Context: an optimization exercise on an open-source flow, tuned for small area, a short achievable clock period and few clock cycles per item. The choices shown serve that exercise and are no tape-out recipe. At most, simulation tests tie the RTL to the original design; equivalence was not proved. Some runs may be left out. An edit can pass the tests and still lose a function that they never use. Only the layout flow was run in runs 2 to 5, 7 and 8; the RTL was not checked for function there.

File: flow/design.v
module filter(
        input clock,
        input reset,
        input start,
        output reg done,
        input  [15:0] data_in,
        output reg [15:0] data_out
    );
    reg signed [15:0] x0, x1, x2, x3, x4, x5, x6, x7;
    always @(posedge clock) begin
        if (reset) begin
            x0 <= 16'sd0; x1 <= 16'sd0; x2 <= 16'sd0; x3 <= 16'sd0;
            x4 <= 16'sd0; x5 <= 16'sd0; x6 <= 16'sd0; x7 <= 16'sd0;
        end else if (start) begin
            x0 <= data_in; x1 <= x0; x2 <= x1; x3 <= x2;
            x4 <= x3; x5 <= x4; x6 <= x5; x7 <= x6;
        end
    end
    wire signed [16:0] a = x0 + x7;
    wire signed [16:0] b = x1 + x6;
    wire signed [16:0] c = x2 + x5;
    wire signed [16:0] d = x3 + x4;
    wire signed [23:0] y = 2*a + 12*b + 42*c + 71*d;
    always @(posedge clock) begin
        if (reset) begin
            done <= 1'b0;
            data_out <= 16'd0;
        end else begin
            done <= start;
            data_out <= y[23:8];
        end
    end
endmodule
File: flow/run.sh
#!/bin/bash
# synth_recipe.tcl (not shown) runs the flow's synth.tcl, then flattens the netlist and writes it again
# the make line also repeats each setting of config.mk as NAME=value (left out here)
make -C /OpenROAD-flow-scripts/flow DESIGN_CONFIG=/design/flow/config.mk WORK_HOME=/design/flow/orfs CLKGATE_MAP_FILE= SYNTH_SCRIPT=/design/flow/synth_recipe.tcl finish
File: flow/config.mk
export PLATFORM = sky130hd
export DESIGN_NAME = filter
export DESIGN_NICKNAME = filter
export VERILOG_FILES = /design/flow/design.v
export SDC_FILE = /design/flow/constraint.sdc
export NUM_CORES = 4
export LEC_CHECK = 0
export CAP_MARGIN = 20
export CORE_MARGIN = 2
export CORE_UTILIZATION = 40
export SLEW_MARGIN = 20
File: flow/constraint.sdc
create_clock -name core_clock -period 10.0 [get_ports {clock}]
set_input_delay 2.0000 -clock core_clock [delete_from_list [all_inputs] [get_ports {clock}]]
set_output_delay 2.0000 -clock core_clock [all_outputs]
set_load 0.01 [all_outputs]
==> impl_summary.log, run 1 <==
INFO  metric cell_types_occupying_the_most_area_after_synthesis = dfxtp_1 21%, ha_1 19%, fa_1 16%
INFO  metric cts-resized-gates = 0
INFO  metric top_layer_used = met4
INFO  metric post_synth_instance_area = 0.0136 mm²
INFO  metric synth_top_family_by_area = adder cells
INFO  metric cts_root_buffer = clkbuf_16
INFO  metric min_path_type = reg2reg
INFO  metric post_synth.cell_area_avg = 9.20 µm²
INFO  metric synth-xor-area-share = 6.54%
INFO  metric yosysSeqAreaShare = 21.4%
INFO  metric finalClockSkew = 11.4 ps
INFO  metric whs_endpoint = x7[9]
INFO  metric worstSetupPathType = reg2reg
INFO  metric dr_wl_met3 = 717 µm
INFO  metric drt_first_pass_iters = 5
INFO  metric unrepaired_setup_endpoints_after_global_routing = no
INFO  metric yosys_cell_types = 54
INFO  metric wirelength_met1 = 15300 µm
INFO  metric fp.dieW = 188 µm
INFO  metric n_antenna_cell = 0
INFO  metric cts.hold.buffers_added = 0
INFO  metric synth_register_bits = 145
INFO  metric finish.instance_area = 0.0149 mm²
INFO  metric final_cell_mix = 236 x inv_1, 205 x ha_1, 196 x nor2_1, 145 x dfxtp_1, 128 x mux2i_1
INFO  metric total_cts_buffers = 17
INFO  metric detail-route-antenna-nets = 0
INFO  metric antenna_found_initial = 0
INFO  metric synth_largest_type_area_fraction = 21.4%
INFO  metric die_boundary_height = 188 µm
INFO  metric layout.cells.most_common = inv_1
INFO  metric clock_sinks = 145
INFO  metric final_max_slew_viol_count = 0
INFO  metric synth_fa_ha_area_share = 35.3%
INFO  metric globalRouteMet2Util = 25.0%
INFO  metric setup-tns-final = 0 ps
INFO  metric post_synth_and_or_nand_nor_area_fraction = 10.3%
INFO  metric hold_start = x7[9]
INFO  metric congestion_overflow_gr = 0
INFO  metric post-cts-setup-buffer-count = 0
INFO  metric worstPathRequired = 10380 ps
INFO  metric worst_setup_path_startpoint = x2[1]
INFO  metric detailroute.wirelength.met2 = 11900 µm
INFO  metric cts-root-to-sink-buffers = 2
INFO  metric max_cap_viol_count = 0
INFO  metric max_clock_freq = 0.112 GHz
INFO  metric grt_pass1_wl = 47600 µm
INFO  metric die_area = 0.0354 mm²
INFO  metric layout-drive-gt1-share = 2.91%
INFO  metric grt_start_max_net_pins = 78
INFO  metric finalCritPeriodShare = 89.1%
INFO  metric r2r-start = x2[1]
INFO  metric buffer_ports.inserted = 35
INFO  metric initial_util = 40.5%
INFO  metric core.rowCount = 67
INFO  metric grtUsageMet3 = 2.23%
INFO  metric num_io_pins = 36
INFO  metric synth_top_flop_cell = dfxtp_1
INFO  metric crit_path_top_delay_cell = fa_1
INFO  metric synthDominantAreaCellType = dfxtp_1
INFO  metric worst_r2r_path_depth = 36
INFO  metric clock_transition_at_the_registers_of_the_reported_paths = 70 ps
INFO  metric period_minus_slack = 8910 ps
INFO  metric h-tree-depth = 4
INFO  metric critical_path.max_fanout = 5
INFO  metric finalWeightedCongestion = 0.817
INFO  metric route.detailed.drc = 0
INFO  metric end_kind = register
INFO  metric top_usage_layer = met1
INFO  metric synth_compound_area_share = 9.60%
INFO  metric timing.critical_path.to = data_out[15]
INFO  metric drt-vias-per-instance = 4.91
INFO  metric slowest_stage_delay_cp = 540 ps
INFO  metric core = 0.0334 mm²
INFO  metric detail_route.iter0.violations = 465
INFO  metric status = finished clean
INFO  metric r2r-end = data_out[15]
INFO  metric fin_nets = 1833
INFO  metric met1_usage = 25.3%
INFO  metric setup_viol = 0
INFO  metric placedInstanceArea = 0.0144 mm²
INFO  metric slew_headroom = 33.0%
INFO  metric tritoncts = done
INFO  metric synth_mux_area_share = 9.45%
INFO  metric cells_after_synthesis = 1473
INFO  metric crit_arrival = 9290 ps
Testbench counts for the RTL of run 1, summed over its fixed seeds: cycles 2,064, samples 2,048.
run 1: final cells by class:
class | count | area, µm² | area share [%]
Multi-Input combinational cell | 1061 | 9650 | 64.6
Sequential cell | 145 | 2900 | 19.4
Inverter | 236 | 886 | 5.93
Tap cell | 448 | 561 | 3.75
Clock buffer | 22 | 474 | 3.17
Timing Repair Buffer | 37 | 364 | 2.44
Clock inverter | 10 | 98.8 | 0.662
run 1: cell usage after synthesis (2+ instances only):
| cell | instances |
|---|---|
| a2111oi_0 | 2 |
| a211o_1 | 2 |
| a211oi_1 | 5 |
| a21boi_0 | 3 |
| a21o_1 | 23 |
| a21oi_1 | 61 |
| a22oi_1 | 2 |
| a31oi_1 | 3 |
| a41oi_1 | 4 |
| and3_1 | 10 |
| buf_1 | 12 |
| clkbuf_1 | 19 |
| dfxtp_1 | 145 |
| fa_1 | 111 |
| ha_1 | 205 |
| inv_1 | 236 |
| mux2i_1 | 128 |
| nand2_1 | 33 |
| nand2b_1 | 7 |
| nand3_1 | 26 |
| nor2_1 | 196 |
| nor2b_1 | 11 |
| nor3_1 | 20 |
| nor3b_1 | 3 |
| o2111ai_1 | 4 |
| o211ai_1 | 5 |
| o21a_1 | 8 |
| o21ai_0 | 37 |
| o21ai_1 | 7 |
| o21bai_1 | 11 |
| o22ai_2 | 2 |
| o31ai_1 | 5 |
| o41ai_1 | 6 |
| or3_1 | 6 |
| xnor2_1 | 69 |
| xnor3_1 | 2 |
| xor2_1 | 27 |
run 1: flip-flops by register name, summed over array words and instances, names as in the netlist:
| register | count |
|---|---|
| data_out | 16 |
| done | 1 |
| x0 | 16 |
| x1 | 16 |
| x2 | 16 |
| x3 | 16 |
| x4 | 16 |
| x5 | 16 |
| x6 | 16 |
| x7 | 16 |
run 1: metrics by stage:
stage	setup WS, ps	hold slack (ps)	cells	util (%)
6_report	1090	496	1959	44.7
5_1_grt	406	536	1959	44.7
4_1_cts	1020	506	1959	44.7
3_5_place_dp	1050	490	1927	42.9
3_3_place_gp	1220	477	1927	42.9
2_1_floorplan	1860	465	1473	-
run 1: critical path: cells and delay by family (launching register included):
family / cells / cell delay [ps]
compound gates: 18 / 3790
fa+ha+maj: 9 / 3630
flops: 1 / 340
xor+xnor: 2 / 530
buf+inv: 4 / 190
simple gates: 3 / 360
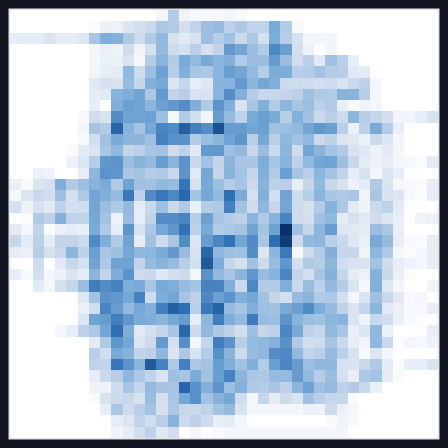
*Wire density map, run 1*
38 x 38 tiles, from white (low) to dark blue (high), scaled to the fullest tile. Values are wire area over tile area, all layers added.
- mean over tiles: 0.12
- densest ninth of the die: centre
- nearly empty tiles: 24%
- fullest tile: 0.50
- tiles over half the peak: 13%
Via Count: 9610
overall fraction of global-route tracks in use: 16.8%
post-DR wirelength/cell: 14.4 µm

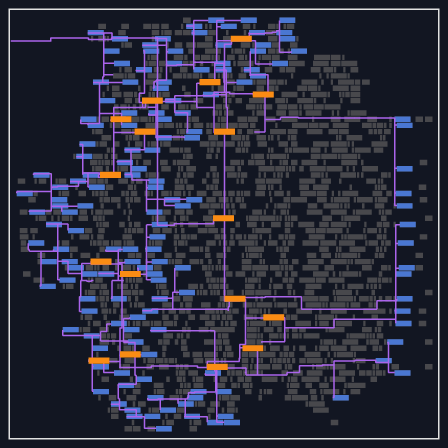
*Clock distribution, run 1*
- flip-flops: blue (count 145)
- clock wires: purple (length 2420 µm)
- clock drivers: orange (count 17)
- flops lie: widely spread
Clk Latency, worst-skew pair: 440 ps

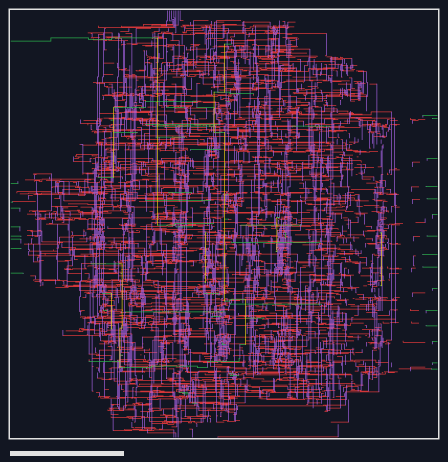
*Metal layers overlaid, run 1*
The bar under the picture is 50 µm long.
- metal 2: purple (wire length 11900 µm)
- metal 4: yellow (wire length 369 µm)
- metal 1: red (wire length 15300 µm)
- metal 3: green (wire length 717 µm)
total length of routed wires: 28300 µm

--- run 2 (changed files replaced; the others as in run 1) ---
==> flow/design.v <==
module filter(
        input clock,
        input reset,
        input start,
        output reg done,
        input  [15:0] data_in,
        output reg [15:0] data_out
    );
    reg [15:0] h0, h1, h2, h3, h4, h5, h6;
    reg [23:0] p0;
    reg [23:0] p1;
    wire ld   = start & ~reset;
    wire hold = ~start & ~reset;
    wire [111:0] hq = {h6, h5, h4, h3, h2, h1, h0};
    wire [111:0] hn = {h5, h4, h3, h2, h1, h0, data_in};
    wire [111:0] hd;
    genvar gi;
    generate
        for (gi = 0; gi < 112; gi = gi + 1) begin : hsel
            ao22 m (ld, hn[gi], hold, hq[gi], hd[gi]);
        end
    endgenerate
    always @(posedge clock)
        {h6, h5, h4, h3, h2, h1, h0} <= hd;
    wire s0, c0;
    fa u0 (h0[2], h0[3], h1[0], s0, c0);
    wire s1, c1;
    fa u1 (h0[3], h0[4], h1[1], s1, c1);
    wire s2, c2;
    fa u2 (h1[3], h1[5], h2[0], s2, c2);
    wire s3, c3;
    ha u3 (h2[3], h3[0], s3, c3);
    wire s4, c4;
    fa u4 (h0[4], h0[5], h1[2], s4, c4);
    wire s5, c5;
    fa u5 (h1[4], h1[6], h2[1], s5, c5);
    wire s6, c6;
    fa u6 (h2[4], h3[1], h3[4], s6, c6);
    wire s7, c7;
    ha u7 (h4[2], h4[4], s7, c7);
    wire s8, c8;
    fa u8 (h0[5], h0[6], h1[3], s8, c8);
    wire s9, c9;
    fa u9 (h1[5], h1[7], h2[2], s9, c9);
    wire s10, c10;
    fa u10 (h2[5], h3[2], h3[5], s10, c10);
    wire s11, c11;
    fa u11 (h4[3], h4[5], h4[7], s11, c11);
    wire s12, c12;
    fa u12 (h0[6], h0[7], h1[4], s12, c12);
    wire s13, c13;
    fa u13 (h1[6], h1[8], h2[3], s13, c13);
    wire s14, c14;
    fa u14 (h2[6], h3[3], h3[6], s14, c14);
    wire s15, c15;
    fa u15 (h4[4], h4[6], h4[8], s15, c15);
    wire s16, c16;
    fa u16 (h0[7], h0[8], h1[5], s16, c16);
    wire s17, c17;
    fa u17 (h1[7], h1[9], h2[4], s17, c17);
    wire s18, c18;
    fa u18 (h2[7], h3[4], h3[7], s18, c18);
    wire s19, c19;
    fa u19 (h4[5], h4[7], h4[9], s19, c19);
    wire s20, c20;
    fa u20 (h0[8], h0[9], h1[10], s20, c20);
    wire s21, c21;
    fa u21 (h1[6], h1[8], h2[5], s21, c21);
    wire s22, c22;
    fa u22 (h2[8], h3[5], h3[8], s22, c22);
    wire s23, c23;
    fa u23 (h4[10], h4[6], h4[8], s23, c23);
    wire s24, c24;
    fa u24 (h0[10], h0[9], h1[11], s24, c24);
    wire s25, c25;
    fa u25 (h1[7], h1[9], h2[6], s25, c25);
    wire s26, c26;
    fa u26 (h2[9], h3[6], h3[9], s26, c26);
    wire s27, c27;
    fa u27 (h4[11], h4[7], h4[9], s27, c27);
    wire s28, c28;
    fa u28 (h0[10], h0[11], h1[10], s28, c28);
    wire s29, c29;
    fa u29 (h1[12], h1[8], h2[10], s29, c29);
    wire s30, c30;
    fa u30 (h2[7], h3[10], h3[7], s30, c30);
    wire s31, c31;
    fa u31 (h4[10], h4[12], h4[8], s31, c31);
    wire s32, c32;
    fa u32 (h0[11], h0[12], h1[11], s32, c32);
    wire s33, c33;
    fa u33 (h1[13], h1[9], h2[11], s33, c33);
    wire s34, c34;
    fa u34 (h2[8], h3[11], h3[8], s34, c34);
    wire s35, c35;
    fa u35 (h4[11], h4[13], h4[9], s35, c35);
    wire s36, c36;
    fa u36 (h0[12], h0[13], h1[10], s36, c36);
    wire s37, c37;
    fa u37 (h1[12], h1[14], h2[12], s37, c37);
    wire s38, c38;
    fa u38 (h2[15], h2[9], h3[12], s38, c38);
    wire s39, c39;
    fa u39 (h3[15], h3[9], h4[10], s39, c39);
    wire s40, c40;
    fa u40 (1'b1, h0[13], h0[14], s40, c40);
    wire s41, c41;
    fa u41 (h1[11], h1[13], h2[10], s41, c41);
    wire s42, c42;
    fa u42 (h2[13], h3[10], h3[13], s42, c42);
    wire s43, c43;
    ha u43 (h4[11], h4[13], s43, c43);
    wire s44, c44;
    fa u44 (1'b1, h0[14], h1[12], s44, c44);
    wire s45, c45;
    fa u45 (h1[14], h2[11], h2[14], s45, c45);
    wire s46, c46;
    fa u46 (h0[0], h0[1], h1[0], s46, c46);
    wire s47, c47;
    fa u47 (h1[2], h2[0], h3[0], s47, c47);
    wire s48, c48;
    fa u48 (h0[1], h0[2], h1[1], s48, c48);
    wire s49, c49;
    fa u49 (h1[3], h2[1], h3[1], s49, c49);
    wire s50, c50;
    fa u50 (h4[1], h4[3], h5[1], s50, c50);
    wire s51, c51;
    fa u51 (h1[2], h1[4], h2[2], s51, c51);
    wire s52, c52;
    fa u52 (h3[2], h4[0], h4[2], s52, c52);
    wire s53, c53;
    fa u53 (h4[4], h5[2], h5[3], s53, c53);
    wire s54, c54;
    ha u54 (h6[4], ~h2[5], s54, c54);
    wire s55, c55;
    fa u55 (h3[3], h4[1], h4[3], s55, c55);
    wire s56, c56;
    fa u56 (h4[5], h5[3], h5[4], s56, c56);
    wire s57, c57;
    fa u57 (h6[5], ~h2[6], ~h3[6], s57, c57);
    wire s58, c58;
    fa u58 (s3, c0, s1, s58, c58);
    wire s59, c59;
    fa u59 (h4[6], h5[4], h5[5], s59, c59);
    wire s60, c60;
    fa u60 (h6[6], ~h2[7], ~h3[7], s60, c60);
    wire s61, c61;
    fa u61 (c3, s7, c1, s61, c61);
    wire s62, c62;
    fa u62 (c2, s4, s5, s62, c62);
    wire s63, c63;
    fa u63 (h5[5], h5[6], h6[7], s63, c63);
    wire s64, c64;
    fa u64 (~h2[8], ~h3[8], c7, s64, c64);
    wire s65, c65;
    fa u65 (c4, c5, c6, s65, c65);
    wire s66, c66;
    fa u66 (s10, s11, s8, s66, c66);
    wire s67, c67;
    fa u67 (h5[6], h5[7], h6[8], s67, c67);
    wire s68, c68;
    fa u68 (~h2[9], ~h3[9], c10, s68, c68);
    wire s69, c69;
    fa u69 (c11, c8, c9, s69, c69);
    wire s70, c70;
    fa u70 (s12, s13, s14, s70, c70);
    wire s71, c71;
    fa u71 (h5[7], h5[8], h6[9], s71, c71);
    wire s72, c72;
    fa u72 (~h2[10], ~h3[10], c12, s72, c72);
    wire s73, c73;
    fa u73 (c13, c14, c15, s73, c73);
    wire s74, c74;
    fa u74 (s16, s17, s18, s74, c74);
    wire s75, c75;
    fa u75 (h5[8], h5[9], h6[10], s75, c75);
    wire s76, c76;
    fa u76 (~h2[11], ~h3[11], c16, s76, c76);
    wire s77, c77;
    fa u77 (c17, c18, c19, s77, c77);
    wire s78, c78;
    fa u78 (s20, s21, s22, s78, c78);
    wire s79, c79;
    fa u79 (h5[10], h5[9], h6[11], s79, c79);
    wire s80, c80;
    fa u80 (~h2[12], ~h3[12], c20, s80, c80);
    wire s81, c81;
    fa u81 (c21, c22, c23, s81, c81);
    wire s82, c82;
    fa u82 (s24, s25, s26, s82, c82);
    wire s83, c83;
    fa u83 (h5[10], h5[11], h6[12], s83, c83);
    wire s84, c84;
    fa u84 (~h2[13], ~h3[13], c24, s84, c84);
    wire s85, c85;
    fa u85 (c25, c26, c27, s85, c85);
    wire s86, c86;
    fa u86 (s28, s29, s30, s86, c86);
    wire s87, c87;
    fa u87 (h5[11], h5[12], h6[13], s87, c87);
    wire s88, c88;
    fa u88 (~h2[14], ~h3[14], c28, s88, c88);
    wire s89, c89;
    fa u89 (c29, c30, c31, s89, c89);
    wire s90, c90;
    fa u90 (s32, s33, s34, s90, c90);
    wire s91, c91;
    fa u91 (h4[12], h4[14], h5[12], s91, c91);
    wire s92, c92;
    fa u92 (h5[13], h6[14], c32, s92, c92);
    wire s93, c93;
    fa u93 (c33, c34, c35, s93, c93);
    wire s94, c94;
    fa u94 (s36, s37, s38, s94, c94);
    wire s95, c95;
    fa u95 (h5[13], h5[14], ~h1[15], s95, c95);
    wire s96, c96;
    fa u96 (~h4[15], ~h6[15], s43, s96, c96);
    wire s97, c97;
    fa u97 (c36, c37, c38, s97, c97);
    wire s98, c98;
    fa u98 (c39, s40, s41, s98, c98);
    wire s99, c99;
    fa u99 (h3[11], h3[14], h4[12], s99, c99);
    wire s100, c100;
    fa u100 (h4[14], h5[14], ~h0[15], s100, c100);
    wire s101, c101;
    fa u101 (~h5[15], c43, c40, s101, c101);
    wire s102, c102;
    fa u102 (c41, c42, s44, s102, c102);
    wire s103, c103;
    fa u103 (1'b1, h1[13], h2[12], s103, c103);
    wire s104, c104;
    fa u104 (h3[12], h4[13], ~h0[15], s104, c104);
    wire s105, c105;
    fa u105 (~h1[15], ~h2[15], ~h3[15], s105, c105);
    wire s106, c106;
    fa u106 (~h4[15], ~h5[15], c44, s106, c106);
    wire s107, c107;
    ha u107 (h0[0], h1[1], s107, c107);
    wire s108, c108;
    fa u108 (h4[0], h4[2], h5[0], s108, c108);
    wire s109, c109;
    fa u109 (h5[1], h6[2], ~h2[3], s109, c109);
    wire s110, c110;
    fa u110 (h5[2], h6[3], ~h2[4], s110, c110);
    wire s111, c111;
    fa u111 (~h3[4], c46, c47, s111, c111);
    wire s112, c112;
    ha u112 (s48, s49, s112, c112);
    wire s113, c113;
    fa u113 (~h3[5], s54, c48, s113, c113);
    wire s114, c114;
    fa u114 (c49, c50, s0, s114, c114);
    wire s115, c115;
    fa u115 (s51, s52, s53, s115, c115);
    wire s116, c116;
    fa u116 (c54, c51, c52, s116, c116);
    wire s117, c117;
    fa u117 (c53, s2, s55, s117, c117);
    wire s118, c118;
    fa u118 (s56, s57, s58, s118, c118);
    wire s119, c119;
    fa u119 (c55, c56, c57, s119, c119);
    wire s120, c120;
    fa u120 (s59, s6, s60, s120, c120);
    wire s121, c121;
    fa u121 (c58, s61, s62, s121, c121);
    wire s122, c122;
    fa u122 (c59, c60, s63, s122, c122);
    wire s123, c123;
    fa u123 (s9, s64, c61, s123, c123);
    wire s124, c124;
    fa u124 (c62, s65, s66, s124, c124);
    wire s125, c125;
    fa u125 (c63, s15, s67, s125, c125);
    wire s126, c126;
    fa u126 (c64, c65, c66, s126, c126);
    wire s127, c127;
    fa u127 (s68, s69, s70, s127, c127);
    wire s128, c128;
    fa u128 (c67, s19, s71, s128, c128);
    wire s129, c129;
    fa u129 (c68, c69, c70, s129, c129);
    wire s130, c130;
    fa u130 (s72, s73, s74, s130, c130);
    wire s131, c131;
    fa u131 (c71, s23, s75, s131, c131);
    wire s132, c132;
    fa u132 (c72, c73, c74, s132, c132);
    wire s133, c133;
    fa u133 (s76, s77, s78, s133, c133);
    wire s134, c134;
    fa u134 (c75, s27, s79, s134, c134);
    wire s135, c135;
    fa u135 (c76, c77, c78, s135, c135);
    wire s136, c136;
    fa u136 (s80, s81, s82, s136, c136);
    wire s137, c137;
    fa u137 (c79, s31, s83, s137, c137);
    wire s138, c138;
    fa u138 (c80, c81, c82, s138, c138);
    wire s139, c139;
    fa u139 (s84, s85, s86, s139, c139);
    wire s140, c140;
    fa u140 (c83, s35, s87, s140, c140);
    wire s141, c141;
    fa u141 (c84, c85, c86, s141, c141);
    wire s142, c142;
    fa u142 (s88, s89, s90, s142, c142);
    wire s143, c143;
    fa u143 (c87, s39, s91, s143, c143);
    wire s144, c144;
    fa u144 (c88, c89, c90, s144, c144);
    wire s145, c145;
    fa u145 (s92, s93, s94, s145, c145);
    wire s146, c146;
    fa u146 (c91, s42, s95, s146, c146);
    wire s147, c147;
    fa u147 (c92, c93, s96, s147, c147);
    wire s148, c148;
    fa u148 (c94, s97, s98, s148, c148);
    wire s149, c149;
    fa u149 (c95, s100, s45, s149, c149);
    wire s150, c150;
    fa u150 (s99, c96, c97, s150, c150);
    wire s151, c151;
    fa u151 (c98, s101, s102, s151, c151);
    wire s152, c152;
    fa u152 (c100, c45, c99, s152, c152);
    wire s153, c153;
    fa u153 (s103, s104, s105, s153, c153);
    wire s154, c154;
    fa u154 (c101, c102, s106, s154, c154);
    wire s155, c155;
    fa u155 (1'b1, h1[14], h2[13], s155, c155);
    wire s156, c156;
    fa u156 (h3[13], h4[14], c103, s156, c156);
    wire s157, c157;
    fa u157 (c104, c105, c106, s157, c157);
    wire s158, c158;
    fa u158 (1'b1, h2[14], h3[14], s158, c158);
    wire s159, c159;
    fa u159 (1'b1, h1[0], h4[0], s159, c159);
    wire s160, c160;
    fa u160 (h4[1], h5[0], h6[1], s160, c160);
    wire s161, c161;
    ha u161 (~h2[2], ~h3[2], s161, c161);
    wire s162, c162;
    fa u162 (~h3[3], c107, s108, s162, c162);
    wire s163, c163;
    fa u163 (s109, s46, s47, s163, c163);
    wire s164, c164;
    fa u164 (c108, c109, s110, s164, c164);
    wire s165, c165;
    fa u165 (s50, s112, s111, s165, c165);
    wire s166, c166;
    fa u166 (c110, c112, c111, s166, c166);
    wire s167, c167;
    fa u167 (s113, s114, s115, s167, c167);
    wire s168, c168;
    fa u168 (c113, c114, c115, s168, c168);
    wire s169, c169;
    fa u169 (s116, s117, s118, s169, c169);
    wire s170, c170;
    fa u170 (c116, c117, s119, s170, c170);
    wire s171, c171;
    fa u171 (s120, c118, s121, s171, c171);
    wire s172, c172;
    fa u172 (c119, c120, s122, s172, c172);
    wire s173, c173;
    fa u173 (s123, c121, s124, s173, c173);
    wire s174, c174;
    fa u174 (c122, s125, c123, s174, c174);
    wire s175, c175;
    fa u175 (c124, s126, s127, s175, c175);
    wire s176, c176;
    fa u176 (c125, s128, c126, s176, c176);
    wire s177, c177;
    fa u177 (c127, s129, s130, s177, c177);
    wire s178, c178;
    fa u178 (c128, s131, c129, s178, c178);
    wire s179, c179;
    fa u179 (c130, s132, s133, s179, c179);
    wire s180, c180;
    fa u180 (c131, s134, c132, s180, c180);
    wire s181, c181;
    fa u181 (c133, s135, s136, s181, c181);
    wire s182, c182;
    fa u182 (c134, s137, c135, s182, c182);
    wire s183, c183;
    fa u183 (c136, s138, s139, s183, c183);
    wire s184, c184;
    fa u184 (c137, s140, c138, s184, c184);
    wire s185, c185;
    fa u185 (c139, s141, s142, s185, c185);
    wire s186, c186;
    fa u186 (c140, s143, c141, s186, c186);
    wire s187, c187;
    fa u187 (c142, s144, s145, s187, c187);
    wire s188, c188;
    fa u188 (c143, s146, c144, s188, c188);
    wire s189, c189;
    fa u189 (s147, c145, s148, s189, c189);
    wire s190, c190;
    fa u190 (c146, s149, c147, s190, c190);
    wire s191, c191;
    fa u191 (s150, c148, s151, s191, c191);
    wire s192, c192;
    fa u192 (c149, s152, s153, s192, c192);
    wire s193, c193;
    fa u193 (c150, c151, s154, s193, c193);
    wire s194, c194;
    fa u194 (s155, c152, c153, s194, c194);
    wire s195, c195;
    fa u195 (s156, c154, s157, s195, c195);
    wire s196, c196;
    fa u196 (~h1[15], ~h4[15], c155, s196, c196);
    wire s197, c197;
    fa u197 (s158, c156, c157, s197, c197);
    wire s198, c198;
    fa u198 (1'b1, ~h2[15], ~h3[15], s198, c198);
    wire s199, c199;
    ha u199 (h6[0], ~h2[1], s199, c199);
    wire s200, c200;
    fa u200 (s107, s161, c159, s200, c200);
    wire s201, c201;
    fa u201 (c161, c160, s162, s201, c201);
    wire s202, c202;
    fa u202 (c162, c163, s164, s202, c202);
    wire s203, c203;
    fa u203 (c164, c165, s166, s203, c203);
    wire s204, c204;
    fa u204 (c166, c167, s168, s204, c204);
    wire s205, c205;
    fa u205 (c168, s170, c169, s205, c205);
    wire s206, c206;
    fa u206 (c170, s172, c171, s206, c206);
    wire s207, c207;
    fa u207 (c172, s174, c173, s207, c207);
    wire s208, c208;
    fa u208 (c174, s176, c175, s208, c208);
    wire s209, c209;
    fa u209 (c176, s178, c177, s209, c209);
    wire s210, c210;
    fa u210 (c178, s180, c179, s210, c210);
    wire s211, c211;
    fa u211 (c180, s182, c181, s211, c211);
    wire s212, c212;
    fa u212 (c182, s184, c183, s212, c212);
    wire s213, c213;
    fa u213 (c184, s186, c185, s213, c213);
    wire s214, c214;
    fa u214 (c186, s188, c187, s214, c214);
    wire s215, c215;
    fa u215 (c188, s190, c189, s215, c215);
    wire s216, c216;
    fa u216 (s192, c190, c191, s216, c216);
    wire s217, c217;
    fa u217 (c192, s194, c193, s217, c217);
    wire s218, c218;
    fa u218 (s196, c194, c195, s218, c218);
    wire s219, c219;
    fa u219 (c158, s198, c196, s219, c219);
    wire s220, c220;
    ha u220 (~h3[1], s199, s220, c220);
    wire s221, c221;
    fa u221 (c199, s160, s200, s221, c221);
    wire s222, c222;
    fa u222 (c200, s163, s201, s222, c222);
    wire s223, c223;
    fa u223 (c201, s165, s202, s223, c223);
    wire s224, c224;
    fa u224 (c202, s167, s203, s224, c224);
    wire s225, c225;
    fa u225 (c203, s204, s169, s225, c225);
    wire s226, c226;
    fa u226 (c204, s171, s205, s226, c226);
    wire s227, c227;
    fa u227 (s173, c205, s206, s227, c227);
    wire s228, c228;
    fa u228 (s175, c206, s207, s228, c228);
    wire s229, c229;
    fa u229 (s177, c207, s208, s229, c229);
    wire s230, c230;
    fa u230 (s179, c208, s209, s230, c230);
    wire s231, c231;
    fa u231 (s181, c209, s210, s231, c231);
    wire s232, c232;
    fa u232 (s183, c210, s211, s232, c232);
    wire s233, c233;
    fa u233 (s185, c211, s212, s233, c233);
    wire s234, c234;
    fa u234 (s187, c212, s213, s234, c234);
    wire s235, c235;
    fa u235 (s189, c213, s214, s235, c235);
    wire s236, c236;
    fa u236 (s191, c214, s215, s236, c236);
    wire s237, c237;
    fa u237 (s193, c215, s216, s237, c237);
    wire s238, c238;
    fa u238 (s195, c216, s217, s238, c238);
    wire s239, c239;
    fa u239 (s197, c217, s218, s239, c239);
    wire s240, c240;
    fa u240 (s219, c197, c218, s240, c240);
    wire s241, c241;
    fa u241 (1'b1, c198, c219, s241, c241);
    wire [23:0] pn0 = {c241, s241, c239, c238, c237, c236, c235, c234, c233, c232, c231, c230, c229, c228, c227, c226, c225, c224, c223, c222, c221, c220, s159, ~h2[0]};
    wire [23:0] pn1 = {1'b0, c240, s240, s239, s238, s237, s236, s235, s234, s233, s232, s231, s230, s229, s228, s227, s226, s225, s224, s223, s222, s221, s220, ~h3[0]};
    wire s242, c242;
    ha u242 (h0[0], p0[1], s242, c242);
    wire s243, c243;
    fa u243 (h0[1], p0[2], p1[2], s243, c243);
    wire s244, c244;
    fa u244 (h0[2], p0[3], p1[3], s244, c244);
    wire s245, c245;
    fa u245 (h0[3], p0[4], p1[4], s245, c245);
    wire s246, c246;
    fa u246 (h0[4], p0[5], p1[5], s246, c246);
    wire s247, c247;
    fa u247 (h0[5], p0[6], p1[6], s247, c247);
    wire s248, c248;
    fa u248 (h0[6], p0[7], p1[7], s248, c248);
    wire s249, c249;
    fa u249 (h0[7], p0[8], p1[8], s249, c249);
    wire s250, c250;
    fa u250 (h0[8], p0[9], p1[9], s250, c250);
    wire s251, c251;
    fa u251 (h0[9], p0[10], p1[10], s251, c251);
    wire s252, c252;
    fa u252 (h0[10], p0[11], p1[11], s252, c252);
    wire s253, c253;
    fa u253 (h0[11], p0[12], p1[12], s253, c253);
    wire s254, c254;
    fa u254 (h0[12], p0[13], p1[13], s254, c254);
    wire s255, c255;
    fa u255 (h0[13], p0[14], p1[14], s255, c255);
    wire s256, c256;
    fa u256 (h0[14], p0[15], p1[15], s256, c256);
    wire s257, c257;
    fa u257 (p0[16], p1[16], ~h0[15], s257, c257);
    wire s258, c258;
    ha u258 (p0[17], p1[17], s258, c258);
    wire s259, c259;
    ha u259 (p0[18], p1[18], s259, c259);
    wire s260, c260;
    ha u260 (p0[19], p1[19], s260, c260);
    wire s261, c261;
    ha u261 (p0[20], p1[20], s261, c261);
    wire s262, c262;
    ha u262 (p0[21], p1[21], s262, c262);
    wire s263, c263;
    ha u263 (p0[22], p1[22], s263, c263);
    wire [23:0] r0 = {p0[23], c262, c261, c260, c259, c258, s258, c256, c255, c254, c253, c252, c251, c250, c249, c248, c247, c246, c245, c244, c243, c242, p1[1], p0[0]};
    wire [23:0] r1 = {c263, s263, s262, s261, s260, s259, c257, s257, s256, s255, s254, s253, s252, s251, s250, s249, s248, s247, s246, s245, s244, s243, s242, p1[0]};
    wire [23:0] y = r0 + r1;
    always @(posedge clock) begin
        p0 <= pn0;
        p1 <= pn1;
    end
    reg dn;
    wire ldo   = dn & ~reset;
    wire holdo = ~dn & ~reset;
    wire [15:0] od;
    generate
        for (gi = 0; gi < 16; gi = gi + 1) begin : osel
            ao22 m (ldo, y[gi + 8], holdo, data_out[gi], od[gi]);
        end
    endgenerate
    always @(posedge clock) begin
        done <= start & ~reset;
        dn <= start & ~reset;
        data_out <= od;
    end
endmodule
module fa(input a, input b, input c, output s, output co);
    assign s  = a ^ b ^ c;
    assign co = (a & b) | (a & c) | (b & c);
endmodule
module ao22(input a1, input a2, input b1, input b2, output y);
    assign y = (a1 & a2) | (b1 & b2);
endmodule
module ha(input a, input b, output s, output co);
    assign s  = a ^ b;
    assign co = a & b;
endmodule
==> flow/config.mk <==
export PLATFORM = sky130hd
export DESIGN_NAME = filter
export DESIGN_NICKNAME = filter
export VERILOG_FILES = /design/flow/design.v
export SDC_FILE = /design/flow/constraint.sdc
export NUM_CORES = 4
export LEC_CHECK = 0
export CAP_MARGIN = 20
export CORE_MARGIN = 2
export CORE_UTILIZATION = 40
export SLEW_MARGIN = 20
export SYNTH_HIERARCHICAL = 1
==> impl_summary.log, run 2 <==
INFO  metric whs_endpoint = p1[0]
INFO  metric critPathTopFamily = buffers and inverters
INFO  metric cells_after_synthesis = 742 (-50%)
INFO  metric hold_start = h3[0]
INFO  metric max_cap_viol_count = 0 (unchanged)
INFO  metric min_path_type = reg2reg
INFO  metric status = finished clean
INFO  metric setup-tns-final = 0 ps (unchanged)
INFO  metric number_of_placed_instances_with_taps_included = 1125 (-42%)
INFO  metric worstSkewPairLatency = 440 ps (about the same)
INFO  metric n_antenna_cell = 0 (unchanged)
INFO  metric synth_largest_type_area_fraction = 45.3% (+24 points)
INFO  metric die_boundary_height = 169 µm (-9.9%)
INFO  metric final_max_slew_viol_count = 0 (unchanged)
INFO  metric track_usage = 17.9% (+1.1 points)
INFO  metric critical_path.max_fanout = 88 (+83)
INFO  metric slew_headroom = 34.7% (+1.7 points)
INFO  metric final_cell_mix = 248 x fa_1, 176 x dfxtp_1, 128 x a22o_1, 41 x inv_1, 38 x ha_1
INFO  metric setup_viol = 0 (unchanged)
INFO  metric cell_types_occupying_the_most_area_after_synthesis = fa_1 45%, dfxtp_1 32%, a22o_1 10%
INFO  metric max_slew.worst_pin.slew = 979 ps
INFO  metric worst_r2r_path_depth = 6 (-83%)
INFO  metric synth_top_flop_cell = dfxtp_1
INFO  metric clock_sinks = 176 (+21%)
INFO  metric crit_path_top_delay_cell = buf_4
INFO  metric finalWeightedCongestion = 0.837 (+2.5%)
INFO  metric ys_async_sr_fraction = 0%
INFO  metric tritoncts = done
INFO  metric worstPathRequired = 10380 ps (about the same)
INFO  metric antenna_found_initial = 0 (unchanged)
INFO  metric crit_arrival = 4370 ps (-4920 ps)
INFO  metric route.detailed.drc = 0 (unchanged)
INFO  metric detail_route.iter0.violations = 374 (-20%)
INFO  metric yosys_cell_types = 40 (-26%)
INFO  metric fp.dieW = 169 µm (-9.9%)
INFO  metric synthDominantAreaCellType = fa_1
INFO  metric post-cts-setup-buffer-count = 0 (unchanged)
INFO  metric clock_transition_at_the_registers_of_the_reported_paths = 70 ps (about the same)
INFO  metric grt_pass1_wl = 38200 µm (-20%)
INFO  metric initial_util = 40.6% (+0.12 points)
INFO  metric grt_start_max_net_pins = 92 (+18%)
INFO  metric final-instance-count-excl-fill = 1157 (-41%)
INFO  metric post_synth_instance_area = 0.0110 mm² (-19%)
INFO  metric max_clock_freq = 0.250 GHz (+120%)
INFO  metric largest_reg_flops = 24
INFO  metric post_synth.cell_area_avg = 14.8 µm² (+60%)
INFO  metric layout.cells.most_common = fa_1
INFO  metric drt_first_pass_iters = 5 (unchanged)
INFO  metric detail_route.wirelength = 23500 µm (-17%)
INFO  metric biggestRegsByFlops = p0 x24, p1 x23
INFO  metric yosysSeqAreaShare = 32.2% (+11 points)
INFO  metric detail-route-antenna-nets = 0 (unchanged)
INFO  metric die_area = 0.0287 mm² (-19%)
INFO  metric ys_top_cells_by_count = 248 x fa_1, 176 x dfxtp_1, 128 x a22o_1, 41 x inv_1, 38 x ha_1
INFO  metric num_io_pins = 36 (unchanged)
INFO  metric drt-vias-per-instance = 5.29 (+7.9%)
INFO  metric fin_nets = 1108 (-40%)
INFO  metric congestion_overflow_gr = 0 (unchanged)
INFO  metric post_drt_wl_per_cell = 20.3 µm (+41%)
INFO  metric buffer_ports.inserted = 35 (unchanged)
INFO  metric preCtsSetupSlack = 5660 ps (+4610 ps)
INFO  metric slowest_stage_delay_cp = 790 ps (+250 ps)
INFO  metric yosys.cell_count.top_type = fa_1
INFO  metric registers.top_by_ff_count = p0
INFO  metric unrepaired_setup_endpoints_after_global_routing = no
INFO  metric finalCritPeriodShare = 40.0% (-49 points)
INFO  metric cts.hold.buffers_added = 0 (unchanged)
INFO  metric reg2reg_slack = 6350 ps
INFO  metric r2r-end = p1[8]
INFO  metric crit_chain = clkdlybuf4s50_1 -> nor2b_4 -> buf_4 -> a22o_1
INFO  metric detailroute.via_count = 6126 (-36%)
INFO  metric cts-resized-gates = 0 (unchanged)
INFO  metric layout-drive-gt1-share = 5.27% (+2.4 points)
INFO  metric cts_root_buffer = clkbuf_16
INFO  metric core = 0.0270 mm² (-19%)
INFO  metric cp_num_buf_inv = 2 (-2)
INFO  metric end_kind = register
INFO  metric synth_register_bits = 176 (+21%)
INFO  metric worstSetupPathType = in2reg
INFO  metric worst_hold_slack = 474 ps (-21.4 ps)
INFO  metric core.rowCount = 60 (-10%)
INFO  metric cts-root-to-sink-buffers = 2 (unchanged)
INFO  metric period_minus_slack = 4000 ps (-4910 ps)
INFO  metric setup_ws = 6000 ps (+4910 ps)
INFO  metric total_cts_buffers = 17 (unchanged)
INFO  metric r2r-start = h0[5]
INFO  metric h-tree-depth = 4 (unchanged)
run 2: worst max-delay path by stage:
stage	depth (start not counted)	endpoint	slack, ps	start
after global placement	4	h4[2]	5690	start
after global routing	4	h5[0]	5910	reset
after detailed placement	4	h5[6]	5660	start
after CTS	4	h2[1]	6120	reset
after floorplan	2	h0[0]	3710	reset
final	4	h3[9]	6000	reset
run 2: kinds of logic after synthesis:
group / count (synthesis) / share of synthesized area [%]
simple gates: 41 / 1.90
xor+xnor: 14 / 1.12
buf+inv: 43 / 1.50
mux: 1 / 0.0914
compound gates: 180 / 13.5
fa+ha+maj: 286 / 49.7
flops: 176 / 32.2
other cells: 1 / 0.0342
run 2: metrics by stage:
stage	util, %	area [µm²]
after floorplan	-	11000
after global placement	43.7	11800
after detailed placement	43.7	11800
after CTS	45.8	12300
after global routing	45.8	12400
final	45.8	12400
run 2: layout make-up:
cell class | instances | area [µm²]
fillers | 2378 | 14600
multi-input cells | 530 | 7310
flip-flops and latches | 176 | 3520
well taps | 341 | 427
clock buffers | 17 | 425
repair buffers | 37 | 365
inverters | 41 | 154
clock inverters | 15 | 145
run 2: per-module statistics from Yosys, one instance, submodules excluded:
module | cell area (µm²) | times used
filter | 4670 | 1
ao22 | 8.76 | 128
ha | 12.5 | 16
fa | 20.0 | 248
run 2: per-layer routing:
layer,global-route usage [%],vias to the layer above,part of all wire (%)
li1,-,2731,-
met1,22.2,3292,42
met2,31.7,79,54
met3,3.33,24,2.4
met4,5.43,0,1.7
met5,0,-,0
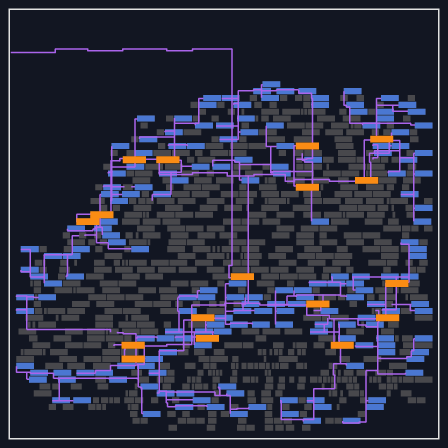
*Clock distribution, run 2*
- flip-flops: blue (count 176)
- clock drivers: orange (count 17)
- clock wires: purple (length 2190 µm)
- routed clock nets: 18
setup skew after layout: 11.3 ps

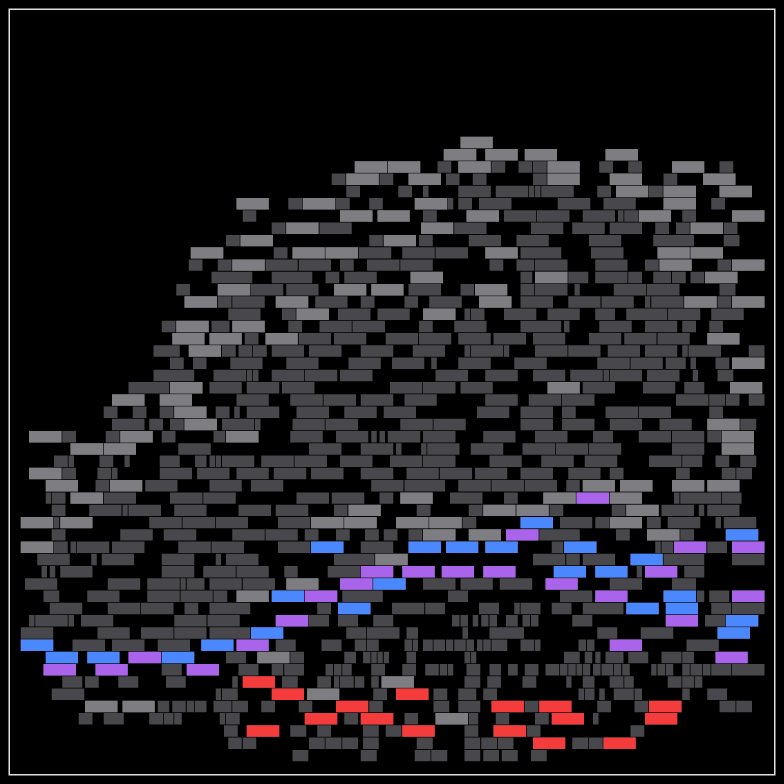
*Sequential cells coloured by netlist name, run 2*
Other sequential cells in the stronger grey, the rest of the logic in the fainter grey.
- data_out: red (flops 16)
- p1: purple (flops 23)
- p0: blue (flops 24)
Util after Layout: 45.8%
Register Area: 0.00352 mm²
sequential share of cell area: 28.5%

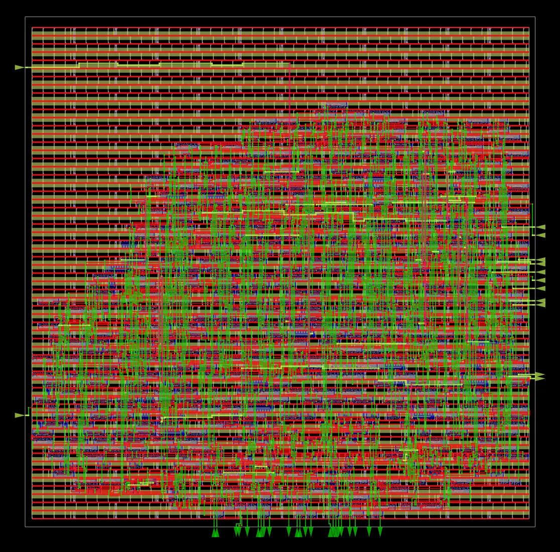
*Signal routing as the flow saved it, run 2*
sum of met2 wire segment lengths after detailed routing: 12700 µm
Detail Route met3 WL: 574 µm

### Metal layers overlaid, run 2

The bar under the picture is 50 µm long.
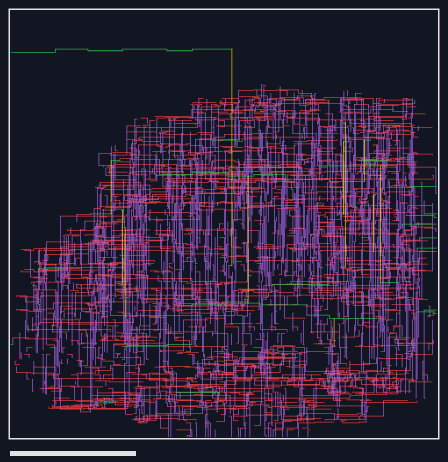

--- run 3 (diff from run 2) ---
==> flow/flow/run.sh (new file) <==
#!/bin/bash
# Standard ORFS layout (standard.sh), asking the timing repair for more
# setup margin than the 10 ns clock needs, so it optimises the achieved period.
set -euo pipefail
bash standard.sh SETUP_SLACK_MARGIN=6.5 finish > orfs_make.log 2>&1
==> flow/standard.sh (new file) <==
#!/bin/bash
# synth_recipe.tcl (not shown) runs the flow's synth.tcl, then flattens the netlist and writes it again
# the make line also repeats each setting of config.mk as NAME=value (left out here)
make -C /OpenROAD-flow-scripts/flow DESIGN_CONFIG=/design/flow/config.mk WORK_HOME=/design/flow/orfs CLKGATE_MAP_FILE= SYNTH_SCRIPT=/design/flow/synth_recipe.tcl "${@:-finish}"
removed: flow/run.sh
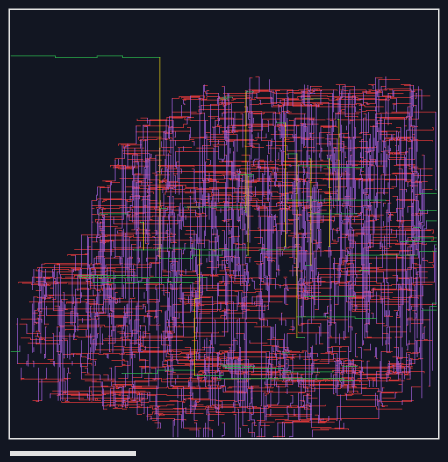
*Metal layers overlaid, run 3*
The bar under the picture is 50 µm long.
Via Count: 6163
overall fraction of global-route tracks in use: 18.2%
total length of routed wires: 24000 µm
post-DR wirelength/cell: 20.7 µm

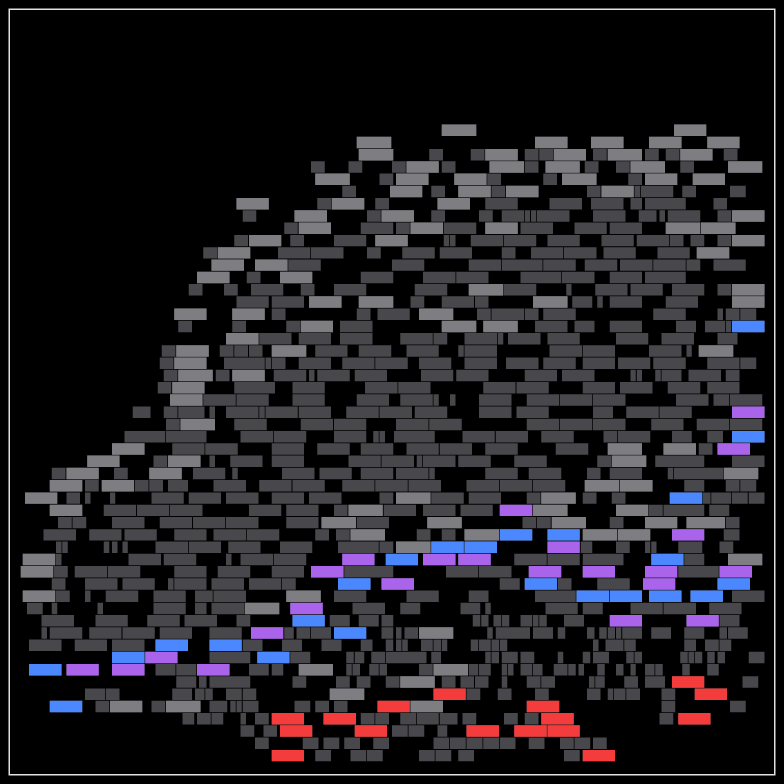
*Sequential cells coloured by netlist name, run 3*
Other sequential cells in the stronger grey, the rest of the logic in the fainter grey.
- data_out: red (flops 16)
- p1: purple (flops 23)
- p0: blue (flops 24)
- not coloured: 113
Register Area: 0.00358 mm²
sequential share of cell area: 28.6%

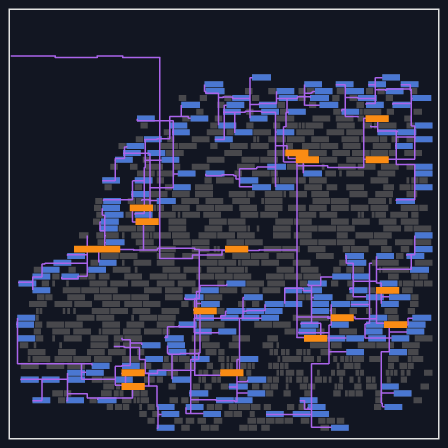
*Clock distribution, run 3*
setup skew after layout: 15.0 ps

==> impl_summary.log, run 3 <==
INFO  metric unrepaired_setup_endpoints_after_global_routing = no
INFO  metric whs_endpoint = data_out[10]
INFO  metric worst_hold_slack = 475 ps (+0.811 ps)
INFO  metric grt_pass1_wl = 38600 µm (+1.0%)
INFO  metric tritoncts = done
INFO  metric drt_first_pass_iters = 4 (-1)
INFO  metric period_minus_slack = 3450 ps (-551 ps)
INFO  metric critical_path.max_fanout = 5 (-94%)
INFO  metric ys_top_cells_by_count = 248 x fa_1, 176 x dfxtp_1, 128 x a22o_1, 41 x inv_1, 38 x ha_1
INFO  metric grt_start_max_net_pins = 93 (+1.1%)
INFO  metric num_io_pins = 36 (unchanged)
INFO  metric layout-drive-gt1-share = 11.2% (+6.0 points)
INFO  metric synth_register_bits = 176 (unchanged)
INFO  metric crit_arrival = 3750 ps (-620 ps)
INFO  metric max_clock_freq = 0.290 GHz (+16%)
INFO  metric cells_after_synthesis = 742 (unchanged)
INFO  metric registers.top_by_ff_count = p0
INFO  metric h-tree-depth = 4 (unchanged)
INFO  metric synthDominantAreaCellType = fa_1
INFO  metric worstPathRequired = 10300 ps (-80 ps)
INFO  metric post_synth.cell_area_avg = 14.8 µm² (unchanged)
INFO  metric finalCritPeriodShare = 34.5% (-5.5 points)
INFO  metric die_boundary_height = 169 µm (unchanged)
INFO  metric crit_chain = fa_1 -> fa_1 -> fa_1 -> fa_1 -> fa_1 -> fa_1
INFO  metric initial_util = 40.6% (unchanged)
INFO  metric worstSkewPairLatency = 440 ps (about the same)
INFO  metric status = finished clean
INFO  metric max_slew.worst_pin.slew = 680 ps (-299 ps)
INFO  metric slowest_stage_delay_cp = 590 ps (-200 ps)
INFO  metric post_synth_instance_area = 0.0110 mm² (unchanged)
INFO  metric worst_r2r_path_depth = 6 (unchanged)
INFO  metric biggestRegsByFlops = p0 x24, p1 x23
INFO  metric r2r-start = h0[6]
INFO  metric setup-tns-final = 0 ps (unchanged)
INFO  metric yosys.cell_count.top_type = fa_1
INFO  metric slew_headroom = 54.5% (+20 points)
INFO  metric r2r-end = p1[10]
INFO  metric setup_ws = 6550 ps (+551 ps)
INFO  metric core = 0.0270 mm² (unchanged)
INFO  metric crit_path_top_delay_cell = fa_1
INFO  metric die_area = 0.0287 mm² (unchanged)
INFO  metric detail-route-antenna-nets = 0 (unchanged)
==> run 3: timing repair <==
action / CTS / global route
gates resized for setup: 26 / 28
endpoints found under the setup margin: 106 / 109
cloned: 2 / 0
buffers inserted: 0 / 0
hold buffers: 0 / 0
pin swaps: 1 / 0
==> run 3: final cells by class <==
cell class,count,area (µm²)
Inverter,41,154
Multi-Input combinational cell,532,7330
Clock inverter,14,198
Sequential cell,176,3580
Timing Repair Buffer,37,390
Clock buffer,18,439
Tap cell,341,427
Fill cell,2353,14400
==> run 3: metal layers <==
layer | GRT usage, % | share of wire [%] | vias up
met1 | 22.5 | 41 | 3305
met5 | 0 | 0 | -
li1 | - | - | 2736
met3 | 3.15 | 3.1 | 25
met4 | 5.65 | 1.9 | 0
met2 | 32.6 | 54 | 97
==> run 3: worst max-delay path by stage <==
stage | cells after the start | endpoint | slack, ps
finish | 6 | p1[10] | 6550
detailed placement | 4 | h3[8] | 5690
global route | 6 | p1[15] | 6500
global placement | 4 | h3[2] | 5710
CTS | 6 | p1[10] | 6500
floorplan | 2 | h0[0] | 6360
==> run 3: per-module statistics from Yosys (local to each module, per instance) <==
module	area, µm²	flops+latches	copies in the design	cells
ao22	8.76	0	128	1
filter	4670	176	1	350
fa	20.0	0	248	1
ha	12.5	0	16	1
==> run 3: through the flow <==
| stage | std cells | util, % |
|---|---|---|
| 6_report | 1159 | 46.5 |
| 5_1_grt | 1159 | 46.5 |
| 4_1_cts | 1159 | 46.3 |
| 3_5_place_dp | 1125 | 43.7 |
| 3_3_place_gp | 1125 | 43.7 |
| 2_1_floorplan | 749 | - |
==> run 3: cells by family after synthesis <==
logic type               count (synthesis)  share of synthesized area, %
XOR/XNOR                                14                          1.12
flip-flops                             176                          32.2
multiplexers                             1                        0.0914
AND/OR/NAND/NOR                         41                          1.90
buffers and inverters                   43                          1.50
other                                    1                        0.0342
adder cells (fa/ha/maj)                286                          49.7
AO/OA/AOI/OAI                          180                          13.5
==> run 3: worst max-delay path, delay by kind of cell, from the launching register on <==
kind / cells / cell delay (ps)
adders and majority gates: 6 / 2920
DFF: 1 / 390
--- run 4 (diff from run 3) ---
==> flow/flow/run.sh (replaced) <==
#!/bin/bash
# Standard ORFS layout (standard.sh), asking the timing repair for more
# setup margin than the 10 ns clock needs, so it optimises the achieved period.
set -euo pipefail
bash standard.sh SETUP_SLACK_MARGIN=7.2 finish > orfs_make.log 2>&1
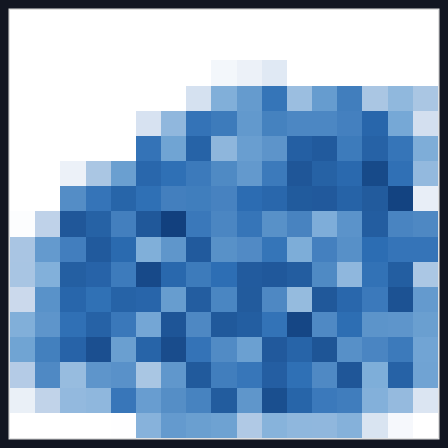
*Local utilization, run 4*
17 x 17 tiles, from white (low) to dark blue (high), 0 to 100% covered.
- emptiest ninth of the die: upper left
- tiles over 75% full: 22%
- mean over tiles: 46%
- fullest tile: 93%
area of the core region: 0.0270 mm²
Util after Layout: 50.7%
Initial Util: 40.6%

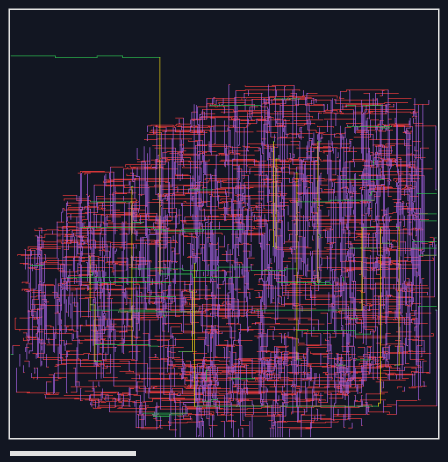
*Metal layers overlaid, run 4*
The bar under the picture is 50 µm long.
- metal 3: green (wire length 889 µm)
- metal 4: yellow (wire length 637 µm)
- metal 2: purple (wire length 14200 µm)
- metal 1: red (wire length 10700 µm)
overall fraction of global-route tracks in use: 19.6%
post-DR wirelength/cell: 21.8 µm
total length of routed wires: 26400 µm
Via Count: 6478

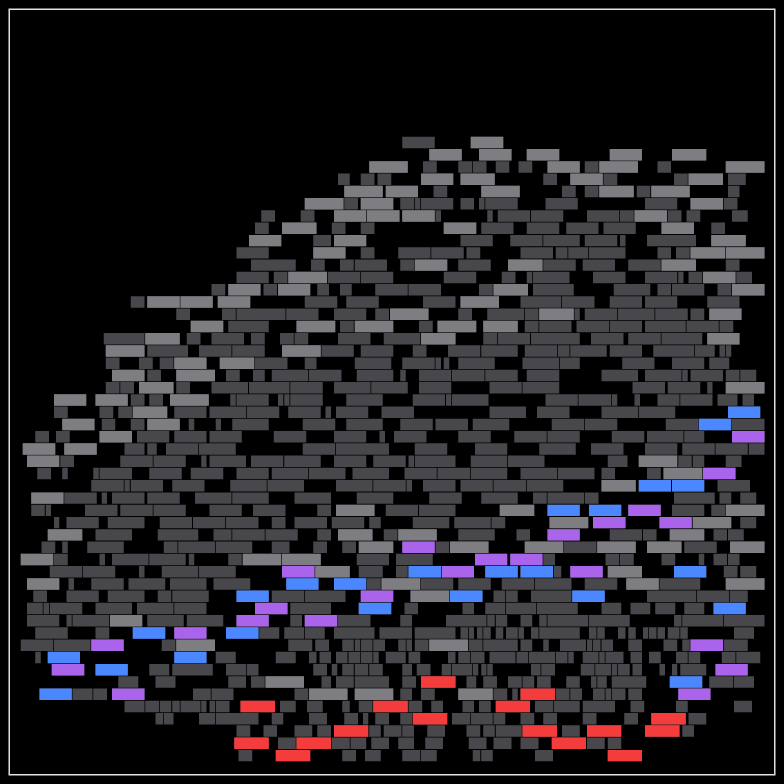
*Sequential cells coloured by netlist name, run 4*
Other sequential cells in the stronger grey, the rest of the logic in the fainter grey.
Register Area: 0.00372 mm²
sequential share of cell area: 27.3%

==> impl_summary.log, run 4 <==
INFO  metric status = finished clean
INFO  metric whs_endpoint = p0[0]
INFO  metric period_minus_slack = 3420 ps (-22.8 ps)
INFO  metric slew_headroom = 55.1% (+0.61 points)
INFO  metric worstSkewPairLatency = 440 ps (about the same)
INFO  metric reg2reg_slack = 6580 ps
INFO  metric post_synth_instance_area = 0.0110 mm² (unchanged)
INFO  metric max_clock_freq = 0.292 GHz (+0.67%)
INFO  metric yosys.cell_count.top_type = fa_1
INFO  metric clock_transition_at_the_registers_of_the_reported_paths = 70 ps
INFO  metric congestion_overflow_gr = 0
INFO  metric timing_hold_violations_final = 0
INFO  metric r2r-end = p1[15]
INFO  metric tritoncts = done
INFO  metric placedInstanceArea = 0.0118 mm²
INFO  metric preCtsSetupSlack = 5460 ps
INFO  metric worst_setup_path_startpoint = h3[8]
INFO  metric post_synth.cell_area_avg = 14.8 µm² (unchanged)
INFO  metric final_max_slew_viol_count = 0
INFO  metric end_kind = register
INFO  metric hold_start = h2[0]
INFO  metric finish.instance_area = 0.0137 mm²
INFO  metric drt_first_pass_iters = 4 (unchanged)
INFO  metric setup-tns-final = 0 ps (unchanged)
INFO  metric worstSetupPathType = reg2reg
INFO  metric yosysSeqAreaShare = 32.2%
INFO  metric dp_hpwl = 18400 µm
INFO  metric h-tree-depth = 4 (unchanged)
INFO  metric setup_viol = 0
INFO  metric die_area = 0.0287 mm² (unchanged)
INFO  metric grt_pass1_wl = 41500 µm (+7.4%)
INFO  metric critical_path.max_fanout = 2 (-3)
INFO  metric r2r-start = h3[8]
INFO  metric worstPathRequired = 10320 ps (+20 ps)
INFO  metric synth_top_flop_cell = dfxtp_1
INFO  metric number_of_global_route_vias_before_repair = 7190
INFO  metric biggestRegsByFlops = p0 x24, p1 x23
INFO  metric critical-path-top-cell-by-count = fa_2
INFO  metric registers.top_by_ff_count = p0
INFO  metric cts-root-to-sink-buffers = 2
INFO  metric slowest_stage_delay_cp = 590 ps (about the same)
INFO  metric finalCritPeriodShare = 34.2% (-0.23 points)
INFO  metric antenna_found_initial = 0
INFO  metric yosys_cell_types = 40
INFO  metric cts_root_buffer = clkbuf_16
INFO  metric crit_path_top_delay_cell = fa_1
INFO  metric timing.hold.worst_path_depth = 1
INFO  metric detail_route.iter0.violations = 425
INFO  metric setup_ws = 6580 ps (+22.8 ps)
INFO  metric largest_reg_flops = 24
INFO  metric drt-vias-per-instance = 5.34
INFO  metric finalWeightedCongestion = 0.815
INFO  metric worst_hold_slack = 453 ps (-22.5 ps)
INFO  metric layout.cells.most_common = fa_1
INFO  metric final_cell_mix = 170 x fa_1, 128 x a22o_1, 93 x dfxtp_1, 78 x fa_2, 47 x buf_4
INFO  metric critPathTopFamily = adder cells
INFO  metric min_path_type = reg2reg
INFO  metric layout-drive-gt1-share = 36.2% (+25 points)
INFO  metric synthDominantAreaCellType = fa_1
INFO  metric max_cap_viol_count = 0
INFO  metric areaGrowthSynthToFinish = 24.6%
INFO  metric final-instance-count-excl-fill = 1214 (+4.7%)
INFO  metric core.rowCount = 60
INFO  metric clock_sinks = 176
INFO  metric synth_largest_type_area_fraction = 45.3%
INFO  metric yosysWarningCount = 7
INFO  metric crit_arrival = 3740 ps (about the same)
INFO  metric grt_start_max_net_pins = 71 (-24%)
INFO  metric fp.dieW = 169 µm
INFO  metric total_cts_buffers = 17
INFO  metric ys_async_sr_fraction = 0%
INFO  metric synth_enable_flop_cells = 0
INFO  metric worst_r2r_path_depth = 6 (unchanged)
INFO  metric cp_num_buf_inv = 0 (unchanged)
INFO  metric unrepaired_setup_endpoints_after_global_routing = yes
INFO  metric route.detailed.drc = 0
INFO  metric synth_register_bits = 176 (unchanged)
INFO  metric detail-route-antenna-nets = 0 (unchanged)
INFO  metric crit_path_start_kind = register
INFO  metric cells_after_synthesis = 742 (unchanged)
INFO  metric fin_nets = 1166
INFO  metric num_io_pins = 36 (unchanged)
INFO  metric die_boundary_height = 169 µm (unchanged)
INFO  metric max_slew.worst_pin.slew = 671 ps (-9.06 ps)
INFO  metric ys_top_cells_by_count = 248 x fa_1, 176 x dfxtp_1, 128 x a22o_1, 41 x inv_1, 38 x ha_1
INFO  metric number_of_placed_instances_with_taps_included = 1125 (unchanged)
INFO  metric crit_chain = fa_1 -> fa_1 -> fa_2 -> fa_2 -> fa_2 -> fa_2
INFO  metric buffer_ports.inserted = 35
INFO  metric cts.hold.buffers_added = 0 (unchanged)
INFO  metric n_antenna_cell = 0
INFO  metric finalClockSkew = 13.8 ps (-1.16 ps)
INFO  metric cell_types_occupying_the_most_area_after_synthesis = fa_1 45%, dfxtp_1 32%, a22o_1 10%
==> run 4: worst max-delay path by stage <==
stage	endpoint	cells past startpoint	slack, ps
after floorplan	h0[0]	2	6360
after global placement	h3[2]	4	5480
after detailed placement	h1[4]	4	5460
after CTS	p1[8]	6	6590
after global routing	p1[13]	6	6520
final	p1[15]	6	6580
==> run 4: timing repair <==
item | in CTS | in global routing
setup endpoints to repair | 180 | 116
resized for setup | 317 | 51
buffers inserted | 40 | 14
gates cloned | 4 | 0
pin swaps | 49 | 29
endpoints found under the hold margin | 0 | 0
==> run 4: Yosys stat by module (local to each module, per instance) <==
module	cell area, µm²	flops+latches	cells inside
ha	12.5	0	1
ao22	8.76	0	1
filter	4670	176	350
fa	20.0	0	1
==> run 4: layer usage <==
| metal | routed length (µm) | GRT usage (%) | vias to the layer above |
|---|---|---|---|
| met5 | 0 | 0 | - |
| met1 | 10700 | 24.6 | 3465 |
| li1 | - | - | 2853 |
| met3 | 889 | 3.52 | 33 |
| met2 | 14200 | 34.7 | 127 |
| met4 | 637 | 6.17 | 0 |
==> run 4: cells by family (layout without fill, tap and decap cells) <==
| family | after synthesis | after routing | share of synthesized area [%] |
|---|---|---|---|
| fa+ha+maj | 286 | 286 | 49.7 |
| compound gates | 180 | 180 | 13.5 |
| flops | 176 | 176 | 32.2 |
| buf+inv | 43 | 164 | 1.50 |
| simple gates | 41 | 44 | 1.90 |
| xor+xnor | 14 | 14 | 1.12 |
| other cells | 1 | 8 | 0.0342 |
| mux | 1 | 1 | 0.0914 |
==> run 4: area by class of cell <==
cell class	count	area [µm²]
clock inverter	14	201
sequential	176	3720
inverter	41	154
fill	2224	13300
multi-input combinational	533	7840
clock buffer	17	425
timing repair buffer	92	885
tap	341	427
--- run 5 (diff from run 4) ---
==> flow/flow/run.sh (replaced) <==
#!/bin/bash
# Standard ORFS layout (standard.sh) with two changes to how it is
# optimised: ports are buffered with a plain buffer instead of the default
# delay-buffer cell, and timing repair is asked for more setup margin than the
# 10 ns clock needs, so that it works on the achieved period.
set -euo pipefail
bash standard.sh SETUP_SLACK_MARGIN=6.8 "BUFFER_PORTS_ARGS=-buffer_cell sky130_fd_sc_hd__buf_2" finish > orfs_make.log 2>&1
==> impl_summary.log, run 5 <==
INFO  metric layout-drive-gt1-share = 27.6% (-8.6 points)
INFO  metric timing_hold_violations_final = 0 (unchanged)
INFO  metric congestion_overflow_gr = 0 (unchanged)
INFO  metric antenna_found_initial = 0 (unchanged)
INFO  metric detail_route.wirelength = 24700 µm (-6.6%)
INFO  metric max_slew.worst_pin.slew = 754 ps (+83.0 ps)
INFO  metric yosysWarningCount = 7 (unchanged)
INFO  metric preCtsSetupSlack = 6080 ps (+613 ps)
INFO  metric synthDominantAreaCellType = fa_1
INFO  metric status = finished clean
INFO  metric r2r-start = h0[6]
INFO  metric yosys_cell_types = 40 (unchanged)
INFO  metric yosys.cell_count.top_type = fa_1
INFO  metric hold_start = h2[0]
INFO  metric biggestRegsByFlops = p0 x24, p1 x23
INFO  metric period_minus_slack = 3370 ps (-49.9 ps)
INFO  metric clock_sinks = 176 (unchanged)
INFO  metric core = 0.0270 mm² (unchanged)
INFO  metric setup_ws = 6630 ps (+49.9 ps)
INFO  metric max_cap_viol_count = 0 (unchanged)
INFO  metric crit_path_top_delay_cell = fa_1
INFO  metric tritoncts = done
INFO  metric die_boundary_height = 169 µm (unchanged)
INFO  metric clock_transition_at_the_registers_of_the_reported_paths = 80 ps (about the same)
INFO  metric crit_arrival = 3680 ps (-60 ps)
INFO  metric finalWeightedCongestion = 0.840 (+3.1%)
INFO  metric post_synth_instance_area = 0.0110 mm² (unchanged)
INFO  metric setup-tns-final = 0 ps (unchanged)
INFO  metric yosysSeqAreaShare = 32.2% (unchanged)
INFO  metric worstSkewPairLatency = 440 ps (about the same)
INFO  metric fin_nets = 1135 (-2.7%)
INFO  metric dp_hpwl = 18400 µm (+0.49%)
INFO  metric max_clock_freq = 0.296 GHz (+1.5%)
INFO  metric cells_after_synthesis = 742 (unchanged)
INFO  metric detail-route-antenna-nets = 0 (unchanged)
INFO  metric buffer_ports.inserted = 35 (unchanged)
INFO  metric worstSetupPathType = reg2reg
INFO  metric worstPathRequired = 10310 ps (about the same)
INFO  metric synth_largest_type_area_fraction = 45.3% (unchanged)
INFO  metric reg2reg_slack = 6630 ps (+50 ps)
INFO  metric crit_chain = fa_1 -> fa_1 -> fa_2 -> fa_2 -> fa_1 -> fa_2
INFO  metric crit_path_start_kind = register
INFO  metric finalClockSkew = 14.2 ps (+0.362 ps)
INFO  metric min_path_type = reg2reg
INFO  metric finish.instance_area = 0.0128 mm² (-5.9%)
INFO  metric placedInstanceArea = 0.0116 mm² (-1.5%)
INFO  metric end_kind = register
INFO  metric slowest_stage_delay_cp = 550 ps (-40 ps)
INFO  metric layout.cells.most_common = fa_1
INFO  metric number_of_global_route_vias_before_repair = 7071 (-1.7%)
INFO  metric grt_start_max_net_pins = 89 (+25%)
INFO  metric final_cell_mix = 189 x fa_1, 128 x a22o_1, 112 x dfxtp_1, 59 x fa_2, 47 x dfxtp_4
INFO  metric fp.dieW = 169 µm (unchanged)
INFO  metric total_cts_buffers = 17 (unchanged)
INFO  metric post_drt_wl_per_cell = 20.8 µm (-4.3%)
INFO  metric slew_headroom = 49.7% (-5.4 points)
INFO  metric drt_first_pass_iters = 4 (unchanged)
INFO  metric die_area = 0.0287 mm² (unchanged)
INFO  metric route.detailed.drc = 0 (unchanged)
INFO  metric finalCritPeriodShare = 33.7% (-0.50 points)
INFO  metric n_antenna_cell = 0 (unchanged)
INFO  metric ys_top_cells_by_count = 248 x fa_1, 176 x dfxtp_1, 128 x a22o_1, 41 x inv_1, 38 x ha_1
INFO  metric final-instance-count-excl-fill = 1184 (-2.5%)
INFO  metric cell_types_occupying_the_most_area_after_synthesis = fa_1 45%, dfxtp_1 32%, a22o_1 10%
INFO  metric num_io_pins = 36 (unchanged)
INFO  metric cts.hold.buffers_added = 0 (unchanged)
INFO  metric synth_top_flop_cell = dfxtp_1
INFO  metric core.rowCount = 60 (unchanged)
INFO  metric worst_hold_slack = 451 ps (-1.93 ps)
INFO  metric initial_util = 40.6% (unchanged)
INFO  metric unrepaired_setup_endpoints_after_global_routing = yes
INFO  metric cts-root-to-sink-buffers = 2 (unchanged)
INFO  metric areaGrowthSynthToFinish = 17.3%
INFO  metric registers.top_by_ff_count = p0
INFO  metric synth_register_bits = 176 (unchanged)
INFO  metric ys_async_sr_fraction = 0% (unchanged)
INFO  metric largest_reg_flops = 24 (unchanged)
INFO  metric final_max_slew_viol_count = 0 (unchanged)
INFO  metric grt_pass1_wl = 39100 µm (-5.8%)
INFO  metric post_synth.cell_area_avg = 14.8 µm² (unchanged)
INFO  metric critical_path.max_fanout = 4 (+2)
INFO  metric detail_route.iter0.violations = 398 (-6.4%)
INFO  metric worst_setup_path_startpoint = h0[6]
## run 5: cell counts after synthesis
No cell type changed its count.
## run 5: logic make-up (layout without fill, tap and decap cells)
logic type / count (synthesis) / in the layout / synth area share [%]
flops: 176 / 176 / 32.2
compound gates: 180 / 180 / 13.5
other cells: 1 / 8 / 0.0342
mux: 1 / 1 / 0.0914
fa+ha+maj: 286 / 286 / 49.7
xor+xnor: 14 / 14 / 1.12
buf+inv: 43 / 135 / 1.50
simple gates: 41 / 43 / 1.90
## run 5: repair_timing
action	CTS	global route
gates resized for setup	142	38
pin swaps	25	25
endpoints found under the setup margin	117	117
gates cloned	0	2
setup buffers	16	9
## run 5: path summary, 6_finish.rpt
path | end | cells past startpoint
worst max register to register | p1[9] | 6
worst min register to register | p0[0] | 1
worst max-delay path | p1[9] | 6
worst min-delay path | p0[0] | 1
## run 5: metal layers
metal / up-vias / global-route usage, % / share of wire, %
met3: 27 / 3.26 / 3.3
met1: 3370 / 23.1 / 41
met5: - / 0 / 0
met4: 0 / 5.54 / 2.2
met2: 120 / 32.2 / 53
li1: 2798 / - / -
## run 5: worst max-delay path, delay by kind of cell, from the launching register on
| kind | cells | cell delay, ps |
|---|---|---|
| adder cells (fa/ha/maj) | 6 | 2870 |
| flip-flops | 1 | 380 |
## run 5: final cells by class
type,count,area [µm²],share of cell area [%]
Clock inverter,14,196,1.53
Inverter,41,154,1.20
Clock buffer,18,439,3.42
Timing Repair Buffer,62,405,3.16
Multi-Input combinational cell,532,7500,58.4
Sequential cell,176,3720,29.0
Tap cell,341,427,3.32
## run 5: Yosys stat by module, one instance, submodules excluded
| module | flip-flops and latches | area [µm²] |
|---|---|---|
| fa | 0 | 20.0 |
| ao22 | 0 | 8.76 |
| filter | 176 | 4670 |
| ha | 0 | 12.5 |
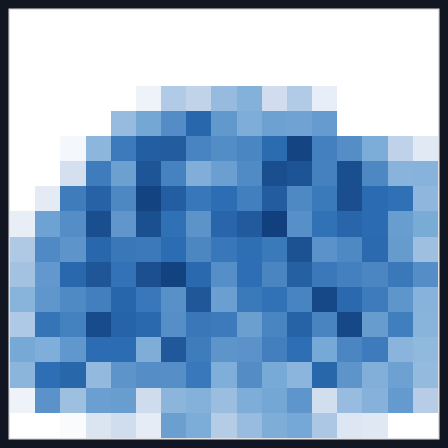
*Local utilization, run 5*
17 x 17 tiles, from white (low) to dark blue (high), 0 to 100% covered.
- mean over tiles: 43%
- emptiest ninth of the die: upper left
- fullest tile: 93%
- tiles over 75% full: 17%
- nearly empty tiles: 27%
Util after Layout: 47.7%

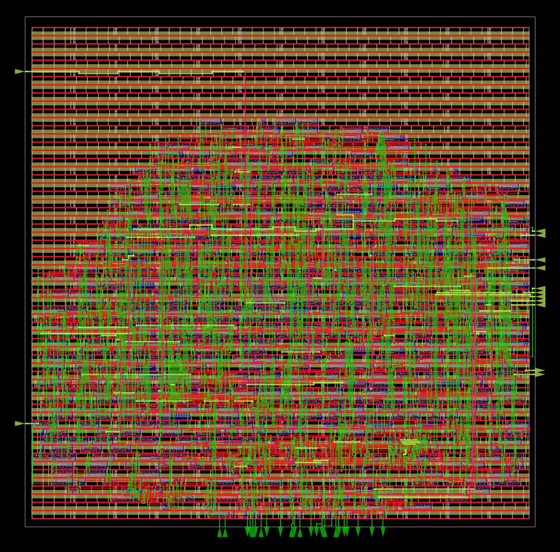
*Signal routing as the flow saved it, run 5*
Detail Route met3 WL: 823 µm
Via Count: 6315
sum of met2 wire segment lengths after detailed routing: 13100 µm
Met1 Routed Length: 10200 µm

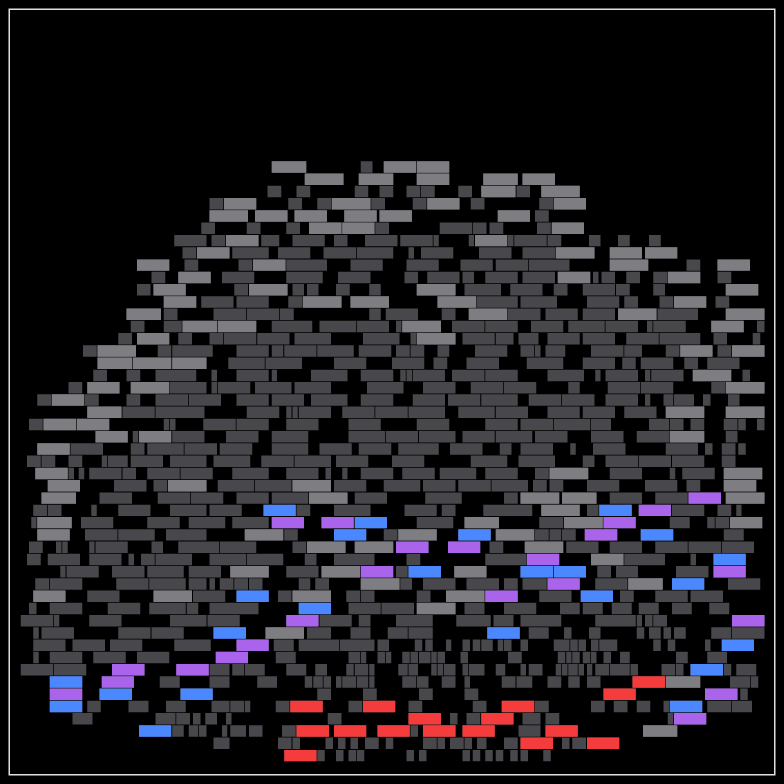
*Sequential cells coloured by netlist name, run 5*
Other sequential cells in the stronger grey, the rest of the logic in the fainter grey.
- data_out: red (flops 16)
- p1: purple (flops 23)
- p0: blue (flops 24)
- not coloured: 113
Register Area: 0.00372 mm²
sequential share of cell area: 29.0%

--- run 6 (diff from run 5) ---
--- a/flow/design.v
+++ b/flow/design.v
@@ -10,17 +10,13 @@
     reg [23:0] p0;
     reg [23:0] p1;
-    wire ld   = start & ~reset;
-    wire hold = ~start & ~reset;
-    wire [111:0] hq = {h6, h5, h4, h3, h2, h1, h0};
-    wire [111:0] hn = {h5, h4, h3, h2, h1, h0, data_in};
-    wire [111:0] hd;
-    genvar gi;
-    generate
-        for (gi = 0; gi < 112; gi = gi + 1) begin : hsel
-            ao22 m (ld, hn[gi], hold, hq[gi], hd[gi]);
+    always @(posedge clock) begin
+        if (reset) begin
+            h0 <= 16'd0; h1 <= 16'd0; h2 <= 16'd0; h3 <= 16'd0;
+            h4 <= 16'd0; h5 <= 16'd0; h6 <= 16'd0;
+        end else if (start) begin
+            h0 <= data_in; h1 <= h0; h2 <= h1; h3 <= h2;
+            h4 <= h3; h5 <= h4; h6 <= h5;
         end
-    endgenerate
-    always @(posedge clock)
-        {h6, h5, h4, h3, h2, h1, h0} <= hd;
+    end
     wire s0, c0;
     fa u0 (h0[2], h0[3], h1[0], s0, c0);
@@ -560,17 +556,13 @@
         p1 <= pn1;
     end
-    reg dn;
-    wire ldo   = dn & ~reset;
-    wire holdo = ~dn & ~reset;
-    wire [15:0] od;
-    generate
-        for (gi = 0; gi < 16; gi = gi + 1) begin : osel
-            ao22 m (ldo, y[gi + 8], holdo, data_out[gi], od[gi]);
-        end
-    endgenerate
     always @(posedge clock) begin
-        done <= start & ~reset;
-        dn <= start & ~reset;
-        data_out <= od;
+        if (reset) begin
+            done <= 1'b0;
+            data_out <= 16'd0;
+        end else begin
+            done <= start;
+            if (done)
+                data_out <= y[23:8];
+        end
     end
 endmodule
@@ -579,7 +571,4 @@
     assign co = (a & b) | (a & c) | (b & c);
 endmodule
-module ao22(input a1, input a2, input b1, input b2, output y);
-    assign y = (a1 & a2) | (b1 & b2);
-endmodule
 module ha(input a, input b, output s, output co);
     assign s  = a ^ b;
==> flow/run.sh (new file) <==
#!/bin/bash
# synth_recipe.tcl (not shown) runs the flow's synth.tcl, then flattens the netlist and writes it again
# the make line also repeats each setting of config.mk as NAME=value (left out here)
make -C /OpenROAD-flow-scripts/flow DESIGN_CONFIG=/design/flow/config.mk WORK_HOME=/design/flow/orfs CLKGATE_MAP_FILE= SYNTH_SCRIPT=/design/flow/synth_recipe.tcl finish
removed: flow/flow/run.sh
removed: flow/standard.sh
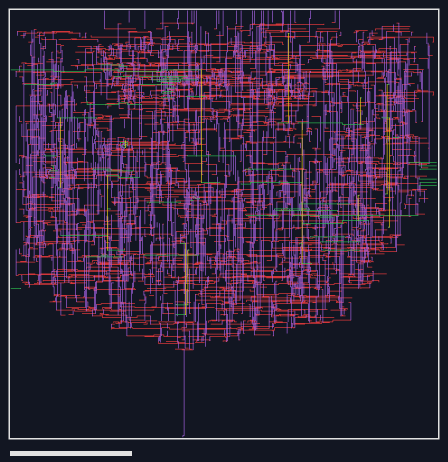
*Metal layers overlaid, run 6*
The bar under the picture is 50 µm long.
- metal 1: red (wire length 10700 µm)
- metal 3: green (wire length 769 µm)
- metal 4: yellow (wire length 365 µm)
- metal 2: purple (wire length 13300 µm)
total length of routed wires: 25100 µm
post-DR wirelength/cell: 18.7 µm
Via Count: 6787

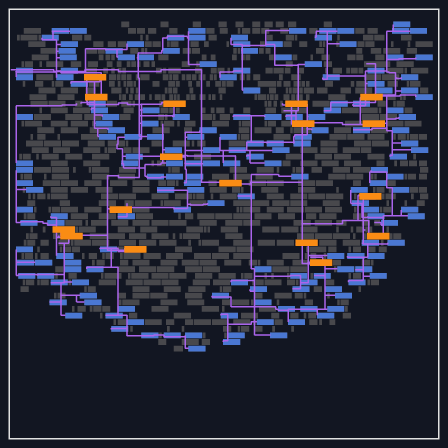
*Clock distribution, run 6*
setup skew after layout: 15.4 ps

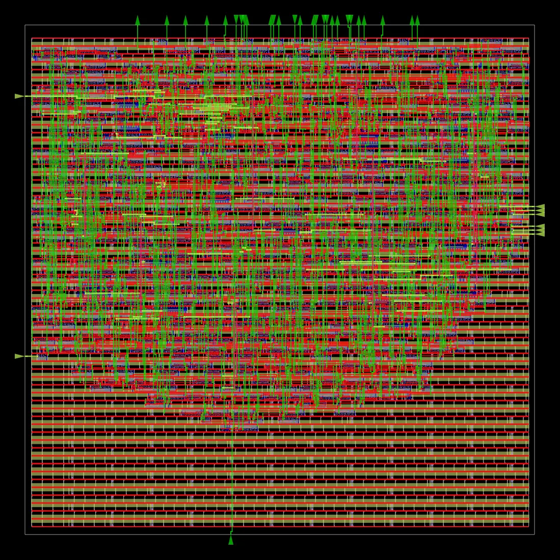
*Signal routing as the flow saved it, run 6*
overall fraction of global-route tracks in use: 18.0%
Met1 Routed Length: 10700 µm
uppermost signal routing layer after detailed routing: met4
Detail Route met3 WL: 768 µm

==> impl_summary.log, run 6 <==
INFO  metric crit_arrival = 1590 ps (-2090 ps)
INFO  metric ys_async_sr_fraction = 0% (unchanged)
INFO  metric layout-drive-gt1-share = 4.58% (-23 points)
INFO  metric critical_path.max_fanout = 12 (+8)
INFO  metric congestion_overflow_gr = 0 (unchanged)
INFO  metric max_clock_freq = 0.278 GHz (-6.1%)
INFO  metric timing_hold_violations_final = 0 (unchanged)
INFO  metric worst_r2r_path_depth = 6 (unchanged)
INFO  metric post_synth.cell_area_avg = 12.9 µm² (-13%)
INFO  metric r2r-start = h0[13]
INFO  metric die_area = 0.0309 mm² (+7.7%)
INFO  metric synth_top_flop_cell = dfxtp_1
INFO  metric number_of_global_route_vias_before_repair = 7506 (+6.2%)
INFO  metric status = finished clean
INFO  metric layout.cells.most_common = fa_1
INFO  metric n_antenna_cell = 0 (unchanged)
INFO  metric min_path_type = reg2reg
INFO  metric yosys.cell_count.top_type = fa_1
INFO  metric cts-root-to-sink-buffers = 2 (unchanged)
INFO  metric cp.depth = 1 (-5)
INFO  metric finish.instance_area = 0.0131 mm² (+2.3%)
INFO  metric slowest_stage_delay_cp = 610 ps (+60 ps)
INFO  metric crit_path_start_kind = register
INFO  metric max_slew.worst_pin.slew = 908 ps (+155 ps)
INFO  metric worstSetupPathType = reg2out
INFO  metric yosysWarningCount = 7 (unchanged)
INFO  metric crit_chain = clkdlybuf4s50_1
INFO  metric finalWeightedCongestion = 0.831 (-1.2%)
INFO  metric timing.critical_path.to = done
INFO  metric buffer_ports.inserted = 35 (unchanged)
INFO  metric worstPathRequired = 8000 ps (-2310 ps)
INFO  metric synth_register_bits = 176 (unchanged)
INFO  metric period_minus_slack = 3590 ps (+221 ps)
INFO  metric initial_util = 40.8% (+0.21 points)
INFO  metric biggestRegsByFlops = p0 x24, p1 x23
INFO  metric detail-route-antenna-nets = 0 (unchanged)
INFO  metric final_cell_mix = 248 x fa_1, 176 x dfxtp_1, 123 x nor2_1, 114 x mux2i_1, 40 x inv_1
INFO  metric cell_types_occupying_the_most_area_after_synthesis = fa_1 42%, dfxtp_1 30%, mux2i_1 9.7%
INFO  metric final-instance-count-excl-fill = 1344 (+14%)
INFO  metric setup-tns-final = 0 ps (unchanged)
INFO  metric crit_path_top_delay_cell = clkdlybuf4s50_1
INFO  metric clock_transition_at_the_registers_of_the_reported_paths = 70 ps (about the same)
INFO  metric yosys_cell_types = 50 (+25%)
INFO  metric synthDominantAreaCellType = fa_1
INFO  metric synth_largest_type_area_fraction = 42.0% (-3.3 points)
INFO  metric final_max_slew_viol_count = 0 (unchanged)
INFO  metric reg2reg_slack = 6460 ps (-170 ps)
INFO  metric critPathTopFamily = buffers and inverters
INFO  metric detail_route.iter0.violations = 534 (+34%)
INFO  metric fin_nets = 1253 (+10%)
INFO  metric yosysSeqAreaShare = 29.8% (-2.4 points)
INFO  metric post_synth_instance_area = 0.0118 mm² (+7.9%)
INFO  metric r2r-end = p1[16]
INFO  metric core = 0.0289 mm² (+7.4%)
INFO  metric largest_reg_flops = 24 (unchanged)
INFO  metric route.detailed.drc = 0 (unchanged)
INFO  metric clock_sinks = 176 (unchanged)
Testbench counts for the RTL of run 6, summed over its fixed seeds: cycles 2,064, samples 2,048.
==> run 6: logic make-up after synthesis <==
kind of cell,share of synthesized area (%)
other,0.0317
XOR/XNOR,0.593
AND/OR/NAND/NOR,6.85
flip-flops,29.8
multiplexers,9.65
AO/OA/AOI/OAI,4.58
buffers and inverters,2.45
adder cells (fa/ha/maj),46.0
==> run 6: area by class of cell <==
cell class              count  area, µm²
fillers                  2613      15800
multi-input cells         676       8030
flip-flops and latches    176       3520
well taps                 384        480
clock buffers              21        460
repair buffers             37        368
inverters                  40        150
clock inverters            10        128
==> run 6: worst min path at each step <==
stage,cells after the start,endpoint,start
2_1_floorplan,1,p1[0],h3[0]
3_3_place_gp,1,data_out[11],data_out[11]
3_5_place_dp,1,data_out[8],data_out[8]
4_1_cts,1,data_out[8],data_out[8]
5_1_grt,1,data_out[8],data_out[8]
6_report,1,data_out[8],data_out[8]
==> run 6: layer usage <==
layer	wire length, µm	global-route usage, %	vias to the layer above	part of all wire, %
met3	768	3.25	29	3.1
met2	13300	31.4	127	53
met1	10700	23.3	3539	43
li1	-	-	3092	-
met4	365	4.24	0	1.5
met5	0	0	-	0
==> run 6: through the flow <==
| step | util (%) | hold slack (ps) | setup slack (ps) |
|---|---|---|---|
| 6_report | 45.4 | 471 | 6410 |
| 5_1_grt | 45.4 | 481 | 6310 |
| 4_1_cts | 45.4 | 474 | 6220 |
| 3_5_place_dp | 43.4 | 458 | 5760 |
| 3_3_place_gp | 43.4 | 455 | 5780 |
| 2_1_floorplan | - | 404 | 6710 |
==> run 6: Yosys stat by module, one instance, submodules excluded <==
module,copies in the design,flops+latches,cells inside
ha,16,0,1
fa,248,0,1
filter,1,176,655
### Sequential cells coloured by netlist name, run 6

Other sequential cells in the stronger grey, the rest of the logic in the fainter grey.
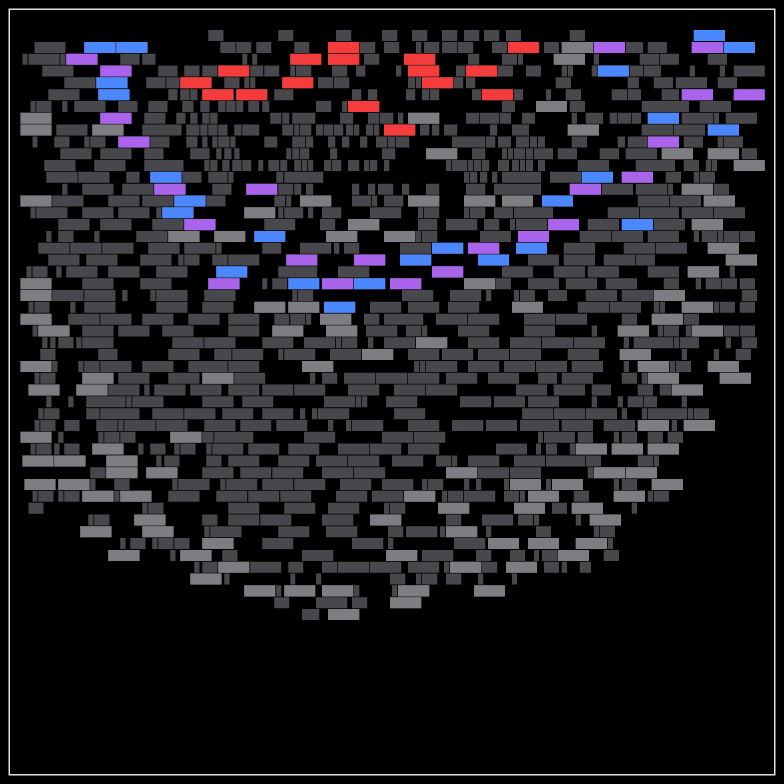

--- run 7 (diff from run 6) ---
--- a/flow/design.v
+++ b/flow/design.v
@@ -10,13 +10,18 @@
     reg [23:0] p0;
     reg [23:0] p1;
-    always @(posedge clock) begin
-        if (reset) begin
-            h0 <= 16'd0; h1 <= 16'd0; h2 <= 16'd0; h3 <= 16'd0;
-            h4 <= 16'd0; h5 <= 16'd0; h6 <= 16'd0;
-        end else if (start) begin
-            h0 <= data_in; h1 <= h0; h2 <= h1; h3 <= h2;
-            h4 <= h3; h5 <= h4; h6 <= h5;
+    reg [23:0] p2;
+    wire ld   = start & ~reset;
+    wire hold = ~start & ~reset;
+    wire [111:0] hq = {h6, h5, h4, h3, h2, h1, h0};
+    wire [111:0] hn = {h5, h4, h3, h2, h1, h0, data_in};
+    wire [111:0] hd;
+    genvar gi;
+    generate
+        for (gi = 0; gi < 112; gi = gi + 1) begin : hsel
+            ao22 m (ld, hn[gi], hold, hq[gi], hd[gi]);
         end
-    end
+    endgenerate
+    always @(posedge clock)
+        {h6, h5, h4, h3, h2, h1, h0} <= hd;
     wire s0, c0;
     fa u0 (h0[2], h0[3], h1[0], s0, c0);
@@ -459,110 +464,116 @@
     wire s219, c219;
     fa u219 (c158, s198, c196, s219, c219);
+    wire [23:0] pn0 = {1'b0, 1'b1, s219, s197, s195, s193, s191, s189, s187, s185, s183, s181, s179, s177, s175, s173, c204, c203, c202, c201, c200, c199, ~h3[1], ~h2[0]};
+    wire [23:0] pn1 = {1'b0, c198, c197, c217, c216, c215, c214, c213, c212, c211, c210, c209, c208, c207, c206, c205, s171, s204, s167, s165, s163, s160, s199, ~h3[0]};
+    wire [23:0] pn2 = {1'b0, c219, c218, s218, s217, s216, s215, s214, s213, s212, s211, s210, s209, s208, s207, s206, s205, s169, s203, s202, s201, s200, s159, 1'b0};
     wire s220, c220;
-    ha u220 (~h3[1], s199, s220, c220);
+    ha u220 (h0[0], p0[1], s220, c220);
     wire s221, c221;
-    fa u221 (c199, s160, s200, s221, c221);
+    fa u221 (h0[1], p0[2], p1[2], s221, c221);
     wire s222, c222;
-    fa u222 (c200, s163, s201, s222, c222);
+    fa u222 (h0[2], p0[3], p1[3], s222, c222);
     wire s223, c223;
-    fa u223 (c201, s165, s202, s223, c223);
+    fa u223 (h0[3], p0[4], p1[4], s223, c223);
     wire s224, c224;
-    fa u224 (c202, s167, s203, s224, c224);
+    fa u224 (h0[4], p0[5], p1[5], s224, c224);
     wire s225, c225;
-    fa u225 (c203, s204, s169, s225, c225);
+    fa u225 (h0[5], p0[6], p1[6], s225, c225);
     wire s226, c226;
-    fa u226 (c204, s171, s205, s226, c226);
+    fa u226 (h0[6], p0[7], p1[7], s226, c226);
     wire s227, c227;
-    fa u227 (s173, c205, s206, s227, c227);
+    fa u227 (h0[7], p0[8], p1[8], s227, c227);
     wire s228, c228;
-    fa u228 (s175, c206, s207, s228, c228);
+    fa u228 (h0[8], p0[9], p1[9], s228, c228);
     wire s229, c229;
-    fa u229 (s177, c207, s208, s229, c229);
+    fa u229 (h0[9], p0[10], p1[10], s229, c229);
     wire s230, c230;
-    fa u230 (s179, c208, s209, s230, c230);
+    fa u230 (h0[10], p0[11], p1[11], s230, c230);
     wire s231, c231;
-    fa u231 (s181, c209, s210, s231, c231);
+    fa u231 (h0[11], p0[12], p1[12], s231, c231);
     wire s232, c232;
-    fa u232 (s183, c210, s211, s232, c232);
+    fa u232 (h0[12], p0[13], p1[13], s232, c232);
     wire s233, c233;
-    fa u233 (s185, c211, s212, s233, c233);
+    fa u233 (h0[13], p0[14], p1[14], s233, c233);
     wire s234, c234;
-    fa u234 (s187, c212, s213, s234, c234);
+    fa u234 (h0[14], p0[15], p1[15], s234, c234);
     wire s235, c235;
-    fa u235 (s189, c213, s214, s235, c235);
+    fa u235 (p0[16], p1[16], p2[16], s235, c235);
     wire s236, c236;
-    fa u236 (s191, c214, s215, s236, c236);
+    ha u236 (p0[17], p1[17], s236, c236);
     wire s237, c237;
-    fa u237 (s193, c215, s216, s237, c237);
+    ha u237 (p0[18], p1[18], s237, c237);
     wire s238, c238;
-    fa u238 (s195, c216, s217, s238, c238);
+    ha u238 (p0[19], p1[19], s238, c238);
     wire s239, c239;
-    fa u239 (s197, c217, s218, s239, c239);
+    ha u239 (p0[20], p1[20], s239, c239);
     wire s240, c240;
-    fa u240 (s219, c197, c218, s240, c240);
+    ha u240 (p0[21], p1[21], s240, c240);
     wire s241, c241;
-    fa u241 (1'b1, c198, c219, s241, c241);
-    wire [23:0] pn0 = {c241, s241, c239, c238, c237, c236, c235, c234, c233, c232, c231, c230, c229, c228, c227, c226, c225, c224, c223, c222, c221, c220, s159, ~h2[0]};
-    wire [23:0] pn1 = {1'b0, c240, s240, s239, s238, s237, s236, s235, s234, s233, s232, s231, s230, s229, s228, s227, s226, s225, s224, s223, s222, s221, s220, ~h3[0]};
+    ha u241 (p0[22], p1[22], s241, c241);
     wire s242, c242;
-    ha u242 (h0[0], p0[1], s242, c242);
+    ha u242 (p1[1], p2[1], s242, c242);
     wire s243, c243;
-    fa u243 (h0[1], p0[2], p1[2], s243, c243);
+    fa u243 (p2[2], c220, s221, s243, c243);
     wire s244, c244;
-    fa u244 (h0[2], p0[3], p1[3], s244, c244);
+    fa u244 (p2[3], c221, s222, s244, c244);
     wire s245, c245;
-    fa u245 (h0[3], p0[4], p1[4], s245, c245);
+    fa u245 (p2[4], c222, s223, s245, c245);
     wire s246, c246;
-    fa u246 (h0[4], p0[5], p1[5], s246, c246);
+    fa u246 (p2[5], c223, s224, s246, c246);
     wire s247, c247;
-    fa u247 (h0[5], p0[6], p1[6], s247, c247);
+    fa u247 (p2[6], c224, s225, s247, c247);
     wire s248, c248;
-    fa u248 (h0[6], p0[7], p1[7], s248, c248);
+    fa u248 (p2[7], c225, s226, s248, c248);
     wire s249, c249;
-    fa u249 (h0[7], p0[8], p1[8], s249, c249);
+    fa u249 (p2[8], c226, s227, s249, c249);
     wire s250, c250;
-    fa u250 (h0[8], p0[9], p1[9], s250, c250);
+    fa u250 (p2[9], c227, s228, s250, c250);
     wire s251, c251;
-    fa u251 (h0[9], p0[10], p1[10], s251, c251);
+    fa u251 (p2[10], c228, s229, s251, c251);
     wire s252, c252;
-    fa u252 (h0[10], p0[11], p1[11], s252, c252);
+    fa u252 (p2[11], c229, s230, s252, c252);
     wire s253, c253;
-    fa u253 (h0[11], p0[12], p1[12], s253, c253);
+    fa u253 (p2[12], c230, s231, s253, c253);
     wire s254, c254;
-    fa u254 (h0[12], p0[13], p1[13], s254, c254);
+    fa u254 (p2[13], c231, s232, s254, c254);
     wire s255, c255;
-    fa u255 (h0[13], p0[14], p1[14], s255, c255);
+    fa u255 (p2[14], c232, s233, s255, c255);
     wire s256, c256;
-    fa u256 (h0[14], p0[15], p1[15], s256, c256);
+    fa u256 (p2[15], c233, s234, s256, c256);
     wire s257, c257;
-    fa u257 (p0[16], p1[16], ~h0[15], s257, c257);
+    fa u257 (~h0[15], c234, s235, s257, c257);
     wire s258, c258;
-    ha u258 (p0[17], p1[17], s258, c258);
+    fa u258 (p2[17], s236, c235, s258, c258);
     wire s259, c259;
-    ha u259 (p0[18], p1[18], s259, c259);
+    fa u259 (p2[18], c236, s237, s259, c259);
     wire s260, c260;
-    ha u260 (p0[19], p1[19], s260, c260);
+    fa u260 (p2[19], c237, s238, s260, c260);
     wire s261, c261;
-    ha u261 (p0[20], p1[20], s261, c261);
+    fa u261 (p2[20], c238, s239, s261, c261);
     wire s262, c262;
-    ha u262 (p0[21], p1[21], s262, c262);
+    fa u262 (p2[21], c239, s240, s262, c262);
     wire s263, c263;
-    ha u263 (p0[22], p1[22], s263, c263);
-    wire [23:0] r0 = {p0[23], c262, c261, c260, c259, c258, s258, c256, c255, c254, c253, c252, c251, c250, c249, c248, c247, c246, c245, c244, c243, c242, p1[1], p0[0]};
-    wire [23:0] r1 = {c263, s263, s262, s261, s260, s259, c257, s257, s256, s255, s254, s253, s252, s251, s250, s249, s248, s247, s246, s245, s244, s243, s242, p1[0]};
+    fa u263 (p2[22], c240, s241, s263, c263);
+    wire [23:0] r0 = {c241, c262, c261, c260, c259, c258, c257, c256, c255, c254, c253, c252, c251, c250, c249, c248, c247, c246, c245, c244, c243, c242, s220, p0[0]};
+    wire [23:0] r1 = {c263, s263, s262, s261, s260, s259, s258, s257, s256, s255, s254, s253, s252, s251, s250, s249, s248, s247, s246, s245, s244, s243, s242, p1[0]};
     wire [23:0] y = r0 + r1;
     always @(posedge clock) begin
         p0 <= pn0;
         p1 <= pn1;
+        p2 <= pn2;
     end
-    always @(posedge clock) begin
-        if (reset) begin
-            done <= 1'b0;
-            data_out <= 16'd0;
-        end else begin
-            done <= start;
-            if (done)
-                data_out <= y[23:8];
+    reg dn;
+    wire ldo   = dn & ~reset;
+    wire holdo = ~dn & ~reset;
+    wire [15:0] od;
+    generate
+        for (gi = 0; gi < 16; gi = gi + 1) begin : osel
+            ao22 m (ldo, y[gi + 8], holdo, data_out[gi], od[gi]);
         end
+    endgenerate
+    always @(posedge clock) begin
+        done <= start & ~reset;
+        dn <= start & ~reset;
+        data_out <= od;
     end
 endmodule
@@ -571,4 +582,7 @@
     assign co = (a & b) | (a & c) | (b & c);
 endmodule
+module ao22(input a1, input a2, input b1, input b2, output y);
+    assign y = (a1 & a2) | (b1 & b2);
+endmodule
 module ha(input a, input b, output s, output co);
     assign s  = a ^ b;
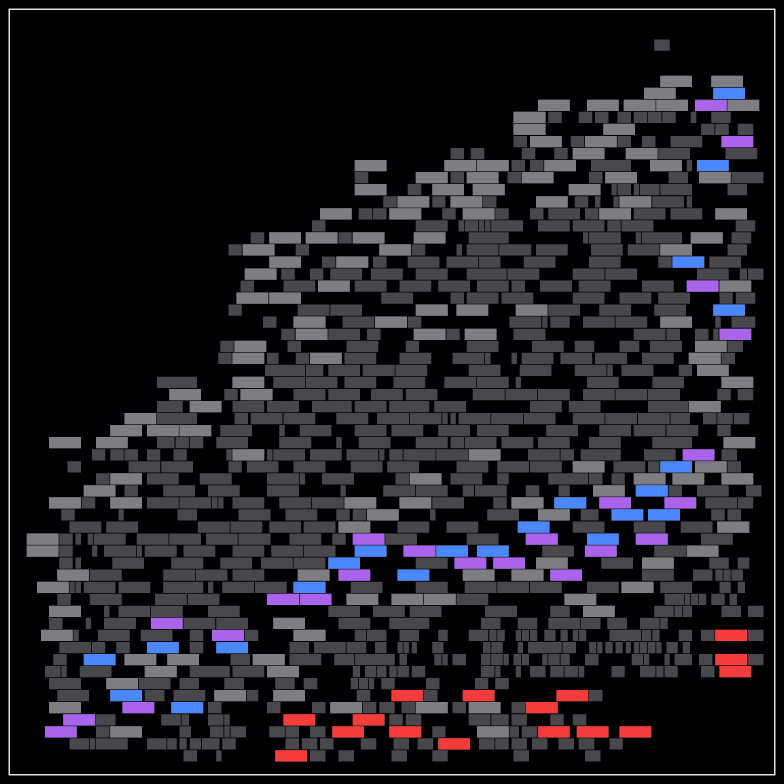
*Sequential cells coloured by netlist name, run 7*
Other sequential cells in the stronger grey, the rest of the logic in the fainter grey.
- p1: purple (flops 23)
- p0: blue (flops 22)
- data_out: red (flops 16)
Util after Layout: 45.9%
Register Area: 0.00392 mm²

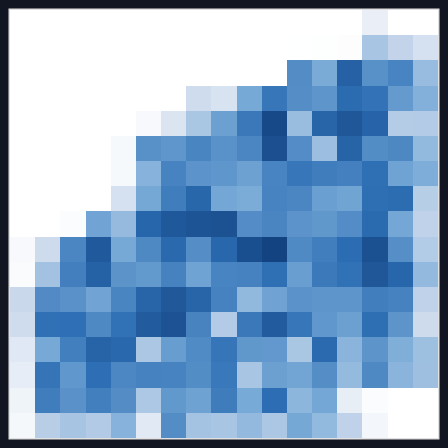
*Local utilization, run 7*
17 x 17 tiles, from white (low) to dark blue (high), 0 to 100% covered.
- mean over tiles: 41%
- emptiest ninth of the die: upper left
- tiles over 75% full: 13%
- nearly empty tiles: 25%
area of the core region: 0.0279 mm²
Initial Util: 40.8%

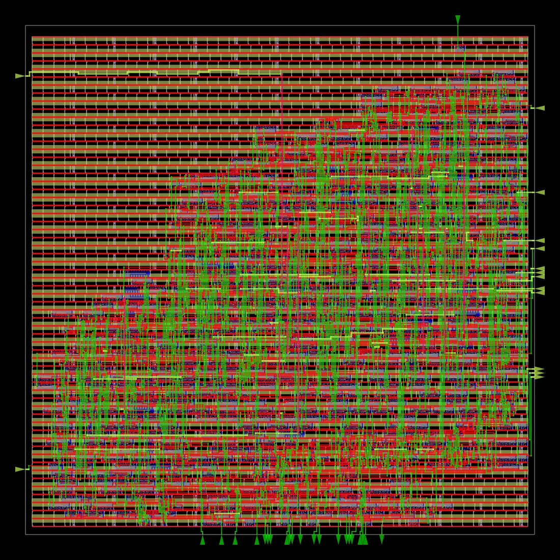
*Signal routing as the flow saved it, run 7*
sum of met2 wire segment lengths after detailed routing: 13200 µm
Detail Route met3 WL: 695 µm

==> impl_summary.log, run 7 <==
INFO  metric status = finished clean
INFO  metric synth_largest_type_area_fraction = 43.7% (+1.7 points)
INFO  metric congestion_overflow_gr = 0 (unchanged)
INFO  metric max_slew.worst_pin.slew = 915 ps (+6.64 ps)
INFO  metric final_max_slew_viol_count = 0 (unchanged)
INFO  metric post_synth_instance_area = 0.0114 mm² (-3.9%)
INFO  metric cells_after_synthesis = 762
INFO  metric yosysWarningCount = 7 (unchanged)
INFO  metric cell_types_occupying_the_most_area_after_synthesis = fa_1 44%, dfxtp_1 35%, a22o_1 9.9%
INFO  metric finalWeightedCongestion = 0.832 (+0.19%)
INFO  metric drt-vias-per-instance = 5.19
INFO  metric fin_nets = 1128 (-10%)
INFO  metric worstSetupPathType = in2reg
INFO  metric detailroute.via_count = 6296 (-7.2%)
INFO  metric post_drt_wl_per_cell = 20.3 µm (+8.9%)
INFO  metric detail_route.wirelength = 24700 µm (-1.6%)
INFO  metric synth_register_bits = 196 (+11%)
INFO  metric final_cell_mix = 248 x fa_1, 196 x dfxtp_1, 128 x a22o_1, 41 x inv_1, 38 x ha_1
INFO  metric cts-root-to-sink-buffers = 2 (unchanged)
INFO  metric post_synth.cell_area_avg = 14.9 µm² (+16%)
INFO  metric largest_reg_flops = 23 (-4.2%)
INFO  metric setup-tns-final = 0 ps (unchanged)
INFO  metric n_antenna_cell = 0 (unchanged)
INFO  metric period_minus_slack = 3990 ps (+395 ps)
INFO  metric ys_async_sr_fraction = 0% (unchanged)
INFO  metric min_path_type = reg2reg
INFO  metric crit_arrival = 4370 ps (+2780 ps)
INFO  metric number_of_global_route_vias_before_repair = 7099 (-5.4%)
INFO  metric detail-route-antenna-nets = 0 (unchanged)
INFO  metric critPathTopFamily = buffers and inverters
INFO  metric route.detailed.drc = 0 (unchanged)
INFO  metric slowest_stage_delay_cp = 840 ps (+230 ps)
INFO  metric die_area = 0.0298 mm² (-3.8%)
INFO  metric yosys_cell_types = 41 (-18%)
INFO  metric synthDominantAreaCellType = fa_1
INFO  metric worstPathRequired = 10380 ps (+2380 ps)
INFO  metric max_clock_freq = 0.251 GHz (-9.9%)
INFO  metric clock_sinks = 196 (+11%)
INFO  metric yosysSeqAreaShare = 34.5% (+4.7 points)
INFO  metric buffer_ports.inserted = 35 (unchanged)
INFO  metric track_usage = 17.7% (-0.30 points)
INFO  metric timing_hold_violations_final = 0 (unchanged)
INFO  metric crit_path_top_delay_cell = buf_4
INFO  metric synth_top_flop_cell = dfxtp_1
INFO  metric critical_path.max_fanout = 84 (+72)
INFO  metric yosys.cell_count.top_type = fa_1
INFO  metric die_boundary_height = 173 µm
INFO  metric biggestRegsByFlops = p1 x23, p0 x22, p2 x22
INFO  metric layout.cells.most_common = fa_1
INFO  metric layout-drive-gt1-share = 5.14% (+0.56 points)
## run 7: changes by cell type in the layout (fill, tap and decap cells not counted), sizes merged, moves of 7 or more
cell,change
nand3,-7
a22o,+128
mux2i,-113
o21ai,-8
nand2,-9
nor2,-111
dfxtp,+20
## run 7: cell type report
class                   count  area (µm²)
clock buffers              19         443
flip-flops and latches    196        3920
repair buffers             37         365
clock inverters            13         124
well taps                 378         473
inverters                  41         154
multi-input cells         530        7320
fillers                  2466       15100
## run 7: Yosys stat by module (local to each module, per instance)
module  copies in the design  cell area [µm²]  cells inside  flops+latches
filter                     1             5070           370            196
fa                       248             20.0             1              0
ha                        16             12.5             1              0
ao22                     128             8.76             1              0
## run 7: kinds of logic (layout without fill, tap and decap cells)
group,Yosys count,count (layout),share of synthesized area [%]
adder cells (fa/ha/maj),286,286,47.9
flip-flops,196,196,34.5
AO/OA/AOI/OAI,180,180,13.1
buffers and inverters,43,110,1.44
AND/OR/NAND/NOR,41,41,1.83
XOR/XNOR,14,14,1.08
other,1,8,0.0330
multiplexers,1,1,0.0881
## run 7: through the flow
stage	util, %	setup WS (ps)	instance area, µm²	hold slack [ps]	cells
3_3_place_gp	43.9	5610	12200	433	1182
6_report	45.9	6010	12800	450	1214
3_5_place_dp	43.9	5580	12200	432	1182
5_1_grt	45.9	5900	12800	471	1214
4_1_cts	45.9	6050	12800	448	1214
2_1_floorplan	-	3710	11400	405	769
## run 7: layer usage
layer	wire [µm]	global-route usage, %
met3	695	3.16
met4	493	5.56
met1	10300	22.4
met5	0	0
met2	13200	31.0
## run 7: worst paths after layout
path	start	end	slack, ps	depth (start not counted)
max	reset	h6[2]	6010	4
min	h3[0]	p1[0]	450	1
max reg2reg	h0[1]	data_out[14]	6230	10
min reg2reg	h3[0]	p1[0]	450	1
--- run 8: outline of the changes from run 7 ---
flow/design.v: 590 -> 427 lines; modules unchanged: 3
  filter: edited, 579 -> 416 lines
==> flow/flow/run.sh (new file) <==
#!/bin/bash
# Standard ORFS layout (standard.sh) with two changes to how it is
# optimised: ports are buffered with a plain buffer instead of the default
# delay-buffer cell, and timing repair is asked for more setup margin than the
# 10 ns clock needs, so that it works on the achieved period.
set -euo pipefail
bash standard.sh SETUP_SLACK_MARGIN=6.8 "BUFFER_PORTS_ARGS=-buffer_cell sky130_fd_sc_hd__buf_2" finish > orfs_make.log 2>&1
==> flow/standard.sh (new file) <==
#!/bin/bash
# synth_recipe.tcl (not shown) runs the flow's synth.tcl, then flattens the netlist and writes it again
# the make line also repeats each setting of config.mk as NAME=value (left out here)
make -C /OpenROAD-flow-scripts/flow DESIGN_CONFIG=/design/flow/config.mk WORK_HOME=/design/flow/orfs CLKGATE_MAP_FILE= SYNTH_SCRIPT=/design/flow/synth_recipe.tcl "${@:-finish}"
removed: flow/run.sh
==> impl_summary.log, run 8 <==
INFO  metric cells_after_synthesis = 898 (+18%)
INFO  metric synthDominantAreaCellType = dfxtp_1
INFO  metric route.detailed.drc = 0 (unchanged)
INFO  metric synth_largest_type_area_fraction = 36.5% (-7.2 points)
INFO  metric whs_endpoint = data_out[6]
INFO  metric max_slew.worst_pin.slew = 1040 ps (+126 ps)
INFO  metric r2r-start = h0[7]
INFO  metric max_cap_viol_count = 0
INFO  metric yosysSeqAreaShare = 36.5% (+2.0 points)
INFO  metric number_of_global_route_vias_before_repair = 7428 (+4.6%)
INFO  metric finalWeightedCongestion = 0.813 (-2.3%)
INFO  metric timing_hold_violations_final = 0 (unchanged)
INFO  metric core.rowCount = 61
INFO  metric crit_path_start_kind = input port
INFO  metric initial_util = 40.9% (+0.11 points)
INFO  metric critical_path.max_fanout = 76 (-9.5%)
INFO  metric grt_pass1_wl = 38800 µm
INFO  metric biggestRegsByFlops = p0 x23, p1 x23
INFO  metric yosys_cell_types = 56 (+37%)
INFO  metric final_max_slew_viol_count = 0 (unchanged)
INFO  metric min_path_type = reg2reg
INFO  metric layout-drive-gt1-share = 11.7% (+6.5 points)
INFO  metric tritoncts = done
INFO  metric post_synth.cell_area_avg = 12.8 µm² (-14%)
INFO  metric slew_headroom = 30.4%
INFO  metric num_io_pins = 36
INFO  metric end_kind = register
INFO  metric clock_sinks = 209 (+6.6%)
INFO  metric hold_start = data_out[6]
INFO  metric n_antenna_cell = 0 (unchanged)
INFO  metric buffer_ports.inserted = 35 (unchanged)
INFO  metric detail-route-antenna-nets = 0 (unchanged)
INFO  metric antenna_found_initial = 0
INFO  metric setup_viol = 0
INFO  metric layout.cells.most_common = dfxtp_1
INFO  metric setup-tns-final = 0 ps (unchanged)
INFO  metric die_boundary_height = 173 µm (+0.40%)
INFO  metric final-instance-count-excl-fill = 1364 (+12%)
INFO  metric cell_types_occupying_the_most_area_after_synthesis = dfxtp_1 37%, fa_1 28%, a22o_1 12%
INFO  metric cts_root_buffer = clkbuf_16
INFO  metric grt_start_max_net_pins = 77
INFO  metric number_of_placed_instances_with_taps_included = 1319 (+12%)
INFO  metric congestion_overflow_gr = 0 (unchanged)
INFO  metric cts-root-to-sink-buffers = 3 (+1)
INFO  metric fin_nets = 1217 (+7.9%)
INFO  metric period_minus_slack = 3080 ps (-905 ps)
INFO  metric areaGrowthSynthToFinish = 15.4%
INFO  metric drt-vias-per-instance = 5.27 (+1.6%)
INFO  metric max_clock_freq = 0.324 GHz (+29%)
INFO  metric clock_transition_at_the_registers_of_the_reported_paths = 60 ps
INFO  metric synth_enable_flop_cells = 0
INFO  metric fp.dieW = 173 µm
INFO  metric fin_util = 47.2% (+1.2 points)
INFO  metric worstPathRequired = 10460 ps (+80 ps)
INFO  metric status = finished clean
INFO  metric die_area = 0.0300 mm² (+0.81%)
INFO  metric unrepaired_setup_endpoints_after_global_routing = no
INFO  metric yosys.cell_count.top_type = dfxtp_1
INFO  metric worstSetupPathType = in2reg
INFO  metric synth_top_flop_cell = dfxtp_1
INFO  metric post_synth_instance_area = 0.0115 mm² (+0.83%)
INFO  metric yosysWarningCount = 7 (unchanged)
INFO  metric timing.hold.worst_path_depth = 1 (unchanged)
INFO  metric reg2reg_slack = 6950 ps (+720 ps)
INFO  metric placedInstanceArea = 0.0122 mm² (-0.58%)
INFO  metric r2r-end = data_out[15]
INFO  metric detail_route.iter0.violations = 459
INFO  metric total_cts_buffers = 24
INFO  metric ys_async_sr_fraction = 0% (unchanged)
INFO  metric h-tree-depth = 1
INFO  metric worst_r2r_path_depth = 10 (unchanged)
INFO  metric finish.instance_area = 0.0132 mm² (+3.2%)
INFO  metric dp_hpwl = 17900 µm
INFO  metric ys_top_cells_by_count = 209 x dfxtp_1, 163 x a22o_1, 160 x fa_1, 70 x ha_1, 34 x inv_1
INFO  metric finalCritPeriodShare = 30.8%
INFO  metric synth_register_bits = 209 (+6.6%)
INFO  metric drt_first_pass_iters = 5
INFO  metric final_cell_mix = 195 x dfxtp_1, 163 x a22o_1, 160 x fa_1, 70 x ha_1, 35 x buf_2
INFO  metric crit_arrival = 3540 ps (-830 ps)
INFO  metric core = 0.0280 mm² (+0.55%)
[run 8: cell count changes in the layout (fill, tap and decap cells not counted), moves of 21 or more]
cell             delta
fa_1               -88
a22o_1             +35
buf_2              +35
clkdlybuf4s50_1    -35
ha_1               +32
nor2_1             +21
[run 8: per-stage QoR]
step / hold slack [ps] / setup slack, ps
after global placement: 451 / 6050
after CTS: 467 / 6800
after global routing: 476 / 6800
final: 463 / 6920
after floorplan: 394 / 5980
after detailed placement: 452 / 6020
[run 8: logic make-up after synthesis]
family,after synthesis,share of synthesized area [%]
simple gates,102,4.25
other cells,1,0.0327
buf+inv,36,1.19
xor+xnor,33,2.52
flops,209,36.5
fa+ha+maj,230,35.6
compound gates,287,19.8
[run 8: worst max path at each step]
stage	start	to	cells past startpoint
after floorplan	start	h0[0]	2
after global placement	start	h0[2]	5
after detailed placement	start	h5[6]	5
after CTS	reset	h0[0]	5
after global routing	reset	h1[1]	5
final	start	h0[0]	5
[run 8: what timing repair did]
item	CTS	global route
setup buffers	0	1
endpoints found under the setup margin	79	83
gates cloned	0	0
resized for setup	12	14
hold endpoints to repair	0	0
pin swaps	0	1
hold buffers	0	0
[run 8: metal layers]
metal | global-route usage [%] | routed length [µm]
met4 | 3.88 | 402
met1 | 23.6 | 11900
met5 | 0 | 0
met3 | 2.29 | 926
met2 | 24.3 | 10300
[run 8: layout make-up]
class,instances,area [µm²]
clock inverter,19,375
tap,378,473
timing repair buffer,40,228
inverter,34,128
sequential,209,4210
multi-input combinational,659,7180
fill,2494,14800
clock buffer,25,614
[run 8: worst max-delay path: stages]
cell and delay, ps:
buf_2 120, nor2b_4 140, buf_6 420, buf_6 530
a22o_1 230
[run 8: per-module statistics from Yosys, one instance, submodules excluded]
module,copies in the design,cells inside
filter,1,562
fa,158,1
ha,16,1
ao22,162,1
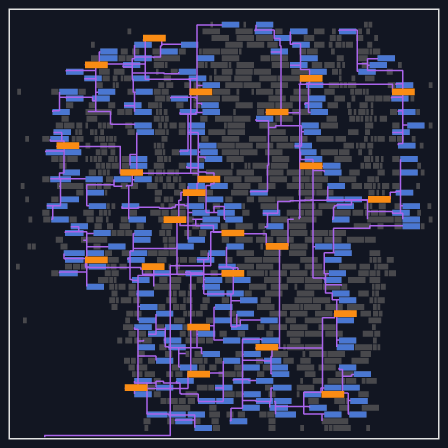
*Clock distribution, run 8*
setup skew after layout: 21.6 ps
Clk Latency, worst-skew pair: 530 ps

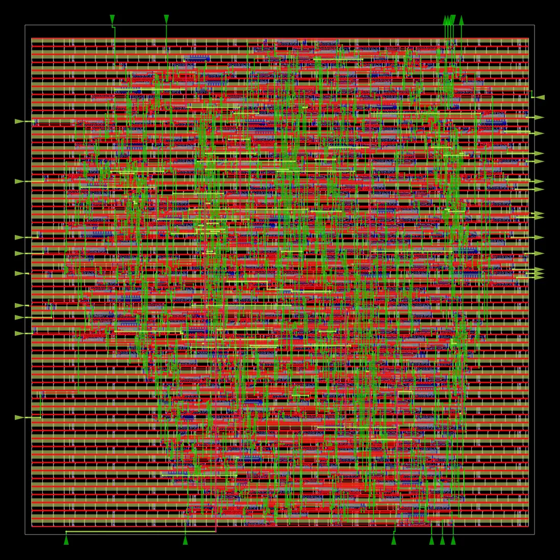
*Signal routing as the flow saved it, run 8*
Met1 Routed Length: 11900 µm
post-DR wirelength/cell: 17.2 µm
sum of met2 wire segment lengths after detailed routing: 10300 µm

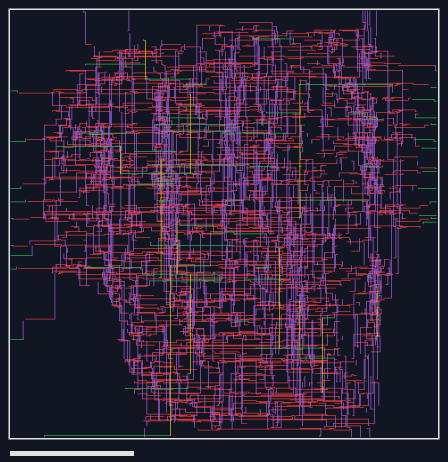
*Metal layers overlaid, run 8*
The bar under the picture is 50 µm long.
Via Count: 7190
overall fraction of global-route tracks in use: 15.8%
total length of routed wires: 23500 µm

--- run 9 (diff from run 8) ---
--- a/flow/design.v
+++ b/flow/design.v
@@ -10,6 +10,5 @@
     reg [23:0] p0;
     reg [23:0] p1;
-    wire ld   = start & ~reset;
-    wire hold = ~start & ~reset;
+    wire [8:0] ld, hold;
     wire [111:0] hq = {h6, h5, h4, h3, h2, h1, h0};
     wire [111:0] hn = {h5, h4, h3, h2, h1, h0, data_in};
@@ -17,6 +16,9 @@
     genvar gi;
     generate
+        for (gi = 0; gi < 9; gi = gi + 1) begin : sel
+            selgen g (start, reset, ld[gi], hold[gi]);
+        end
         for (gi = 0; gi < 112; gi = gi + 1) begin : hsel
-            ao22 m (ld, hn[gi], hold, hq[gi], hd[gi]);
+            ao22 m (ld[gi / 16], hn[gi], hold[gi / 16], hq[gi], hd[gi]);
         end
     endgenerate
@@ -28,5 +30,5 @@
     generate
         for (gi = 0; gi < 17; gi = gi + 1) begin : pcsel
-            ao22 m (ld, pc_n[gi], hold, pc[gi], pc_d[gi]);
+            ao22 m (ld[7], pc_n[gi], hold[7], pc[gi], pc_d[gi]);
         end
     endgenerate
@@ -38,5 +40,5 @@
     generate
         for (gi = 0; gi < 17; gi = gi + 1) begin : pdsel
-            ao22 m (ld, pd_n[gi], hold, pd[gi], pd_d[gi]);
+            ao22 m (ld[8], pd_n[gi], hold[8], pd[gi], pd_d[gi]);
         end
     endgenerate
@@ -419,4 +421,8 @@
     assign co = (a & b) | (a & c) | (b & c);
 endmodule
+module selgen(input start, input reset, output ld, output hold);
+    assign ld   = start & ~reset;
+    assign hold = ~start & ~reset;
+endmodule
 module ao22(input a1, input a2, input b1, input b2, output y);
     assign y = (a1 & a2) | (b1 & b2);
==> impl_summary.log, run 9 <==
INFO  metric crit_path_start_kind = register
INFO  metric preCtsSetupSlack = 6420 ps (+399 ps)
INFO  metric cells_after_synthesis = 925 (+3.0%)
INFO  metric congestion_overflow_gr = 0 (unchanged)
INFO  metric drt-vias-per-instance = 5.37 (+1.9%)
INFO  metric fp.dieW = 175 µm (+1.1%)
INFO  metric synth_enable_flop_cells = 0 (unchanged)
INFO  metric yosysWarningCount = 7 (unchanged)
INFO  metric cts-root-to-sink-buffers = 3 (unchanged)
INFO  metric end_kind = register
INFO  metric worst_hold_slack = 461 ps (-1.33 ps)
INFO  metric dp_hpwl = 20900 µm (+17%)
INFO  metric worstSkewPairLatency = 530 ps (about the same)
INFO  metric top_usage_layer = met2
INFO  metric fin_nets = 1237 (+1.6%)
INFO  metric buffer_ports.inserted = 35 (unchanged)
INFO  metric detailroute.via_count = 7453 (+3.7%)
INFO  metric detail_route.iter0.violations = 471 (+2.6%)
INFO  metric r2r-start = h0[11]
INFO  metric cell_types_occupying_the_most_area_after_synthesis = dfxtp_1 36%, fa_1 27%, a22o_1 12%
INFO  metric worst_r2r_path_depth = 9 (-1)
INFO  metric layout.cells.most_common = dfxtp_1
INFO  metric number_of_global_route_vias_before_repair = 7789 (+4.9%)
INFO  metric drt_first_pass_iters = 8 (+3)
INFO  metric timing.hold.worst_path_depth = 1 (unchanged)
INFO  metric antenna_found_initial = 0 (unchanged)
INFO  metric total_cts_buffers = 23 (-4.2%)
INFO  metric yosysSeqAreaShare = 35.8% (-0.78 points)
INFO  metric core.rowCount = 62 (+1.6%)
INFO  metric yosys_cell_types = 53 (-5.4%)
INFO  metric detail_route.wirelength = 26000 µm (+11%)
INFO  metric post-cts-setup-buffer-count = 0 (unchanged)
INFO  metric layout-drive-gt1-share = 10.1% (-1.6 points)
INFO  metric hold_start = data_out[7]
INFO  metric yosys.cell_count.top_type = dfxtp_1
INFO  metric timing_hold_violations_final = 0 (unchanged)
INFO  metric tritoncts = done
INFO  metric finalCritPeriodShare = 31.0% (+0.14 points)
INFO  metric status = finished clean
INFO  metric reg2reg_slack = 6900 ps (-50 ps)
INFO  metric detail-route-antenna-nets = 0 (unchanged)
INFO  metric grt_pass1_wl = 42600 µm (+9.9%)
Testbench counts for the RTL of run 9, summed over its fixed seeds: cycles 2,064, samples 2,048.
[run 9: timing repair]
action	4_1_cts	5_1_grt
endpoints found under the hold margin	0	0
setup endpoints to repair	10	14
cloned	0	0
resized for setup	2	8
[run 9: cells by family after synthesis]
kind of cell / Yosys count / share of synthesized area (%)
multiplexers: 2 / 0.171
AND/OR/NAND/NOR: 113 / 5.37
other: 1 / 0.0321
buffers and inverters: 35 / 1.14
AO/OA/AOI/OAI: 294 / 19.6
adder cells (fa/ha/maj): 230 / 34.9
flip-flops: 209 / 35.8
XOR/XNOR: 41 / 3.07
[run 9: per-module statistics from Yosys (local to each module, per instance)]
module	flip-flops and latches	times used	cell area (µm²)
filter	209	1	6760
fa	0	158	20.0
selgen	0	9	17.5
ha	0	16	12.5
ao22	0	162	8.76
[run 9: cell type report]
type	instances	area (µm²)
Tap cell	384	480
Clock buffer	33	673
Inverter	29	109
Timing Repair Buffer	38	198
Clock inverter	7	131
Sequential cell	209	4200
Fill cell	2647	15600
Multi-Input combinational cell	687	7420
[run 9: worst max-delay path by stage]
stage / from / end / slack, ps
floorplan: reset / data_out[0] / 7140
global placement: reset / pc[15] / 6440
detailed placement: reset / h1[15] / 6420
CTS: h0[4] / data_out[14] / 6810
global route: h0[11] / data_out[15] / 6730
finish: h0[11] / data_out[15] / 6900
[run 9: worst max-delay path, stage by stage, from the launching register on]
cell       delay (ps)
dfxtp_1           620
fa_1              480
ha_1              430
a21oi_1           110
o21ai_0           280
or3b_2            480
a2bb2oi_1         150
a31oi_1            70
xnor2_1           150
a22o_1            210
[run 9: routing by layer]
layer  up-vias  part of all wire, %  routed length, µm
li1       3550                    -                  -
met1      3720                   50              13000
met2       139                   44              11400
met3        44                  3.9               1030
met4         0                  2.2                568
met5         -                    0                  0
[run 9: through the flow]
step	util (%)	instance area, µm²
global route	45.9	13200
CTS	45.8	13200
detailed placement	43.0	12400
finish	45.9	13200
global placement	43.0	12400
floorplan	-	11700
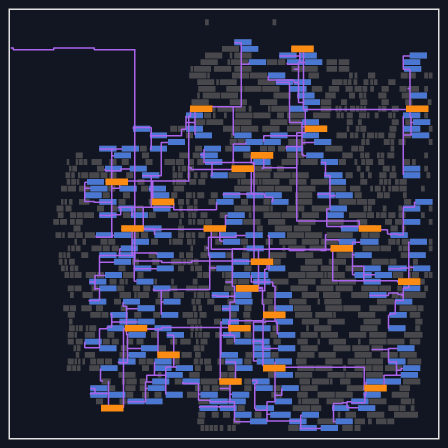
*Clock distribution, run 9*
- flip-flops: blue (count 209)
- clock wires: purple (length 2590 µm)
- clock drivers: orange (count 23)
- routed clock nets: 24
setup skew after layout: 20.1 ps

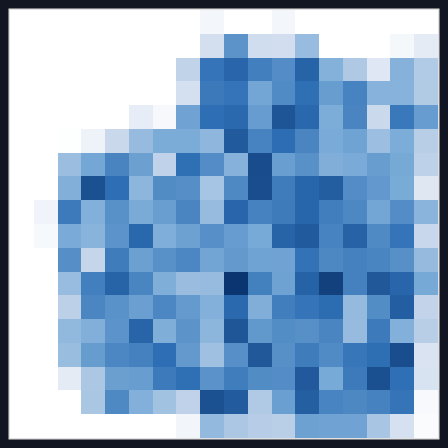
*Local utilization, run 9*
18 x 18 tiles, from white (low) to dark blue (high), 0 to 100% covered.
Initial Util: 40.7%
Util after Layout: 45.9%
area of the core region: 0.0288 mm²

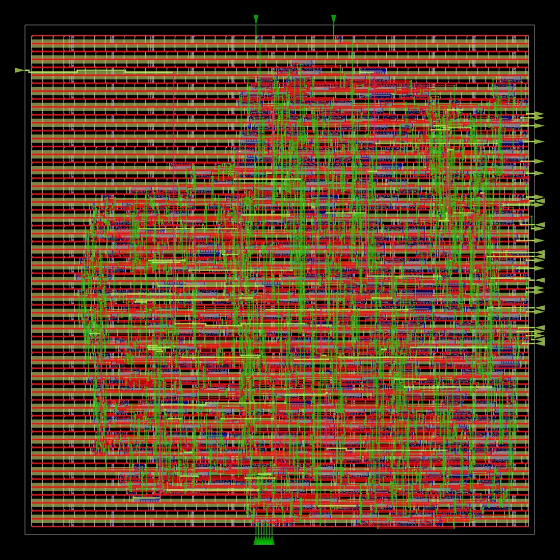
*Signal routing as the flow saved it, run 9*
Detail Route met3 WL: 1030 µm
overall fraction of global-route tracks in use: 17.6%
post-DR wirelength/cell: 18.7 µm

-- re-timing with driven ports --
In the flow no input, the clock included, has a driving cell. The finished layouts below were timed again as built, in two steps. Step 1: set_driving_cell puts a clkbuf_16 on clock and a buf_2 on each other input, an assumption about the parent block. Step 2 also shifts input and output timing later by t, the mid clock arrival at the registers, as if the neighbouring blocks saw the same clock. Slacks: no drivers / after step 1 / after step 2; pairs: no drivers / after step 1.
run	t (ns)	setup WS [ns]	worst slew at a driven data input, ns
run 1	0.490	1.091 / 1.091 / 1.091	0.06
run 2	0.482	6.002 / 6.032 / 5.550	0.04
run 3	0.483	6.553 / 6.553 / 6.111	0.04
run 4	0.489	6.576 / 6.576 / 6.576	0.05
run 5	0.479	6.626 / 6.626 / 6.445	0.04
run 6	0.476	6.405 / 6.358 / 6.043	0.05
run 7	0.481	6.010 / 6.036 / 5.555	0.04
run 8	0.568	6.916 / 6.932 / 6.364	0.03
run 9	0.571	6.902 / 6.902 / 6.365	0.04
After both steps setup and hold are still met in every run listed. For run 8, which loses most, drivers alone change the setup slack by +0.016 ns; drivers and shift together by -0.552 ns.
